This is an optimization exercise on Yosys and OpenROAD, whose aim is small area, a short achievable clock period and few clock cycles, not a production implementation.
At most, simulation tests tie the RTL to the original design; equivalence was not proved.
The series may have gaps, and a smaller design here may also do less where the tests do not look.
No functional check of the RTL was part of run 2.

### Gate-type map, run 1

Bar = 100 µm.
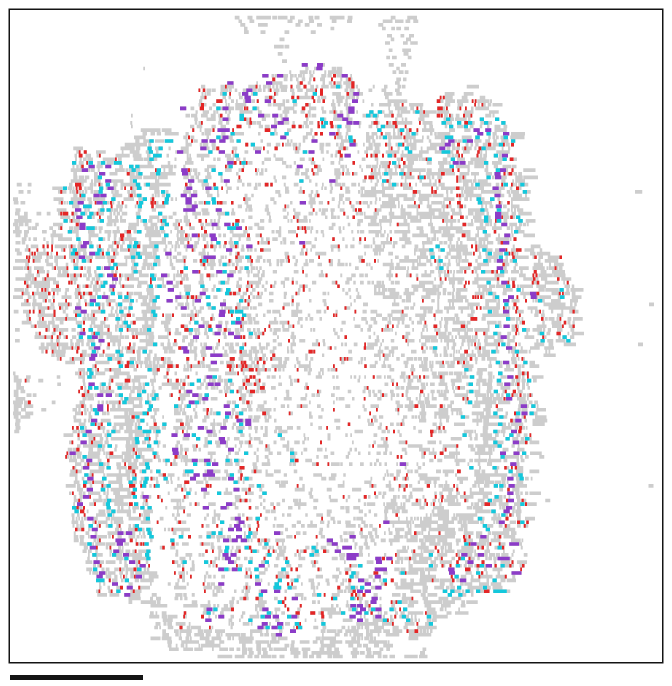
### Sequential cells coloured by instance or generate block, run 1

Other cells in grey.
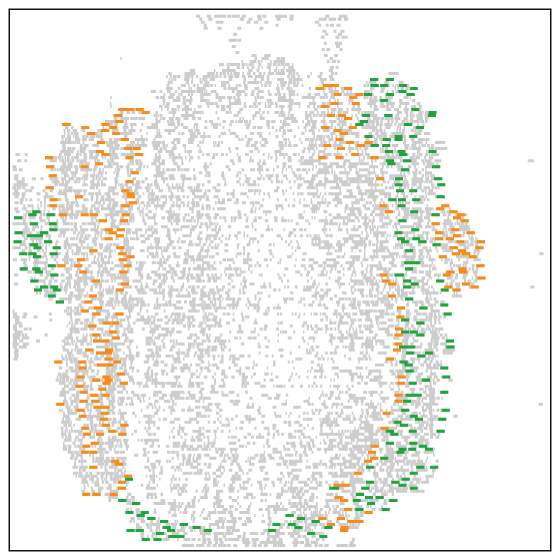
### The clock network, run 1

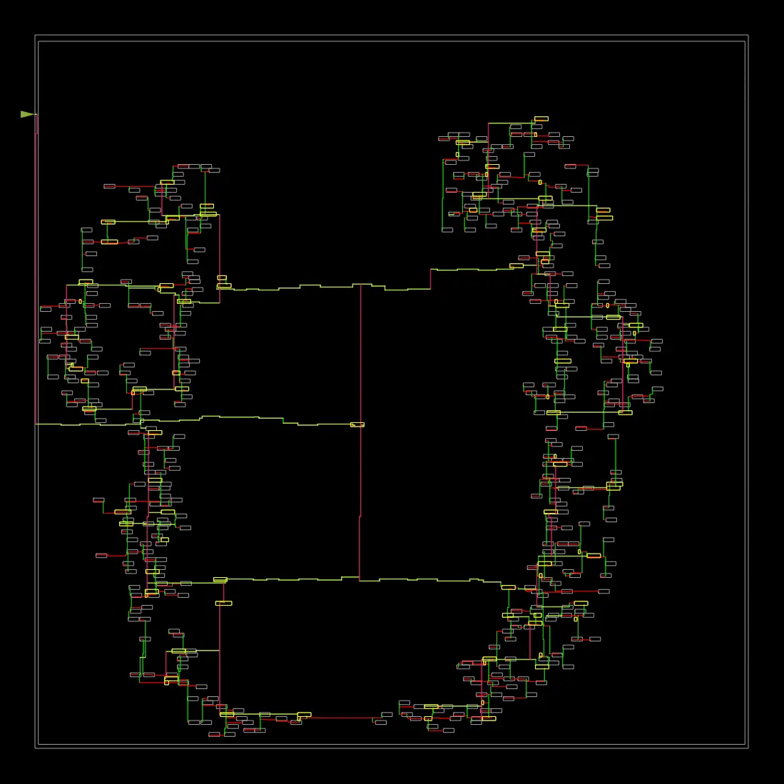
### Drive-strength map, run 1

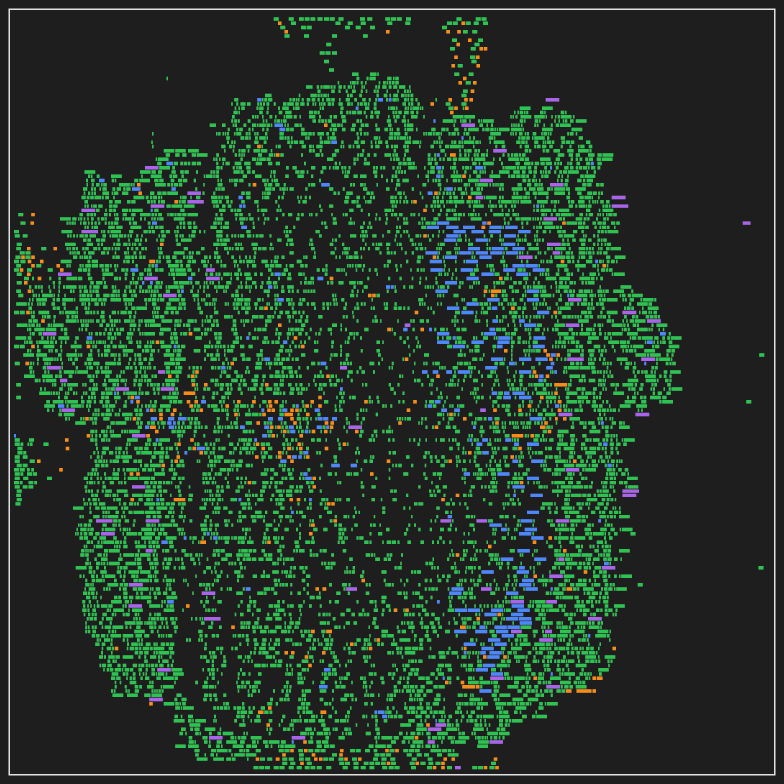
===== flow/config.mk =====
export PLATFORM = sky130hd
export DESIGN_NAME = ALU
export DESIGN_NICKNAME = ALU
export VERILOG_FILES = /design/flow/design.v
export SDC_FILE = /design/flow/constraint.sdc
export NUM_CORES = 4
export LEC_CHECK = 0
export CAP_MARGIN = 20
export CORE_MARGIN = 2
export CORE_UTILIZATION = 25
export SLEW_MARGIN = 20

===== flow/constraint.sdc =====
create_clock -name core_clock -period 14.0 [get_ports {clock}]
set_input_delay 2.8000 -clock core_clock [delete_from_list [all_inputs] [get_ports {clock}]]
set_output_delay 2.8000 -clock core_clock [all_outputs]
set_load 0.01 [all_outputs]

===== flow/design.v =====
module partial_product(
  input  [2:0]  io_y,
  input  [63:0] io_x,
  output        io_c,
  output [63:0] io_p
);
  wire [64:0] _io_p_T = {io_x, 1'h0};  
  wire [64:0] _io_p_T_2 = ~_io_p_T;  
  wire [63:0] _io_p_T_3 = ~io_x;  
  wire [63:0] _io_p_T_6 = 3'h1 == io_y ? io_x : 64'h0;  
  wire [63:0] _io_p_T_8 = 3'h2 == io_y ? io_x : _io_p_T_6;  
  wire [64:0] _io_p_T_10 = 3'h3 == io_y ? _io_p_T : {{1'd0}, _io_p_T_8};  
  wire [64:0] _io_p_T_12 = 3'h4 == io_y ? _io_p_T_2 : _io_p_T_10;  
  wire [64:0] _io_p_T_14 = 3'h5 == io_y ? {{1'd0}, _io_p_T_3} : _io_p_T_12;  
  wire [64:0] _io_p_T_16 = 3'h6 == io_y ? {{1'd0}, _io_p_T_3} : _io_p_T_14;  
  wire [64:0] _io_p_T_18 = 3'h7 == io_y ? 65'h0 : _io_p_T_16;  
  assign io_c = 3'h6 == io_y | (3'h5 == io_y | 3'h4 == io_y);  
  assign io_p = _io_p_T_18[63:0];  
endmodule
module Mul(
  input         clock,
  input         reset,
  input         io_mul_valid,
  input         io_mulw,
  input  [63:0] io_multiplicand,
  input  [63:0] io_multiplier,
  output        io_out_valid,
  input         io_out_ready,
  output [31:0] io_result_hi,
  output [31:0] io_result_lo
);
  wire [2:0] booth_partial_io_y;  
  wire [63:0] booth_partial_io_x;  
  wire  booth_partial_io_c;  
  wire [63:0] booth_partial_io_p;  
  wire  sign = io_multiplicand[63] ^ io_multiplier[63];  
  reg [63:0] res;  
  reg [1:0] state;  
  reg [127:0] src1;  
  reg [64:0] src2;  
  wire [31:0] _src1_32_T_2 = io_multiplicand[31] ? 32'hffffffff : 32'h0;  
  wire [63:0] _src1_32_T_4 = {_src1_32_T_2,io_multiplicand[31:0]};  
  wire [63:0] src1_32 = io_mulw ? _src1_32_T_4 : io_multiplicand;  
  wire [31:0] _src2_32_T_2 = io_multiplier[31] ? 32'hffffffff : 32'h0;  
  wire [63:0] _src2_32_T_4 = {_src2_32_T_2,io_multiplier[31:0]};  
  wire [63:0] src2_32 = io_mulw ? _src2_32_T_4 : io_multiplier;  
  wire [63:0] _real_cand_T_5 = src1_32[63] ? 64'hffffffffffffffff : 64'h0;  
  wire [127:0] real_cand = {_real_cand_T_5,src1_32};  
  wire [64:0] _real_er_T = {src2_32,1'h0};  
  wire [127:0] _GEN_1 = io_mul_valid ? real_cand : src1;  
  wire [64:0] real_er = _real_er_T;  
  wire  _T_4 = src2 != 65'h0;  
  wire [63:0] _res_T_1 = res + booth_partial_io_p;  
  wire [63:0] _GEN_21 = {{63'd0}, booth_partial_io_c};  
  wire [63:0] _res_T_3 = _res_T_1 + _GEN_21;  
  wire [129:0] _src1_T = {src1, 2'h0};  
  wire [1:0] _GEN_4 = io_out_ready ? 2'h0 : state;  
  wire [129:0] _GEN_7 = src2 != 65'h0 ? _src1_T : {{2'd0}, src1};  
  wire [129:0] _GEN_16 = 2'h1 == state ? _GEN_7 : {{2'd0}, src1};  
  wire [129:0] _GEN_18 = 2'h0 == state ? {{2'd0}, _GEN_1} : _GEN_16;  
  wire [31:0] _io_result_hi_T_1 = res[63:32];  
  wire  _GEN_22 = _T_4 ? 1'h0 : 1'h1;  
  wire [31:0] _GEN_23 = _T_4 ? 32'h0 : _io_result_hi_T_1;  
  wire [31:0] _GEN_24 = _T_4 ? 32'h0 : res[31:0];  
  wire  _GEN_26 = state == 2'h1 & _GEN_22;  
  wire [31:0] _GEN_27 = state == 2'h1 ? _GEN_23 : 32'h0;  
  wire [31:0] _GEN_28 = state == 2'h1 ? _GEN_24 : 32'h0;  
  wire [129:0] _GEN_25 = reset ? 130'h0 : _GEN_18;  
  partial_product booth_partial (  
    .io_y(booth_partial_io_y),
    .io_x(booth_partial_io_x),
    .io_c(booth_partial_io_c),
    .io_p(booth_partial_io_p)
  );
  assign io_out_valid = state == 2'h0 ? 1'h0 : _GEN_26;  
  assign io_result_hi = state == 2'h0 ? 32'h0 : _GEN_27;  
  assign io_result_lo = state == 2'h0 ? 32'h0 : _GEN_28;  
  assign booth_partial_io_y = src2[2:0];  
  assign booth_partial_io_x = src1[63:0];  
  always @(posedge clock) begin
    if (reset) begin  
      res <= 64'h0;  
    end else if (2'h0 == state) begin  
      if (io_mul_valid) begin  
        res <= 64'h0;  
      end
    end else if (2'h1 == state) begin  
      if (src2 != 65'h0) begin  
        res <= _res_T_3;  
      end
    end
    if (reset) begin  
      state <= 2'h0;  
    end else if (2'h0 == state) begin  
      if (io_mul_valid) begin  
        state <= 2'h1;  
      end
    end else if (2'h1 == state) begin  
      if (!(src2 != 65'h0)) begin  
        state <= _GEN_4;
      end
    end
    src1 <= _GEN_25[127:0];  
    if (reset) begin  
      src2 <= 65'h0;  
    end else if (2'h0 == state) begin  
      if (io_mul_valid) begin  
        src2 <= real_er;  
      end
    end else if (2'h1 == state) begin  
      if (src2 != 65'h0) begin  
        src2 <= {{2'd0}, src2[64:2]};  
      end
    end
  end
endmodule
module Div(
  input         clock,
  input         reset,
  input  [63:0] io_dividend,
  input  [63:0] io_divisor,
  input         io_div_valid,
  input         io_divw,
  input         io_div_signed,
  output        io_out_valid,
  output [63:0] io_quotient,
  output [63:0] io_remainder
);
  wire  dend_neg = io_divw ? io_dividend[31] : io_dividend[63];  
  wire  sor_neg = io_divw ? io_divisor[31] : io_divisor[63];  
  wire  sor_zero = io_divw ? io_divisor[31:0] == 32'h0 : io_divisor == 64'h0;  
  wire  quotient_neg = (dend_neg & ~sor_neg | ~dend_neg & sor_neg) & ~sor_zero;  
  wire [31:0] _src1_32_s_T_2 = io_dividend[31] ? 32'hffffffff : 32'h0;  
  wire [63:0] _src1_32_s_T_4 = {_src1_32_s_T_2,io_dividend[31:0]};  
  wire [63:0] src1_32_s = io_divw ? _src1_32_s_T_4 : io_dividend;  
  wire [31:0] _src2_32_s_T_2 = io_divisor[31] ? 32'hffffffff : 32'h0;  
  wire [63:0] _src2_32_s_T_4 = {_src2_32_s_T_2,io_divisor[31:0]};  
  wire [63:0] src2_32_s = io_divw ? _src2_32_s_T_4 : io_divisor;  
  wire [63:0] src1_32 = io_divw ? {{32'd0}, io_dividend[31:0]} : io_dividend;  
  wire [63:0] src2_32 = io_divw ? {{32'd0}, io_divisor[31:0]} : io_divisor;  
  wire [63:0] _real_cand_T_2 = ~src1_32_s;  
  wire [63:0] _real_cand_T_4 = _real_cand_T_2 + 64'h1;  
  wire [63:0] _real_cand_T_5 = dend_neg ? _real_cand_T_4 : src1_32_s;  
  wire [63:0] real_cand = io_div_signed ? _real_cand_T_5 : src1_32;  
  wire [63:0] _real_er_T_2 = ~src2_32_s;  
  wire [63:0] _real_er_T_4 = _real_er_T_2 + 64'h1;  
  wire [63:0] _real_er_T_5 = sor_neg ? _real_er_T_4 : src2_32_s;  
  wire [63:0] real_er = io_div_signed ? _real_er_T_5 : src2_32;  
  wire [95:0] _src1_T_1 = {32'h0,real_cand};  
  wire [64:0] src2 = {1'h0,real_er};  
  reg [127:0] div_cand;  
  reg  div_start;  
  reg [63:0] quotient;  
  reg [31:0] step_num;  
  wire  _GEN_0 = div_start & $signed(step_num) <= 32'sh0 ? 1'h0 : div_start;  
  wire  _GEN_1 = io_div_valid & ~div_start | _GEN_0;  
  wire [127:0] src1 = {{32'd0}, _src1_T_1};  
  wire [127:0] _GEN_2 = io_div_valid & ~div_start ? src1 : div_cand;  
  wire [63:0] _GEN_3 = io_div_valid & ~div_start ? 64'h0 : quotient;  
  wire [31:0] _GEN_4 = io_div_valid & ~div_start ? 32'h40 : step_num;  
  wire [64:0] sub_res = div_cand[127:63] - src2;  
  wire [64:0] _quotient_T_2 = {quotient, 1'h0};  
  wire [64:0] _quotient_T_4 = _quotient_T_2 | 65'h1;  
  wire [64:0] _quotient_T_5 = sub_res[64] ? _quotient_T_2 : _quotient_T_4;  
  wire [127:0] update_cand = {sub_res, 63'h0};  
  wire [127:0] _new_cand_T_2 = div_cand & 128'h7fffffffffffffff;  
  wire [127:0] _new_cand_T_3 = _new_cand_T_2 | update_cand;  
  wire [127:0] new_cand = sub_res[64] ? div_cand : _new_cand_T_3;  
  wire [128:0] _div_cand_T = {new_cand, 1'h0};  
  wire [31:0] _step_num_T_1 = step_num - 32'h1;  
  wire [63:0] _io_remainder_T_3 = ~div_cand[127:64];  
  wire [63:0] _io_remainder_T_5 = _io_remainder_T_3 + 64'h1;  
  wire [63:0] _io_remainder_T_7 = dend_neg ? _io_remainder_T_5 : div_cand[127:64];  
  wire [63:0] _io_remainder_T_9 = io_div_signed ? _io_remainder_T_7 : div_cand[127:64];  
  wire [63:0] _io_quotient_T_2 = ~quotient;  
  wire [63:0] _io_quotient_T_4 = _io_quotient_T_2 + 64'h1;  
  wire [63:0] _io_quotient_T_5 = quotient_neg ? _io_quotient_T_4 : quotient;  
  wire [63:0] _io_quotient_T_6 = io_div_signed ? _io_quotient_T_5 : quotient;  
  wire [64:0] _GEN_9 = $signed(step_num) > 32'sh0 ? _quotient_T_5 : {{1'd0}, _GEN_3};  
  wire [128:0] _GEN_10 = $signed(step_num) > 32'sh0 ? _div_cand_T : {{1'd0}, _GEN_2};  
  wire [63:0] _GEN_12 = $signed(step_num) > 32'sh0 ? 64'h0 : _io_remainder_T_9;  
  wire  _GEN_13 = $signed(step_num) > 32'sh0 ? 1'h0 : 1'h1;  
  wire [63:0] _GEN_14 = $signed(step_num) > 32'sh0 ? 64'h0 : _io_quotient_T_6;  
  wire [64:0] _GEN_15 = div_start ? _GEN_9 : {{1'd0}, _GEN_3};  
  wire [128:0] _GEN_16 = div_start ? _GEN_10 : {{1'd0}, _GEN_2};  
  wire [128:0] _GEN_21 = reset ? 129'h0 : _GEN_16;  
  wire [64:0] _GEN_22 = reset ? 65'h0 : _GEN_15;  
  assign io_out_valid = div_start & _GEN_13;  
  assign io_quotient = div_start ? _GEN_14 : 64'h0;  
  assign io_remainder = div_start ? _GEN_12 : 64'h0;  
  always @(posedge clock) begin
    div_cand <= _GEN_21[127:0];  
    if (reset) begin  
      div_start <= 1'h0;  
    end else begin
      div_start <= _GEN_1;
    end
    quotient <= _GEN_22[63:0];  
    if (reset) begin  
      step_num <= 32'h0;  
    end else if (div_start) begin  
      if ($signed(step_num) > 32'sh0) begin  
        step_num <= _step_num_T_1;  
      end else begin
        step_num <= _GEN_4;
      end
    end else begin
      step_num <= _GEN_4;
    end
  end
endmodule
/*verilator lint_off WIDTH*/
module ALU(
  input         clock,
  input         reset,
  input  [63:0] io_src1_value,
  input  [63:0] io_src2_value,
  input  [31:0] io_ALUop,
  input         io_src_valid,
  output        io_alu_busy,
  input         io_res_ready,
  output [63:0] io_alu_res
);
  wire  Mul_clock;  
  wire  Mul_reset;  
  wire  Mul_io_mul_valid;  
  wire  Mul_io_mulw;  
  wire [63:0] Mul_io_multiplicand;  
  wire [63:0] Mul_io_multiplier;  
  wire  Mul_io_out_valid;  
  wire  Mul_io_out_ready;  
  wire [31:0] Mul_io_result_hi;  
  wire [31:0] Mul_io_result_lo;  
  wire  Div_clock;  
  wire  Div_reset;  
  wire [63:0] Div_io_dividend;  
  wire [63:0] Div_io_divisor;  
  wire  Div_io_div_valid;  
  wire  Div_io_divw;  
  wire  Div_io_div_signed;  
  wire  Div_io_out_valid;  
  wire [63:0] Div_io_quotient;  
  wire [63:0] Div_io_remainder;  
  wire  mul_valid = 32'h12 == io_ALUop | 32'h11 == io_ALUop;  
  wire  div_valid = 32'h32 == io_ALUop | (32'h14 == io_ALUop | (32'h33 == io_ALUop | (32'h34 == io_ALUop | (32'h35 ==
    io_ALUop | (32'h13 == io_ALUop | (32'h30 == io_ALUop | 32'h31 == io_ALUop))))));  
  wire [63:0] add_res = io_src1_value + io_src2_value;  
  wire [63:0] sub_res = io_src1_value - io_src2_value;  
  wire [63:0] sra_res = $signed(io_src1_value) >>> io_src2_value[5:0];  
  wire [63:0] srl_res = io_src1_value >> io_src2_value[5:0];  
  wire [126:0] _GEN_0 = {{63'd0}, io_src1_value};  
  wire [126:0] sll_res = _GEN_0 << io_src2_value[5:0];  
  wire [31:0] _sraw_res_T_1 = io_src1_value[31:0];  
  wire [31:0] sraw_res = $signed(_sraw_res_T_1) >>> io_src2_value[4:0];  
  wire [31:0] srlw_res = io_src1_value[31:0] >> io_src2_value[4:0];  
  wire [62:0] _GEN_1 = {{31'd0}, io_src1_value[31:0]};  
  wire [62:0] sllw_res = _GEN_1 << io_src2_value[4:0];  
  wire [63:0] or_res = io_src1_value | io_src2_value;  
  wire [63:0] xor_res = io_src1_value ^ io_src2_value;  
  wire [63:0] and_res = io_src1_value & io_src2_value;  
  wire [63:0] mlu_res = {Mul_io_result_hi,Mul_io_result_lo};  
  wire [31:0] divw_res = Div_io_quotient[31:0];  
  wire [31:0] remw_res = Div_io_remainder[31:0];  
  wire [63:0] _alu_res_T_1 = io_src1_value + 64'h4;  
  wire  _alu_res_T_4 = io_src1_value < io_src2_value;  
  wire  _alu_res_T_8 = $signed(io_src1_value) < $signed(io_src2_value);  
  wire [31:0] _alu_res_T_12 = add_res[31] ? 32'hffffffff : 32'h0;  
  wire [63:0] _alu_res_T_14 = {_alu_res_T_12,add_res[31:0]};  
  wire [31:0] _alu_res_T_17 = sub_res[31] ? 32'hffffffff : 32'h0;  
  wire [63:0] _alu_res_T_19 = {_alu_res_T_17,sub_res[31:0]};  
  wire [31:0] _alu_res_T_22 = sllw_res[31] ? 32'hffffffff : 32'h0;  
  wire [63:0] _alu_res_T_24 = {_alu_res_T_22,sllw_res[31:0]};  
  wire [31:0] _alu_res_T_27 = sraw_res[31] ? 32'hffffffff : 32'h0;  
  wire [31:0] _alu_res_T_28 = $signed(_sraw_res_T_1) >>> io_src2_value[4:0];  
  wire [63:0] _alu_res_T_29 = {_alu_res_T_27,_alu_res_T_28};  
  wire [31:0] _alu_res_T_32 = srlw_res[31] ? 32'hffffffff : 32'h0;  
  wire [63:0] _alu_res_T_34 = {_alu_res_T_32,srlw_res};  
  wire [31:0] _alu_res_T_37 = Mul_io_result_lo[31] ? 32'hffffffff : 32'h0;  
  wire [63:0] _alu_res_T_38 = {_alu_res_T_37,Mul_io_result_lo};  
  wire [31:0] _alu_res_T_41 = divw_res[31] ? 32'hffffffff : 32'h0;  
  wire [63:0] _alu_res_T_42 = {_alu_res_T_41,divw_res};  
  wire [31:0] _alu_res_T_49 = remw_res[31] ? 32'hffffffff : 32'h0;  
  wire [63:0] _alu_res_T_50 = {_alu_res_T_49,remw_res};  
  wire [63:0] _alu_res_T_56 = 32'hf == io_ALUop ? add_res : 64'h0;  
  wire [63:0] _alu_res_T_58 = 32'h4 == io_ALUop ? io_src2_value : _alu_res_T_56;  
  wire [63:0] _alu_res_T_60 = 32'h5 == io_ALUop ? _alu_res_T_1 : _alu_res_T_58;  
  wire [63:0] _alu_res_T_62 = 32'h6 == io_ALUop ? _alu_res_T_1 : _alu_res_T_60;  
  wire [63:0] _alu_res_T_64 = 32'h1e == io_ALUop ? {{63'd0}, _alu_res_T_4} : _alu_res_T_62;  
  wire [63:0] _alu_res_T_66 = 32'h1f == io_ALUop ? {{63'd0}, _alu_res_T_8} : _alu_res_T_64;  
  wire [63:0] _alu_res_T_68 = 32'hc == io_ALUop ? _alu_res_T_14 : _alu_res_T_66;  
  wire [63:0] _alu_res_T_70 = 32'he == io_ALUop ? sub_res : _alu_res_T_68;  
  wire [63:0] _alu_res_T_72 = 32'h15 == io_ALUop ? sra_res : _alu_res_T_70;  
  wire [63:0] _alu_res_T_74 = 32'hb == io_ALUop ? or_res : _alu_res_T_72;  
  wire [63:0] _alu_res_T_76 = 32'h2e == io_ALUop ? xor_res : _alu_res_T_74;  
  wire [63:0] _alu_res_T_78 = 32'h8 == io_ALUop ? and_res : _alu_res_T_76;  
  wire [63:0] _alu_res_T_80 = 32'hd == io_ALUop ? _alu_res_T_19 : _alu_res_T_78;  
  wire [63:0] _alu_res_T_82 = 32'h16 == io_ALUop ? _alu_res_T_24 : _alu_res_T_80;  
  wire [63:0] _alu_res_T_84 = 32'h1c == io_ALUop ? _alu_res_T_29 : _alu_res_T_82;  
  wire [63:0] _alu_res_T_86 = 32'h1d == io_ALUop ? _alu_res_T_34 : _alu_res_T_84;  
  wire [63:0] _alu_res_T_88 = 32'h11 == io_ALUop ? mlu_res : _alu_res_T_86;  
  wire [63:0] _alu_res_T_90 = 32'h12 == io_ALUop ? _alu_res_T_38 : _alu_res_T_88;  
  wire [63:0] _alu_res_T_92 = 32'h13 == io_ALUop ? _alu_res_T_42 : _alu_res_T_90;  
  wire [63:0] _alu_res_T_94 = 32'h30 == io_ALUop ? Div_io_quotient : _alu_res_T_92;  
  wire [63:0] _alu_res_T_96 = 32'h31 == io_ALUop ? Div_io_quotient : _alu_res_T_94;  
  wire [63:0] _alu_res_T_98 = 32'h35 == io_ALUop ? _alu_res_T_42 : _alu_res_T_96;  
  wire [63:0] _alu_res_T_100 = 32'h14 == io_ALUop ? _alu_res_T_50 : _alu_res_T_98;  
  wire [63:0] _alu_res_T_102 = 32'h32 == io_ALUop ? _alu_res_T_50 : _alu_res_T_100;  
  wire [63:0] _alu_res_T_104 = 32'h33 == io_ALUop ? Div_io_remainder : _alu_res_T_102;  
  wire [63:0] _alu_res_T_106 = 32'h34 == io_ALUop ? Div_io_remainder : _alu_res_T_104;  
  wire [126:0] _alu_res_T_108 = 32'h37 == io_ALUop ? sll_res : {{63'd0}, _alu_res_T_106};  
  wire [126:0] _alu_res_T_110 = 32'h39 == io_ALUop ? {{63'd0}, sra_res} : _alu_res_T_108;  
  wire [126:0] _alu_res_T_112 = 32'h38 == io_ALUop ? {{63'd0}, srl_res} : _alu_res_T_110;  
  wire [126:0] _alu_res_T_114 = 32'h3f == io_ALUop ? {{63'd0}, io_src1_value} : _alu_res_T_112;  
  wire [126:0] _alu_res_T_116 = 32'h46 == io_ALUop ? {{63'd0}, io_src1_value} : _alu_res_T_114;  
  wire [126:0] alu_res = 32'h47 == io_ALUop ? {{63'd0}, io_src1_value} : _alu_res_T_116;  
  Mul Mul (  
    .clock(Mul_clock),
    .reset(Mul_reset),
    .io_mul_valid(Mul_io_mul_valid),
    .io_mulw(Mul_io_mulw),
    .io_multiplicand(Mul_io_multiplicand),
    .io_multiplier(Mul_io_multiplier),
    .io_out_valid(Mul_io_out_valid),
    .io_out_ready(Mul_io_out_ready),
    .io_result_hi(Mul_io_result_hi),
    .io_result_lo(Mul_io_result_lo)
  );
  Div Div (  
    .clock(Div_clock),
    .reset(Div_reset),
    .io_dividend(Div_io_dividend),
    .io_divisor(Div_io_divisor),
    .io_div_valid(Div_io_div_valid),
    .io_divw(Div_io_divw),
    .io_div_signed(Div_io_div_signed),
    .io_out_valid(Div_io_out_valid),
    .io_quotient(Div_io_quotient),
    .io_remainder(Div_io_remainder)
  );
  assign io_alu_busy = mul_valid ? ~Mul_io_out_valid : div_valid & ~Div_io_out_valid;  
  assign io_alu_res = alu_res[63:0];  
  assign Mul_clock = clock;
  assign Mul_reset = reset;
  assign Mul_io_mul_valid = mul_valid & io_src_valid;  
  assign Mul_io_mulw = io_ALUop == 32'h12;  
  assign Mul_io_multiplicand = io_src1_value;  
  assign Mul_io_multiplier = io_src2_value;  
  assign Mul_io_out_ready = io_res_ready;  
  assign Div_clock = clock;
  assign Div_reset = reset;
  assign Div_io_dividend = io_src1_value;  
  assign Div_io_divisor = io_src2_value;  
  assign Div_io_div_valid = div_valid & io_src_valid;  
  assign Div_io_divw = 32'h32 == io_ALUop | (32'h14 == io_ALUop | (32'h35 == io_ALUop | 32'h13 == io_ALUop));  
  assign Div_io_div_signed = 32'h14 == io_ALUop | (32'h34 == io_ALUop | (32'h13 == io_ALUop | 32'h31 == io_ALUop));  
endmodule
/*verilator lint_on WIDTH*/

===== flow/run.sh =====
#!/bin/bash
# synth_recipe.tcl (not shown) runs the flow's synth.tcl, then flattens the netlist and writes it again
# the make line also repeats each setting of config.mk as NAME=value (left out here)
make -C /OpenROAD-flow-scripts/flow DESIGN_CONFIG=/design/flow/config.mk WORK_HOME=/design/flow/orfs CLKGATE_MAP_FILE= SYNTH_SCRIPT=/design/flow/synth_recipe.tcl finish

==> metrics.md, run 1 <==
| Metric | Value |
|---|---|
| Status | `finished clean` |
| Most instantiated cells after synthesis | `1026 x nor2_1, 901 x a21oi_1, 769 x nand2_1` |
| CP Cell Sequence | `clkdlybuf4s50_1 > inv_1 > ha_1 > a21oi_1 > inv_1 > o31ai_1 > o311ai_0 > o21ai_0 > o21ai_0 > xnor2_1 > a21oi_2 > buf_4 > a22o_1 > a22oi_1 > nor4_1 > nor3_1 > clkdlybuf4s50_1` |
| WHS | `about 450 ps` |
| Top cell type's share of synthesized area | `14.3%` |
| RSZ-0062 raised after global routing | `no` |
| IO Port Bufs | `approximately 230` |
| Met1 usage | `39.1%` |
| Synth Area in Simple Gates | `between 20% and 30%` |
| Proportion of synthesized area in mux cells | `~8%` |
| Post-Syn Nets | `approximately 9000` |
| Worst Hold Depth | `2` |
| Fraction of layout cells with a size suffix above 1 | `around 7.9%` |
| Syn avg cell area | `between 6 and 7 µm²` |
| Hpwl dp | `308000 µm` |
| Post-route DRC violation count | `0` |
| CP top delay family | `compound AO/OA/AOI/OAI gates` |
| Clock latency (worst-skew pair) | `roughly 730 ps` |
| First-pass GRT wire length | `540000 µm` |
| Setup Buffers After CTS | `0` |
| Area of the multi-input gates | `46900 µm²` |
| CP max FO | `15` |
| Levels on crit path | `17` |
| Seq. cell area | `about 8400 µm²` |
| Grt met3 use | `a little over a tenth` |
| Critical Path Source | `io_src1_value[6]` |
| Initial antenna violation count | `42` |
| Synth warn | `2` |
| Worst Setup EP | `io_alu_res[42]` |
| Worst Path Buf+Inv | `5` |
| Hold Crit Start | `Div.div_cand[5]` |
| RD Place Congestion | `around 1.2` |
| Grt met2 use | `a little under half` |
| Synth area leaders | `dfxtp_1 14%, a21oi_1 7.7%, ha_1 7.1%` |
| Synth area leader | `dfxtp_1` |
| Largest net degree at the start of global routing | `149` |
| Die area | `approximately 240000 µm²` |
| Final setup violation count | `0` |
| CTS Hold Bufs | `0` |
| CP Capture Type | `output pin` |
| Fill cells | `around 26000` |
| Final Max Tran Viols | `0` |
| WL per Instance | `34.2 µm` |
| Slew @ Worst Pin | `1360 ps` |
| Xor and xnor fraction of the mapped netlist area | `8.34%` |
| Buffer share of cell area | `6.75%` |
| RR Endpoint | `Mul.res[63]` |
| Cts repair resizes | `0` |
| Seq/Total Area, Yosys | `roughly 14%` |
| Nets | `8878` |
| Grt total ovfl | `0` |
| Met3 Wirelength | `just under 50000 µm` |
| DRT antenna net count | `0` |
| Final hold vios | `0` |
| CTS root buf | `clkbuf_16` |
| Placed Area | `64600 µm²` |
| CTS tree | `done` |
| Slowest Stage Delay on Critical Path | `slightly above 900 ps` |
| Vias/cell | `6.38` |
| Largest cell class | `multi-input gates` |
| Critical-path top delay cell | `clkdlybuf4s50_1` |
| Worst Setup Path Type | `in2out` |
| FP Rows | `around 180` |
| CP arrival | `between 10000 and 15000 ps` |
| Setup slack at placement | `1350 ps` |
| Metal-1 WL | `approximately 150000 µm` |
| Seq cells post-synth | `around 420` |
| Number of synthesized flops with an enable pin | `0` |
| Flop-to-flop setup slack | `7800 ps` |
| Most used routing layer | `met2` |
| RR Startpoint | `Mul.src2[0]` |
| CLK BUF | `between 70 and 80` |
| Vias in the first global route | `between 60000 and 70000` |
| Final wirelength | `slightly below 400000 µm` |
| Met2 WL | `between 150000 and 200000 µm` |
| Diode count | `22` |
| Clk_skew | `27.8 ps` |
| Max Root-Sink Buffers | `3` |
| Die width | `489 µm` |
| Non-Clock Inverter Count | `between 200 and 300` |
| Distinct cells, synth | `between 100 and 150` |
| Hold EP | `Div.div_cand[6]` |
| Drt pass-1 iters | `7` |
| CTS clk-pin slew, worst paths | `60 ps` |
| Netlist Area Pre-Place | `~59000 µm²` |
| #MultiIn Comb | `approximately 7100` |
| H-Tree Depth | `2` |
| Clock-cell share | `2.67%` |
| Asr flop ratio synth | `0%` |
| Core ar. | `233000 µm²` |
Testbench counts for the RTL of run 1, summed over its fixed seeds: cycles 58,535.
Notes on 'Gate-type map' above:
family	colour	cells	where
NAND gates	red	1104	widely spread
adder and majority cells	purple	338	widely spread
XOR/XNOR gates	cyan	559	widely spread
commonest non-fill, non-tap cell in the layout: nor2_1
Post-Layout Cell Count: 11568
multi-input combinational area share: 70.5%

Notes on 'Sequential cells coloured by instance or generate block' above:
scope	colour	placed flops	where
Mul	green	194	widely spread
Div	orange	225	widely spread

Notes on 'The clock network' above:
sequential cells: 419
CTS buffer count: 53

Notes on 'Drive-strength map' above:
size	colour	cells	share
drive 1 or less	green	7749	92%
drive 6 and up	purple	81	0.96%
drive 2	blue	281	3.3%
drive 3 to 4	orange	303	3.6%
worst setup margin: 832 ps
design area: 66600 µm²
Area Growth Syn to Fin: 13.5%
Non-clk bufs: 513

[run 1: state kept, by name, indices dropped and copies added (netlist names)]
signal         cells
Div.div_cand     128
Div.div_start      1
Div.quotient      64
Div.step_num      32
Mul.res           64
Mul.src1          64
Mul.src2          65
Mul.state          1
[run 1: stage by stage]
stage	util [%]	instances
after floorplan	-	8506
after global placement	27.7	11449
after detailed placement	27.7	11449
after CTS	28.5	11542
after global routing	28.6	11551
final	28.6	11568
[run 1: placed cells by master (no fill, tap or decap), types with 210 or more instances in the layout]
cell type,netlist,layout
inv_1,253,252
xnor2_1,363,361
nand2_1,769,766
nor2_1,1026,1013
ha_1,333,333
a211oi_1,212,210
dfxtp_1,419,417
buf_4,1,280
a21oi_1,901,898
o21ai_0,626,624
clkdlybuf4s50_1,0,219
### Clock network drawn from the DEF, run 1

Bar = 100 µm.
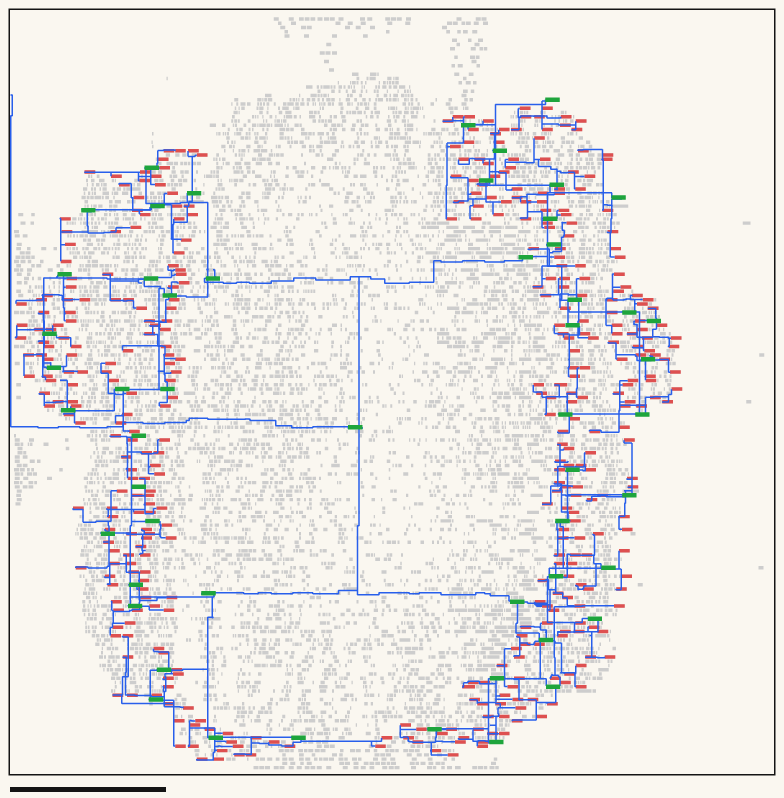

--- run 2 (changed files replaced; the others as in run 1) ---
==> flow/design.v <==
module partial_product(
  input  [2:0]  io_y,
  input  [63:0] io_x,
  output        io_c,
  output [63:0] io_p
);
  wire one = io_y[1] ^ io_y[0];
  wire two = (io_y[2] & ~io_y[1] & ~io_y[0]) | (~io_y[2] & io_y[1] & io_y[0]);
  wire [63:0] mag = ({64{one}} & io_x) | ({64{two}} & {io_x[62:0], 1'b0});
  assign io_p = mag ^ {64{io_y[2]}};
  assign io_c = io_y[2];
endmodule
module Mul(
  input  [63:0] io_acc,
  input  [63:0] io_m,       
  input  [4:0]  io_win,     
  output [63:0] io_sum
);
  wire [63:0] p0, p1;
  wire        c0, c1;
  partial_product pp0 (.io_y(io_win[2:0]), .io_x(io_m),                .io_c(c0), .io_p(p0));
  partial_product pp1 (.io_y(io_win[4:2]), .io_x({io_m[61:0], 2'b00}), .io_c(c1), .io_p(p1));
  wire [63:0] s  = io_acc ^ p0 ^ p1;
  wire [63:0] cy = (io_acc & p0) | (io_acc & p1) | (p0 & p1);
  wire [64:0] t = {s, 1'b1} + {cy[62:0], c1, c0};
  assign io_sum = t[64:1];
endmodule
module DivStep(
  input  [63:0] io_r,
  input         io_bit,
  input  [64:0] io_dadd,    
  input         io_cin,
  output [63:0] io_r_out,
  output        io_q
);
  wire [64:0] r2 = {io_r, io_bit};
  wire [65:0] tt = {r2, 1'b1} + {io_dadd, io_cin};
  wire [64:0] t  = tt[65:1];
  assign io_q = ~t[64];
  assign io_r_out = io_q ? t[63:0] : r2[63:0];
endmodule
module Div(
  input  [63:0]  io_r,
  input  [63:0]  io_aq,
  input  [64:0]  io_dadd,
  input          io_cin,
  output [63:0]  io_r_out,
  output [63:0]  io_aq_out
);
  wire [63:0] r1;
  wire        q1, q2;
  DivStep s1 (.io_r(io_r), .io_bit(io_aq[63]), .io_dadd(io_dadd), .io_cin(io_cin), .io_r_out(r1),       .io_q(q1));
  DivStep s2 (.io_r(r1),   .io_bit(io_aq[62]), .io_dadd(io_dadd), .io_cin(io_cin), .io_r_out(io_r_out), .io_q(q2));
  assign io_aq_out = {io_aq[61:0], q1, q2};
endmodule
module ALU(
  input         clock,
  input         reset,
  input  [63:0] io_src1_value,
  input  [63:0] io_src2_value,
  input  [31:0] io_ALUop,
  input         io_src_valid,
  output        io_alu_busy,
  input         io_res_ready,
  output [63:0] io_alu_res
);
  wire [63:0] a  = io_src1_value;
  wire [63:0] b  = io_src2_value;
  wire [6:0]  op = io_ALUop[6:0];
  wire op_add  = op == 7'h0f;
  wire op_sub  = op == 7'h0e;
  wire op_addw = op == 7'h0c;
  wire op_subw = op == 7'h0d;
  wire op_b    = op == 7'h04;
  wire op_a4   = op == 7'h05 | op == 7'h06;
  wire op_sltu = op == 7'h1e;
  wire op_slt  = op == 7'h1f;
  wire op_and  = op == 7'h08;
  wire op_or   = op == 7'h0b;
  wire op_xor  = op == 7'h2e;
  wire op_sll  = op == 7'h37;
  wire op_srl  = op == 7'h38;
  wire op_sra  = op == 7'h15 | op == 7'h39;
  wire op_sllw = op == 7'h16;
  wire op_srlw = op == 7'h1d;
  wire op_sraw = op == 7'h1c;
  wire op_a    = op == 7'h3f | op == 7'h46 | op == 7'h47;
  wire op_mul  = op == 7'h11;
  wire op_mulw = op == 7'h12;
  wire is_mul  = op_mul | op_mulw;
  wire div_w   = op == 7'h13 | op == 7'h35 | op == 7'h14 | op == 7'h32;
  wire div_d   = op == 7'h31 | op == 7'h30 | op == 7'h34 | op == 7'h33;
  wire op_div  = div_w | div_d;
  wire div_s   = op == 7'h31 | op == 7'h34 | op == 7'h13 | op == 7'h14;
  wire div_rem = op == 7'h34 | op == 7'h33 | op == 7'h14 | op == 7'h32;
  reg         run;     
  reg         done;    
  reg  [4:0]  cnt;
  reg  [63:0] R;       
  reg  [63:0] AQ;      
  wire        sub  = op_sub | op_subw | op_sltu | op_slt;
  wire [63:0] addb = (op_a4 ? 64'd4 : b) ^ {64{sub}};
  wire [65:0] addt = {1'b0, a, 1'b1} + {1'b0, addb, sub};
  wire [63:0] sum  = addt[64:1];
  wire        sltu = ~addt[65];
  wire        slt  = (a[63] ^ b[63]) ? a[63] : sum[63];
  function [3:0] last_win(input [63:0] y);
    integer i;
    begin
      last_win = 4'd0;
      for (i = 1; i < 16; i = i + 1)
        if (~(&y[4*i-1 +: 5]) & (|y[4*i-1 +: 5])) last_win = i;
    end
  endfunction
  wire [63:0] ma    = op_mulw ? {{32{a[31]}}, a[31:0]} : a;
  wire [63:0] mb    = op_mulw ? {{32{b[31]}}, b[31:0]} : b;
  wire [3:0]  lastA = last_win(ma);
  wire [3:0]  lastB = last_win(mb);
  wire        swap  = lastA < lastB;           
  wire [3:0]  mlast = swap ? lastA : lastB;
  wire [64:0] max   = {ma, 1'b0};
  wire [64:0] mbx   = {mb, 1'b0};
  wire [4:0]  wina  = max[{cnt[3:0], 2'b00} +: 5];
  wire [4:0]  winb  = mbx[{cnt[3:0], 2'b00} +: 5];
  wire [4:0]  win   = swap ? wina : winb;
  wire [63:0] da    = div_w ? {{32{div_s & a[31]}}, a[31:0]} : a;
  wire [63:0] db    = div_w ? {{32{div_s & b[31]}}, b[31:0]} : b;
  wire        neg_a = div_s & da[63];
  wire        neg_b = div_s & db[63];
  wire [63:0] ua    = neg_a ? (~da + 64'd1) : da;
  wire [63:0] va    = da ^ {64{neg_a}};        
  wire [63:0] vb    = db ^ {64{neg_b}};        
  function [6:0] nbits(input [63:0] v);
    integer i;
    begin
      nbits = 7'd0;
      for (i = 0; i < 64; i = i + 1)
        if (v[i]) nbits = i + 1;
    end
  endfunction
  wire        pa    = &(~va[63:1] | va[62:0]);
  wire        pb    = &(~vb[63:1] | vb[62:0]);
  wire [6:0]  bitsa = nbits(va) + {6'd0, neg_a & pa};
  wire [6:0]  bitsb = nbits(vb) + {6'd0, neg_b & pb};
  wire [7:0]  sdiff = {1'b0, bitsa} - {1'b0, bitsb};
  wire        bzero = db == 64'd0;
  wire        early = bzero | sdiff[7];        
  wire [5:0]  s1    = sdiff[5:0] | 6'd1;       
  wire [4:0]  dlast = s1[5:1];
  wire [5:0]  kdiv  = ~s1;                     
  wire        shw   = op_sllw | op_srlw | op_sraw;
  wire        left  = op_sll | op_sllw | is_mul | op_div;
  wire [5:0]  k     = is_mul ? {cnt[3:0], 2'b00} : op_div ? kdiv : shw ? {1'b0, b[4:0]} : b[5:0];
  wire [5:0]  ramt  = left ? (6'd0 - k) : k;
  wire [63:0] rin   = op_div ? ua : (is_mul & swap) ? b : a;
  wire [63:0] r0 = ramt[0] ? {rin[0],    rin[63:1]}  : rin;
  wire [63:0] r1 = ramt[1] ? {r0[1:0],   r0[63:2]}   : r0;
  wire [63:0] r2 = ramt[2] ? {r1[3:0],   r1[63:4]}   : r1;
  wire [63:0] r3 = ramt[3] ? {r2[7:0],   r2[63:8]}   : r2;
  wire [63:0] r4 = ramt[4] ? {r3[15:0],  r3[63:16]}  : r3;
  wire [63:0] rot = ramt[5] ? {r4[31:0], r4[63:32]}  : r4;
  wire [63:0] mL;                                
  genvar gi;
  generate for (gi = 0; gi < 64; gi = gi + 1) begin : g_mask
    assign mL[gi] = gi >= k;
  end endgenerate
  wire [63:0] mR, mRw;
  generate for (gi = 0; gi < 64; gi = gi + 1) begin : g_rev
    assign mR[gi] = mL[63-gi];
    if (gi < 32) begin : g_w
      assign mRw[gi] = mL[31-gi];
    end else begin : g_nw
      assign mRw[gi] = 1'b0;
    end
  end endgenerate
  wire [63:0] rot_l   = rot & mL;
  wire [63:0] sh_sll  = rot_l;
  wire [63:0] sh_srl  = rot & mR;
  wire [63:0] sh_sra  = (rot & mR) | ({64{a[63]}} & ~mR);
  wire [31:0] sh_w    = op_sllw ? rot_l[31:0] : ((rot[31:0] & mRw[31:0]) | ({32{op_sraw & a[31]}} & ~mRw[31:0]));
  wire [63:0] msum;
  Mul mstep (.io_acc(run ? R : 64'd0), .io_m(rot_l), .io_win(win), .io_sum(msum));
  wire [64:0] dadd = neg_b ? {db[63], db} : ~{1'b0, db};
  wire [63:0] dr, daq;
  Div dstep (.io_r(R), .io_aq(AQ), .io_dadd(dadd), .io_cin(~neg_b), .io_r_out(dr), .io_aq_out(daq));
  wire mhit  = cnt[3:0] == mlast;
  wire dhit  = cnt == dlast;
  wire start = io_src_valid & (is_mul | (op_div & ~early));
  always @(posedge clock) begin
    if (reset) begin
      run  <= 1'b0;
      done <= 1'b0;
      cnt  <= 5'd0;
    end else if (done) begin
      if (io_src_valid & io_res_ready) begin
        done <= 1'b0;
        cnt  <= 5'd0;
      end
    end else if (run) begin
      if (is_mul ? mhit : dhit) begin
        run  <= 1'b0;
        done <= 1'b1;
      end else begin
        cnt <= cnt + 5'd1;
      end
    end else if (start) begin
      if (is_mul) begin
        if (mhit) done <= 1'b1;
        else begin
          run <= 1'b1;
          cnt <= 5'd1;
        end
      end else begin
        run <= 1'b1;
      end
    end
  end
  always @(posedge clock) begin
    if (~done) begin
      R  <= is_mul ? msum : run ? dr : (rot & ~mL);
      AQ <= run ? daq : rot_l;
    end
  end
  wire [63:0] dx   = div_rem ? R : AQ;
  wire        dneg = div_rem ? neg_a : (neg_a ^ neg_b);
  wire [63:0] dxo  = dneg ? (~dx + 64'd1) : dx;
  wire [63:0] dv   = early ? (div_rem ? da : {64{bzero}}) : dxo;
  wire [63:0] divres = div_w ? {{32{dv[31]}}, dv[31:0]} : dv;
  wire [63:0] mulres = op_mulw ? {{32{R[31]}}, R[31:0]} : R;
  wire        w32  = op_addw | op_subw;
  wire [63:0] simple =
      ({64{op_add | op_sub | op_a4}} & sum)
    | ({64{w32}}  & {{32{sum[31]}}, sum[31:0]})
    | ({64{op_sltu}} & {63'd0, sltu})
    | ({64{op_slt}}  & {63'd0, slt})
    | ({64{op_b}}    & b)
    | ({64{op_a}}    & a)
    | ({64{op_and}}  & (a & b))
    | ({64{op_or}}   & (a | b))
    | ({64{op_xor}}  & (a ^ b))
    | ({64{op_sll}}  & sh_sll)
    | ({64{op_srl}}  & sh_srl)
    | ({64{op_sra}}  & sh_sra)
    | ({64{shw}}     & {{32{sh_w[31]}}, sh_w});
  assign io_alu_res  = is_mul ? mulres : op_div ? divres : simple;
  assign io_alu_busy = (is_mul | op_div) & ~done & ~(op_div & early);
endmodule
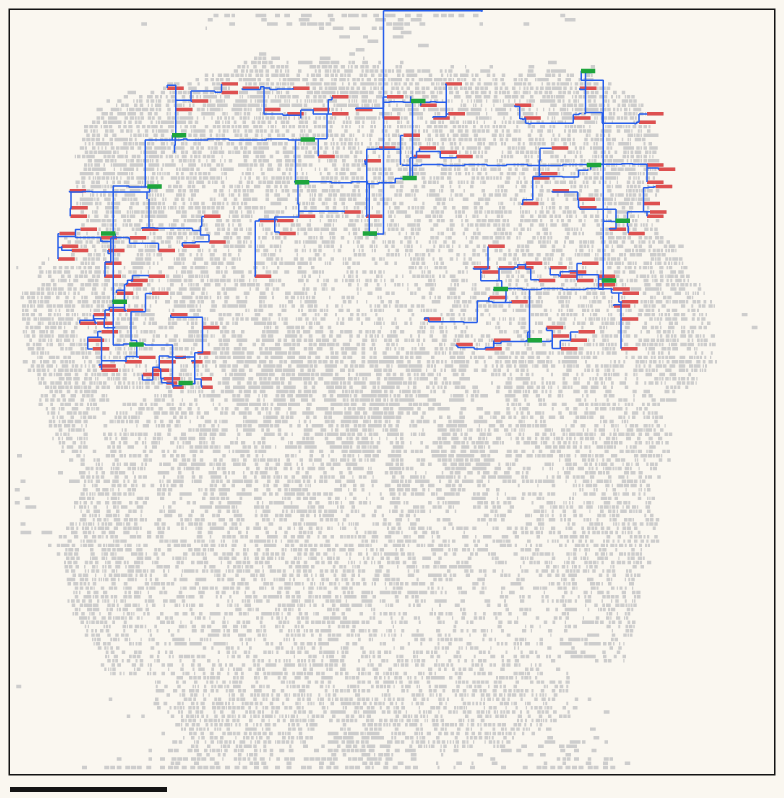
*Clock network drawn from the DEF, run 2*
Bar = 100 µm.
[cells driving clock nets] green | count: 17
[flip-flops] red | count: 135
[clock wires] blue | length: 3410 µm
routed clock nets	18
clock latency (worst-skew pair): 550 ps
clk_skew: 18.5 ps

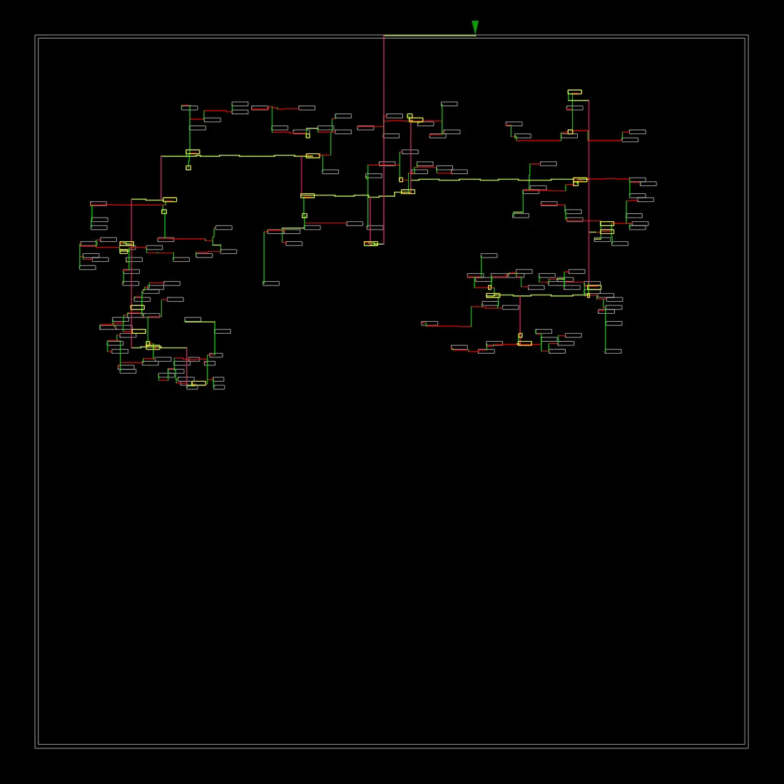
*The clock network, run 2*
number of clock sinks: 135
CTS buffer count: 17
sequential cells: 135

==> run 2 against run 1 <==
Register-to-register slack worse by 4000 ps. Die area decreased by 0.90%. Highest routed layer unchanged. Final cell count grew 21%. Via count is 17% higher. Worst hold slack gained 120 ps. Clock skew fell by 9.3 ps. Global-route usage is 5.9 points higher. The layout now fails its checks (setup timing). Clock-buffer cell count shrank 51.
==> metrics.md, run 2 <==
| Metric | Value |
|---|---|
| First-pass GRT wire length | `632000 µm (+17%)` |
| Critical Path Source | `io_ALUop[3]` |
| RR Startpoint | `R[3]` |
| Asr flop ratio synth | `0% (unchanged)` |
| Vias in the first global route | `79491 (+19%)` |
| Most instantiated cells after synthesis | `872 x nand2_1, 798 x a21oi_1, 711 x o21ai_0` |
| Final Max Tran Viols | `0 (unchanged)` |
| Number of synthesized flops with an enable pin | `128 (+128)` |
| Synth area leader | `ha_1` |
| Critical-path top delay cell | `or4b_4` |
| Distinct cells, synth | `113 (+8.7%)` |
| CP top delay family | `compound AO/OA/AOI/OAI gates` |
| CTS tree | `done` |
| Worst Hold Depth | `2 (unchanged)` |
| WP data required | `14260 ps` |
| Slowest Stage Delay on Critical Path | `570 ps (-340 ps)` |
| Slew @ Worst Pin | `1370 ps (+15.8 ps)` |
| Worst Path Buf+Inv | `17 (+12)` |
| RD Place Congestion | `1.13 (-2.1%)` |
| CTS root buf | `clkbuf_16` |
| Hold Crit Start | `AQ[11]` |
| CP arrival | `15100 ps (+4730 ps)` |
| Synth warn | `1 (-1)` |
| CP max FO | `5 (-10)` |
| Final wirelength | `466000 µm (+18%)` |
| Hold EP | `AQ[13]` |
| Largest regs | `AQ (64), R (64), cnt (5)` |
| Drt initial violations | `12275` |
| FP Rows | `177 (unchanged)` |
| Core ar. | `232000 µm² (-0.48%)` |
| Die width | `486 µm (-0.45%)` |
| Placed cell count | `13669 (+19%)` |
| Vias/cell | `6.17 (-3.4%)` |
| Die area | `236000 µm² (-0.90%)` |
| Nets | `11552 (+30%)` |
| Worst Setup Path Type | `in2reg` |
| Fin crit share | `106%` |
| Synth area leaders | `ha_1 8.7%, a21oi_1 6.9%, edfxtp_1 6.6%` |
| WL per Instance | `33.2 µm (-2.7%)` |
| Top cell type's share of synthesized area | `8.69% (-5.6 points)` |
| CP Capture Type | `flop` |
| Worst Setup EP | `R[60]` |
| Levels on crit path | `66 (+49)` |
| CTS clk-pin slew, worst paths | `70 ps (about the same)` |
| Commonest non-fill, non-tap cell in the layout | `buf_4` |
| Final hold vios | `0 (unchanged)` |
| Max Root-Sink Buffers | `2 (-1)` |
| Post-route DRC violation count | `0 (unchanged)` |
| Seq/Total Area, Yosys | `6.85% (-7.4 points)` |
| Netlist Area Pre-Place | `58200 µm² (-0.91%)` |
| Setup crit start kind | `input pin` |
| Commonest non-fill, non-tap cells in the layout | `2581 x buf_4, 833 x nand2_1, 706 x a21oi_1` |
| Initial antenna violation count | `60 (+43%)` |
| WHS | `578 ps (+124 ps)` |
| Final core utilization | `39.3% (+11 points)` |
| Setup slack at placement | `-2800 ps (-4150 ps)` |
| RSZ-0062 raised after global routing | `yes` |
| RR Endpoint | `R[50]` |
| Status | `finished with violations` |
| IO Port Bufs | `203 (-11%)` |
| Cts repair resizes | `932 (+932)` |
| Worst setup margin | `-842 ps (-1670 ps)` |
| DRT antenna net count | `0 (unchanged)` |
| Drt pass-1 iters | `6 (-1)` |
| R2R depth | `38` |
| Slew headroom | `7.38%` |
| Seq cells post-synth | `135 (-68%)` |
| CTS Hold Bufs | `0 (unchanged)` |
| Largest net degree at the start of global routing | `86 (-42%)` |
| Post-Layout Cell Count | `14004 (+21%)` |
| Fraction of layout cells with a size suffix above 1 | `36.3% (+28 points)` |
| H-Tree Depth | `4 (+2)` |
| Flop-to-flop setup slack | `3830 ps (-3970 ps)` |
| Final setup violation count | `104 (+104)` |
| Placed Area | `82600 µm² (+28%)` |
| Grt total ovfl | `0 (unchanged)` |
| Hpwl dp | `377000 µm (+23%)` |
| Syn avg cell area | `6.77 µm² (-1.9%)` |
| Setup Buffers After CTS | `182 (+182)` |
| Fail Reasons | `setup timing` |
| Post-Syn Nets | `9223 (+2.4%)` |
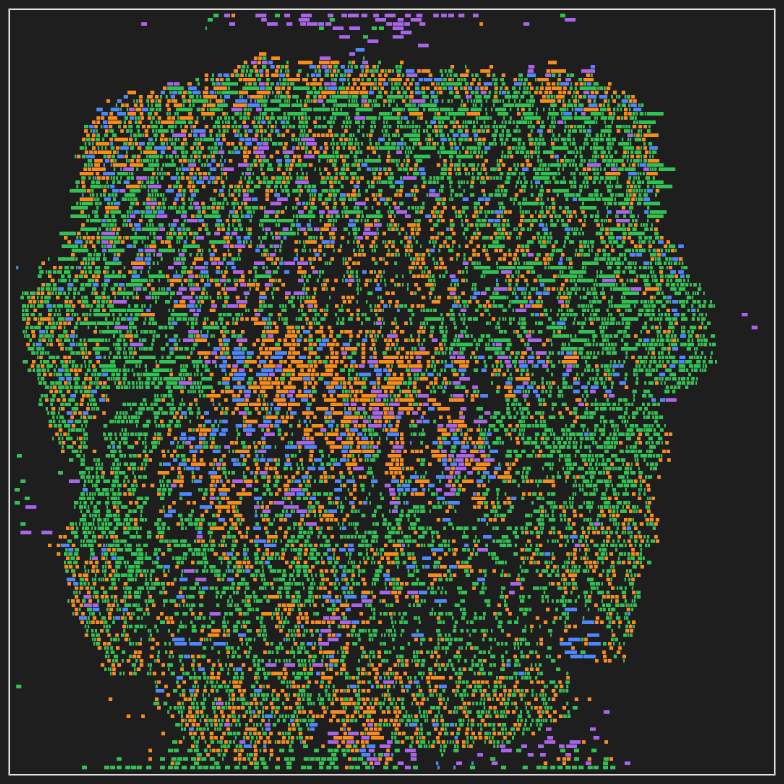
*Drive-strength map, run 2*
size	colour	cells	share
drive 1 or less	green	6965	64%
drive 2	blue	656	6.0%
drive 6 and up	purple	408	3.7%
drive 3 to 4	orange	2904	27%
Area Growth Syn to Fin: 56.7%
worst setup margin: -842 ps
design area: 91100 µm²

[run 2: cell types whose count changed in the layout (fill, tap and decap cells not counted), sizes merged, moves of 90 or more]
cell    change
nor2      -355
edfxtp    +128
a21o       +90
a21oi     -104
nand2     +103
a22o       -91
buf      +2674
dfxtp     -412
[run 2: kinds of logic after synthesis]
| kind of cell | synth area share, % |
|---|---|
| xor+xnor | 7.15 |
| buf+inv | 7.65 |
| mux | 7.53 |
| simple gates | 20.8 |
| fa+ha+maj | 12.0 |
| flops | 6.85 |
| compound gates | 38.0 |
[run 2: cell type report]
class	count	area (µm²)
Inverter	343	1290
Tap cell	3043	3810
Sequential cell	135	3990
Clock inverter	11	82.6
Clock buffer	21	493
Fill cell	24331	141000
Timing Repair Buffer	3104	26300
Antenna cell	28	70.1
Multi-Input combinational cell	7319	55100
[run 2: tightest hold or removal path, stage by stage (launching register included)]
cell      delay (ps)
edfxtp_1         360
nand2_1           50
o21ai_0           60
[run 2: per-layer routing]
layer / share of wire [%] / wire length, µm / global-route usage [%]
met1: 38 / 176000 / 46.1
met2: 39 / 183000 / 53.1
met3: 12 / 54500 / 11.0
met4: 11 / 51800 / 32.8
met5: 0.075 / 347 / 0
### Gate-type map, run 2

Bar = 100 µm.
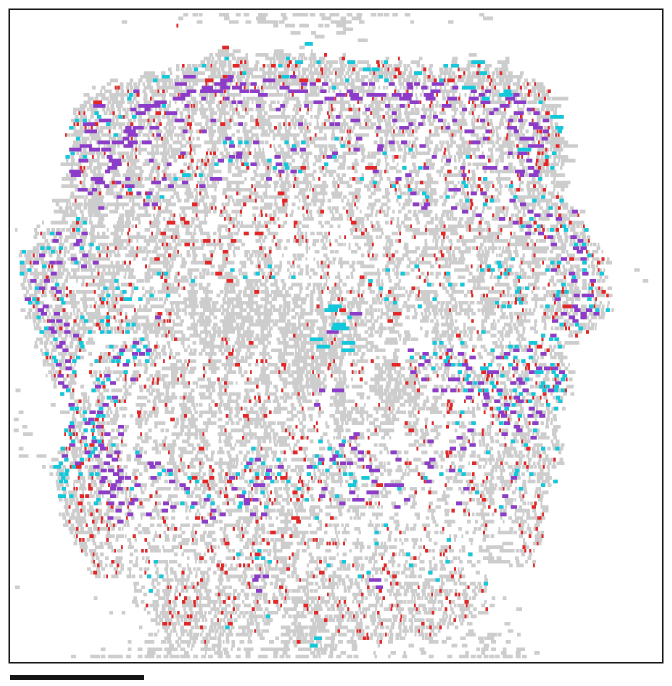

--- run 3 (changed files replaced; the others as in run 2) ---
==> flow/design.v <==
module partial_product(
  input  [2:0]  io_y,
  input  [63:0] io_x,
  output        io_c,
  output [63:0] io_p
);
  wire one = io_y[1] ^ io_y[0];
  wire two = (io_y[2] & ~io_y[1] & ~io_y[0]) | (~io_y[2] & io_y[1] & io_y[0]);
  wire [63:0] mag = ({64{one}} & io_x) | ({64{two}} & {io_x[62:0], 1'b0});
  assign io_p = mag ^ {64{io_y[2]}};
  assign io_c = io_y[2];
endmodule
module Mul(
  input  [63:0] io_acc,
  input  [63:0] io_m,       
  input  [8:0]  io_win,     
  output [63:0] io_sum
);
  wire [63:0] p0, p1, p2, p3;
  wire        n0, n1, n2, n3;
  partial_product pp0 (.io_y(io_win[2:0]), .io_x(io_m),                .io_c(n0), .io_p(p0));
  partial_product pp1 (.io_y(io_win[4:2]), .io_x({io_m[61:0], 2'b00}), .io_c(n1), .io_p(p1));
  partial_product pp2 (.io_y(io_win[6:4]), .io_x({io_m[59:0], 4'b00}), .io_c(n2), .io_p(p2));
  partial_product pp3 (.io_y(io_win[8:6]), .io_x({io_m[57:0], 6'b00}), .io_c(n3), .io_p(p3));
  wire [63:0] s1 = io_acc ^ p0 ^ p1;
  wire [63:0] m1 = (io_acc & p0) | (io_acc & p1) | (p0 & p1);
  wire [63:0] c1 = {m1[62:0], n0};
  wire [63:0] s2 = s1 ^ c1 ^ p2;
  wire [63:0] m2 = (s1 & c1) | (s1 & p2) | (c1 & p2);
  wire [63:0] c2 = {m2[62:0], n1};
  wire [63:0] s3 = s2 ^ c2 ^ p3;
  wire [63:0] m3 = (s2 & c2) | (s2 & p3) | (c2 & p3);
  wire [63:0] c3 = {m3[62:0], n2};
  wire [64:0] t  = {s3, 1'b1} + {c3, n3};
  assign io_sum = t[64:1];
endmodule
module DivStep(
  input  [63:0] io_r,
  input         io_bit,
  input  [64:0] io_dadd,    
  input         io_cin,
  output [63:0] io_r_out,
  output        io_q
);
  wire [64:0] r2 = {io_r, io_bit};
  wire [65:0] tt = {r2, 1'b1} + {io_dadd, io_cin};
  wire [64:0] t  = tt[65:1];
  assign io_q = ~t[64];
  assign io_r_out = io_q ? t[63:0] : r2[63:0];
endmodule
module Div(
  input  [63:0]  io_r,
  input  [63:0]  io_aq,
  input  [64:0]  io_dadd,
  input          io_cin,
  output [63:0]  io_r_out,
  output [63:0]  io_aq_out
);
  wire [63:0] r1;
  wire        q1, q2;
  DivStep s1 (.io_r(io_r), .io_bit(io_aq[63]), .io_dadd(io_dadd), .io_cin(io_cin), .io_r_out(r1),       .io_q(q1));
  DivStep s2 (.io_r(r1),   .io_bit(io_aq[62]), .io_dadd(io_dadd), .io_cin(io_cin), .io_r_out(io_r_out), .io_q(q2));
  assign io_aq_out = {io_aq[61:0], q1, q2};
endmodule
module Lzc64(
  input  [63:0] io_v,
  output [6:0]  io_n
);
  wire [31:0] v1;  wire [31:0]      c1;
  wire [15:0] v2;  wire [2*16-1:0]  c2;
  wire [7:0]  v3;  wire [3*8-1:0]   c3;
  wire [3:0]  v4;  wire [4*4-1:0]   c4;
  wire [1:0]  v5;  wire [5*2-1:0]   c5;
  genvar i;
  generate
    for (i = 0; i < 32; i = i + 1) begin : l1
      assign v1[i] = io_v[2*i+1] | io_v[2*i];
      assign c1[i] = ~io_v[2*i+1];
    end
    for (i = 0; i < 16; i = i + 1) begin : l2
      assign v2[i] = v1[2*i+1] | v1[2*i];
      assign c2[2*i +: 2] = v1[2*i+1] ? {1'b0, c1[2*i+1]} : {1'b1, c1[2*i]};
    end
    for (i = 0; i < 8; i = i + 1) begin : l3
      assign v3[i] = v2[2*i+1] | v2[2*i];
      assign c3[3*i +: 3] = v2[2*i+1] ? {1'b0, c2[2*(2*i+1) +: 2]} : {1'b1, c2[2*(2*i) +: 2]};
    end
    for (i = 0; i < 4; i = i + 1) begin : l4
      assign v4[i] = v3[2*i+1] | v3[2*i];
      assign c4[4*i +: 4] = v3[2*i+1] ? {1'b0, c3[3*(2*i+1) +: 3]} : {1'b1, c3[3*(2*i) +: 3]};
    end
    for (i = 0; i < 2; i = i + 1) begin : l5
      assign v5[i] = v4[2*i+1] | v4[2*i];
      assign c5[5*i +: 5] = v4[2*i+1] ? {1'b0, c4[4*(2*i+1) +: 4]} : {1'b1, c4[4*(2*i) +: 4]};
    end
  endgenerate
  wire [5:0] c6 = v5[1] ? {1'b0, c5[9:5]} : {1'b1, c5[4:0]};
  assign io_n = (v5[1] | v5[0]) ? {1'b0, c6} : 7'd64;
endmodule
module ALU(
  input         clock,
  input         reset,
  input  [63:0] io_src1_value,
  input  [63:0] io_src2_value,
  input  [31:0] io_ALUop,
  input         io_src_valid,
  output        io_alu_busy,
  input         io_res_ready,
  output [63:0] io_alu_res
);
  wire [63:0] a  = io_src1_value;
  wire [63:0] b  = io_src2_value;
  wire [6:0]  op = io_ALUop[6:0];
  wire op_add  = op == 7'h0f;
  wire op_sub  = op == 7'h0e;
  wire op_addw = op == 7'h0c;
  wire op_subw = op == 7'h0d;
  wire op_b    = op == 7'h04;
  wire op_a4   = op == 7'h05 | op == 7'h06;
  wire op_sltu = op == 7'h1e;
  wire op_slt  = op == 7'h1f;
  wire op_and  = op == 7'h08;
  wire op_or   = op == 7'h0b;
  wire op_xor  = op == 7'h2e;
  wire op_sll  = op == 7'h37;
  wire op_srl  = op == 7'h38;
  wire op_sra  = op == 7'h15 | op == 7'h39;
  wire op_sllw = op == 7'h16;
  wire op_srlw = op == 7'h1d;
  wire op_sraw = op == 7'h1c;
  wire op_a    = op == 7'h3f | op == 7'h46 | op == 7'h47;
  wire op_mul  = op == 7'h11;
  wire op_mulw = op == 7'h12;
  wire is_mul  = op_mul | op_mulw;
  wire div_w   = op == 7'h13 | op == 7'h35 | op == 7'h14 | op == 7'h32;
  wire div_d   = op == 7'h31 | op == 7'h30 | op == 7'h34 | op == 7'h33;
  wire op_div  = div_w | div_d;
  wire div_s   = op == 7'h31 | op == 7'h34 | op == 7'h13 | op == 7'h14;
  wire div_rem = op == 7'h34 | op == 7'h33 | op == 7'h14 | op == 7'h32;
  wire shw     = op_sllw | op_srlw | op_sraw;
  wire op_sh   = op_sll | op_srl | op_sra | shw;
  wire res_w   = op_addw | op_subw | shw | op_mulw | div_w;    
  reg         run;     
  reg         done;    
  reg         prep;    
  reg         erly;    
  reg         bz;      
  reg  [4:0]  cnt;
  reg  [63:0] R;       
  reg  [63:0] AQ;      
  reg  [65:0] D;       
  wire        sub  = op_sub | op_subw | op_sltu | op_slt;
  wire [63:0] addb = (op_a4 ? 64'd4 : b) ^ {64{sub}};
  wire [65:0] addt = {1'b0, a, 1'b1} + {1'b0, addb, sub};
  wire [63:0] sum  = addt[64:1];
  wire        sltu = ~addt[65];
  wire        slt  = (a[63] ^ b[63]) ? a[63] : sum[63];
  function [2:0] last_win(input [63:0] y);
    integer i;
    begin
      last_win = 3'd0;
      for (i = 1; i < 8; i = i + 1)
        if (~(&y[8*i-1 +: 9]) & (|y[8*i-1 +: 9])) last_win = i;
    end
  endfunction
  wire [63:0] ma    = op_mulw ? {{32{a[31]}}, a[31:0]} : a;
  wire [63:0] mb    = op_mulw ? {{32{b[31]}}, b[31:0]} : b;
  wire [2:0]  lastA = last_win(ma);
  wire [2:0]  lastB = last_win(mb);
  wire        swap  = lastA < lastB;           
  wire [2:0]  mlast = swap ? lastA : lastB;
  wire [63:0] mier  = swap ? ma : mb;           
  wire [8:0]  win   = run ? D[8:0] : {mier[7:0], 1'b0};
  wire [63:0] da    = div_w ? {{32{div_s & a[31]}}, a[31:0]} : a;
  wire [63:0] db    = div_w ? {{32{div_s & b[31]}}, b[31:0]} : b;
  wire        neg_a = div_s & da[63];
  wire        neg_b = div_s & db[63];
  wire [63:0] va    = da ^ {64{neg_a}};        
  wire [63:0] vb    = db ^ {64{neg_b}};        
  wire [63:0] ua    = va + {63'd0, neg_a};     
  wire [6:0]  lza, lzb;
  Lzc64 lz_a (.io_v(va), .io_n(lza));
  Lzc64 lz_b (.io_v(vb), .io_n(lzb));
  wire        pa    = neg_a & (&(~va[63:1] | va[62:0]));
  wire        pb    = neg_b & (&(~vb[63:1] | vb[62:0]));
  wire [7:0]  sdiff = {1'b0, lzb} - {1'b0, lza} + {7'd0, pa} - {7'd0, pb};
  wire        bzero = db == 64'd0;
  wire        early = bzero | sdiff[7];        
  wire        left  = op_sll | op_sllw;
  wire [5:0]  kb    = {b[5] & ~shw, b[4:0]};
  wire [4:0]  cnt1  = cnt + 5'd1;
  wire [5:0]  ramt  = op_div ? {cnt1, 1'b0} : left ? (6'd0 - kb) : kb;
  wire [5:0]  k     = op_div ? {~cnt, 1'b0} : kb;
  wire [63:0] rin   = op_div ? ua : a;
  wire [63:0] r0 = ramt[0] ? {rin[0],    rin[63:1]}  : rin;
  wire [63:0] r1 = ramt[1] ? {r0[1:0],   r0[63:2]}   : r0;
  wire [63:0] r2 = ramt[2] ? {r1[3:0],   r1[63:4]}   : r1;
  wire [63:0] r3 = ramt[3] ? {r2[7:0],   r2[63:8]}   : r2;
  wire [63:0] r4 = ramt[4] ? {r3[15:0],  r3[63:16]}  : r3;
  wire [63:0] rot = ramt[5] ? {r4[31:0], r4[63:32]}  : r4;
  wire [63:0] mL;                                
  wire [63:0] msh;                               
  genvar gi;
  generate for (gi = 0; gi < 64; gi = gi + 1) begin : g_mask
    assign mL[gi] = gi >= k;
  end endgenerate
  generate for (gi = 0; gi < 64; gi = gi + 1) begin : g_msh
    if (gi < 32) begin : g_lo
      assign msh[gi] = left ? mL[gi] : shw ? mL[31-gi] : mL[63-gi];
    end else begin : g_hi
      assign msh[gi] = left ? mL[gi] : mL[63-gi];
    end
  end endgenerate
  wire        fill  = (op_sra & a[63]) | (op_sraw & a[31]);
  wire [63:0] shres = (rot & msh) | ({64{fill}} & ~msh);
  wire [63:0] msum;
  wire [63:0] mcand = run ? AQ : (swap ? b : a);    
  Mul mstep (.io_acc(run ? R : 64'd0), .io_m(mcand), .io_win(win), .io_sum(msum));
  wire [64:0] dadd = neg_b ? {db[63], db} : ~{1'b0, db};
  wire [63:0] dr, daq;
  Div dstep (.io_r(R), .io_aq(AQ), .io_dadd(D[64:0]), .io_cin(D[65]), .io_r_out(dr), .io_aq_out(daq));
  wire last  = cnt == 5'd0;
  always @(posedge clock) begin
    if (reset) begin
      run   <= 1'b0;
      prep  <= 1'b0;
      done  <= 1'b0;
    end else if (done) begin
      if (io_src_valid & io_res_ready) done <= 1'b0;
    end else if (run) begin
      if (last) begin
        run  <= 1'b0;
        done <= 1'b1;
      end
    end else if (prep) begin
      prep <= 1'b0;
      run  <= 1'b1;
    end else if (io_src_valid & is_mul) begin
      if (mlast == 3'd0) done <= 1'b1;
      else run <= 1'b1;
    end else if (io_src_valid & op_div) begin
      if (early) done <= 1'b1;
      else prep <= 1'b1;
    end
  end
  always @(posedge clock) begin
    if (~done) begin
      if (run) cnt <= cnt - 5'd1;
      else if (~prep) cnt <= is_mul ? {2'd0, mlast - 3'd1} : sdiff[5:1];
      if (~run & ~prep) begin
        erly <= early;
        bz   <= bzero;
      end
      R  <= is_mul ? msum : run ? dr : (rot & ~mL);
      AQ <= is_mul ? {mcand[55:0], 8'd0} : run ? daq : (rot & mL);
      if (is_mul) D <= run ? {8'd0, D[65:8]} : {9'd0, mier[63:7]};
      else if (~run & ~prep) D <= {~neg_b, dadd};
    end
  end
  wire [63:0] dx   = div_rem ? R : AQ;
  wire        dneg = div_rem ? neg_a : (neg_a ^ neg_b);
  wire [63:0] dxo  = (dx ^ {64{dneg}}) + {63'd0, dneg};
  wire [63:0] dv   = erly ? (div_rem ? da : {64{bz}}) : dxo;
  wire [63:0] pre =
      ({64{op_add | op_sub | op_a4 | op_addw | op_subw}} & sum)
    | ({64{op_sltu}} & {63'd0, sltu})
    | ({64{op_slt}}  & {63'd0, slt})
    | ({64{op_b}}    & b)
    | ({64{op_a}}    & a)
    | ({64{op_and}}  & (a & b))
    | ({64{op_or}}   & (a | b))
    | ({64{op_xor}}  & (a ^ b))
    | ({64{op_sh}}   & shres)
    | ({64{is_mul}}  & R)
    | ({64{op_div}}  & dv);
  assign io_alu_res  = {res_w ? {32{pre[31]}} : pre[63:32], pre[31:0]};
  assign io_alu_busy = (is_mul | op_div) & ~done;
endmodule
==> flow/config.mk <==
export PLATFORM = sky130hd
export DESIGN_NAME = ALU
export DESIGN_NICKNAME = ALU
export VERILOG_FILES = /design/flow/design.v
export SDC_FILE = /design/flow/constraint.sdc
export NUM_CORES = 4
export LEC_CHECK = 0
export ABC_AREA = 1
export CAP_MARGIN = 20
export CORE_MARGIN = 2
export CORE_UTILIZATION = 40
export SLEW_MARGIN = 20
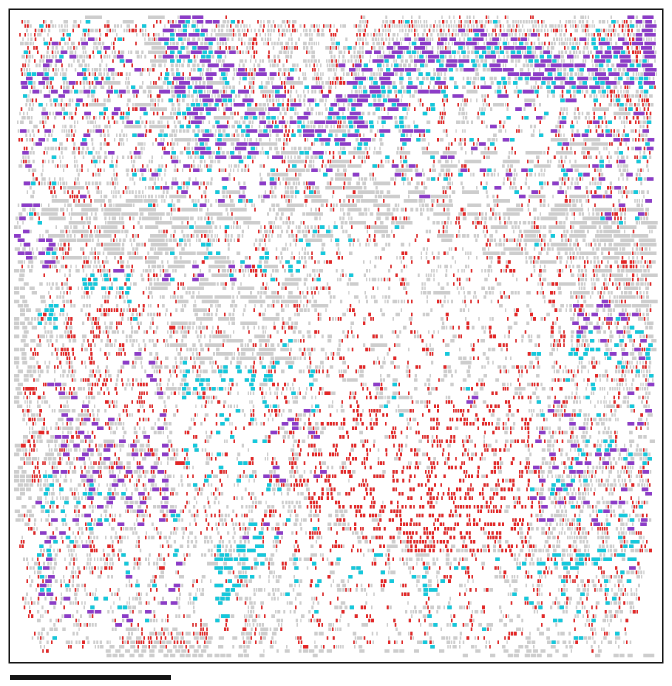
*Gate-type map, run 3*
Bar = 100 µm.
family	colour	cells	where
NAND gates	red	3275	widely spread
adder and majority cells	purple	602	widely spread
XOR/XNOR gates	cyan	775	widely spread

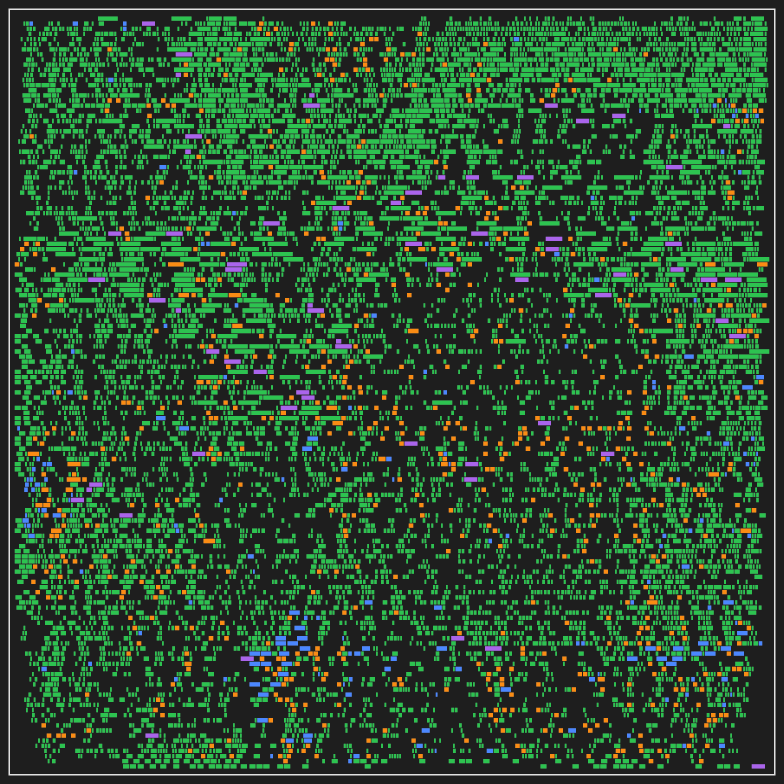
*Drive-strength map, run 3*
size	colour	cells	share
drive 6 and up	purple	65	0.58%
drive 2	blue	192	1.7%
drive 3 to 4	orange	714	6.4%
drive 1 or less	green	10231	91%
Non-clk bufs: 906
Area Growth Syn to Fin: 14.8%
design area: 74100 µm²
worst setup margin: 358 ps

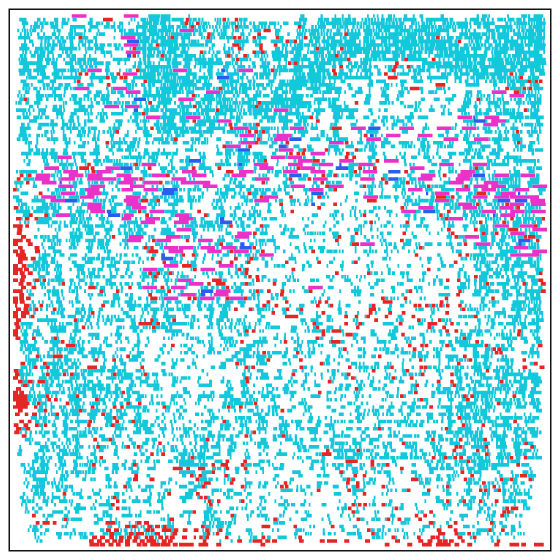
*Placed cells, one colour a class, run 3*
class	colour	cells	share of their area
all other logic	cyan	10046	80%
other buffers and delay cells	red	906	11%
clock drivers and dummy loads	blue	46	1.1%
flops	magenta	204	8.6%
Core ar.: 160000 µm²
fraction of area in registers: 8.23%
final core utilization: 46.2%
FP Rows: 147

==> run 3 against run 2 <==
Now clean on timing, DRC and antenna. Synthesized area is 11% higher. Die area is 30% lower. Worst setup slack better by 1200 ps. Clock-buffer cell count is 7 higher. Global-route usage is 20 points higher. Non-clock buffer count is 2198 lower. Clock skew is 70 ps higher. Via count is 5.5% higher. Final area is 19% lower. First-iteration DRC count is 43% higher. Largest cell class unchanged. Highest routed layer unchanged.
==> metrics.md, run 3 <==
| Metric | Value |
|---|---|
| Number of synthesized flops with an enable pin | `201 (+57%)` |
| # IOs | `approximately 230` |
| Cts repair resizes | `0 (-100%)` |
| Slowest Stage Delay on Critical Path | `1110 ps (+540 ps)` |
| Synth area leaders | `nand2_1 14%, edfxtp_1 9.3%, xor2_1 8.4%` |
| Post-Syn Nets | `11535 (+25%)` |
| WL per Instance | `36.9 µm (+11%)` |
| H-Tree Depth | `1 (-3)` |
| Met3 Wirelength | `92200 µm (+69%)` |
| Asr flop ratio synth | `0% (unchanged)` |
| Largest regs | `D (66), AQ (64), R (64)` |
| Synth warn | `1 (unchanged)` |
| RSZ-0062 raised after global routing | `no` |
| Fmax | `0.0733 GHz` |
| Seq/Total Area, Yosys | `9.44% (+2.6 points)` |
| CTS clk-pin slew, worst paths | `70 ps (about the same)` |
| Slew @ Worst Pin | `1420 ps (+43.6 ps)` |
| Largest net degree at the start of global routing | `148 (+72%)` |
| Most frequent cell after synthesis | `nand2_1` |
| Top cell type's share of synthesized area | `13.7% (+5.0 points)` |
| Post-route DRC violation count | `0 (unchanged)` |
| Fill cells | `17524 (-28%)` |
| RD Place Congestion | `1.23 (+8.9%)` |
| DRT antenna net count | `0 (unchanged)` |
| Clock latency (worst-skew pair) | `670 ps (+120 ps)` |
| IO Port Bufs | `203 (unchanged)` |
| Xor and xnor fraction of the mapped netlist area | `10.9% (+3.8 points)` |
| Commonest non-fill, non-tap cells in the layout | `2341 x nand2_1, 1251 x inv_1, 1007 x nor2_1` |
| Adder-Cell Fraction of Synth Area | `13.9% (+1.9 points)` |
| Synth Area in Compound Gates | `24.9% (-13 points)` |
| CTS root buf | `clkbuf_16` |
| Grt total ovfl | `0 (unchanged)` |
| Top cell by count, worst path | `nand2_1` |
| Clk_skew | `88.7 ps (+70.2 ps)` |
| Final hold vios | `0 (unchanged)` |
| Fin crit share | `97.4% (-8.6 points)` |
| CTS buffer count | `25 (+8)` |
| Slew headroom | `5.40% (-2.0 points)` |
| Commonest non-fill, non-tap cell in the layout | `nand2_1` |
| Die width | `406 µm (-17%)` |
| Vias/cell | `6.78 (+9.9%)` |
| Met2 WL | `174000 µm (-5.1%)` |
| Proportion of synthesized area in mux cells | `0.233% (-7.3 points)` |
| Most flop-heavy register | `D` |
| Ys flop type | `edfxtp_1` |
| Initial antenna violation count | `92 (+53%)` |
| CTS tree | `done` |
| Seq cells post-synth | `204 (+51%)` |
| Final wirelength | `495000 µm (+6.4%)` |
| Max Root-Sink Buffers | `3 (+1)` |
| Area of the multi-input gates | `51700 µm² (-6.3%)` |
| Synth area leader | `nand2_1` |
| Main combinational cell family by area after synthesis | `simple AND/OR/NAND/NOR gates` |
| Grt met3 use | `37.5% (+26 points)` |
| Met1 usage | `67.8% (+22 points)` |
| HP Class | `reg2reg` |
| Synth Area in Simple Gates | `29.5% (+8.7 points)` |
| Max reg flops | `between 60 and 70` |
| Grt met2 use | `72.1% (+19 points)` |
| Metal-1 WL | `178000 µm (+1.4%)` |
| Initial Utilization | `about two fifths` |
| Netlist Area Pre-Place | `64600 µm² (+11%)` |
| Setup tns final | `0 ps` |
| Drt initial violations | `17607 (+43%)` |
| Syn avg cell area | `6.00 µm² (-11%)` |
| Most used routing layer | `met2` |
| CP Capture Type | `output pin` |
| Most instantiated cells after synthesis | `2348 x nand2_1, 1259 x inv_1, 1017 x nor2_1` |
| First-pass GRT wire length | `658000 µm (+4.1%)` |
| Final Max Tran Viols | `0 (unchanged)` |
| Fraction of layout cells with a size suffix above 1 | `8.67% (-28 points)` |
| CTS Hold Bufs | `0 (unchanged)` |
| Final setup violation count | `0 (-100%)` |
| CP arrival | `10840 ps (-4260 ps)` |
| WP data required | `11200 ps (-3060 ps)` |
| CP max FO | `15 (+10)` |
| Critical-path top delay cell | `a21oi_1` |
| Overall Global Routing Usage | `just under 60%` |
| Seq. cell area | `6100 µm² (+53%)` |
| Number of clock sinks | `204 (+51%)` |
| Distinct cells, synth | `80 (-29%)` |
| Setup Buffers After CTS | `0 (-100%)` |
| Hpwl dp | `407000 µm (+7.8%)` |
| Status | `finished clean` |
| Synth Instances | `about 11000` |
| Drt pass-1 iters | `11 (+5)` |
| Setup crit start kind | `input pin` |
| Die area | `165000 µm² (-30%)` |
| WHS | `559 ps (-19.3 ps)` |
| Min Tclk post-route | `roughly 14000 ps` |
| CP top delay family | `compound AO/OA/AOI/OAI gates` |
| Highest Signal Layer | `met5` |
| Vias in the first global route | `81011 (+1.9%)` |
| Worst Path Buf+Inv | `6 (-11)` |
| Worst Setup Path Type | `in2out` |
| Die H | `~410 µm` |
| Vias | `roughly 91000` |
| Nets | `11949 (+3.4%)` |
Testbench counts for the RTL of run 3, summed over its fixed seeds: cycles 9,018.
==> run 3: metrics by stage <==
stage	instances	setup slack (ps)	instance area [µm²]
after floorplan	10769	3620	64600
after global placement	13312	227	73000
after detailed placement	13313	413	73000
after CTS	13359	1040	73800
after global routing	13379	187	74000
final	13439	358	74100
==> run 3: layout make-up <==
class / instances / area share, %
diodes: 77 / 0.260
clock inverters: 18 / 0.240
repair buffers: 906 / 10.3
well taps: 2160 / 3.65
inverters: 1323 / 6.73
flip-flops and latches: 204 / 8.23
multi-input cells: 8723 / 69.7
clock buffers: 28 / 0.859
==> run 3: worst paths after layout <==
check                                  from              to  slack (ps)  depth (start not counted)
worst max-delay path            io_ALUop[1]  io_alu_res[41]         360                         26
worst min-delay path                   prep            prep         560                          2
worst max register to register        R[36]           R[53]        2110                         37
worst min register to register         prep            prep         560                          2

afterwards: timing with drivers on the ports:
In the flow no input, the clock included, has a driving cell. The finished layouts below were timed again as built, in two steps.
Step 1, drivers: a clkbuf_16 drives clock and a buf_2 each remaining input, both assumed.
Step 2 moves the port delays by t, midway between the first and last clock arrival at a register: inputs arrive t later, outputs are due t later. That takes back most of the time a late clock gives input paths.
a / b / c = ideal / step 1 / step 2; a / b = the first two.
run | t (ns) | setup slack, ns | worst setup path at the end | worst slew at a driven data input, ns
run 1 | 0.804 | 0.832 / 0.810 / 0.810 | input to output | 0.19
run 2 | 0.599 | -0.842 / -0.851 / -1.419 | input to register | 0.49
run 3 | 0.700 | 0.358 / 0.337 / -0.242 | input to register | 0.30
With both steps, setup timing fails in run 3, where it was met with ideal ports. The setup slack of run 3, which loses most, moves by -0.021 ns with the drivers and by -0.600 ns with both steps.
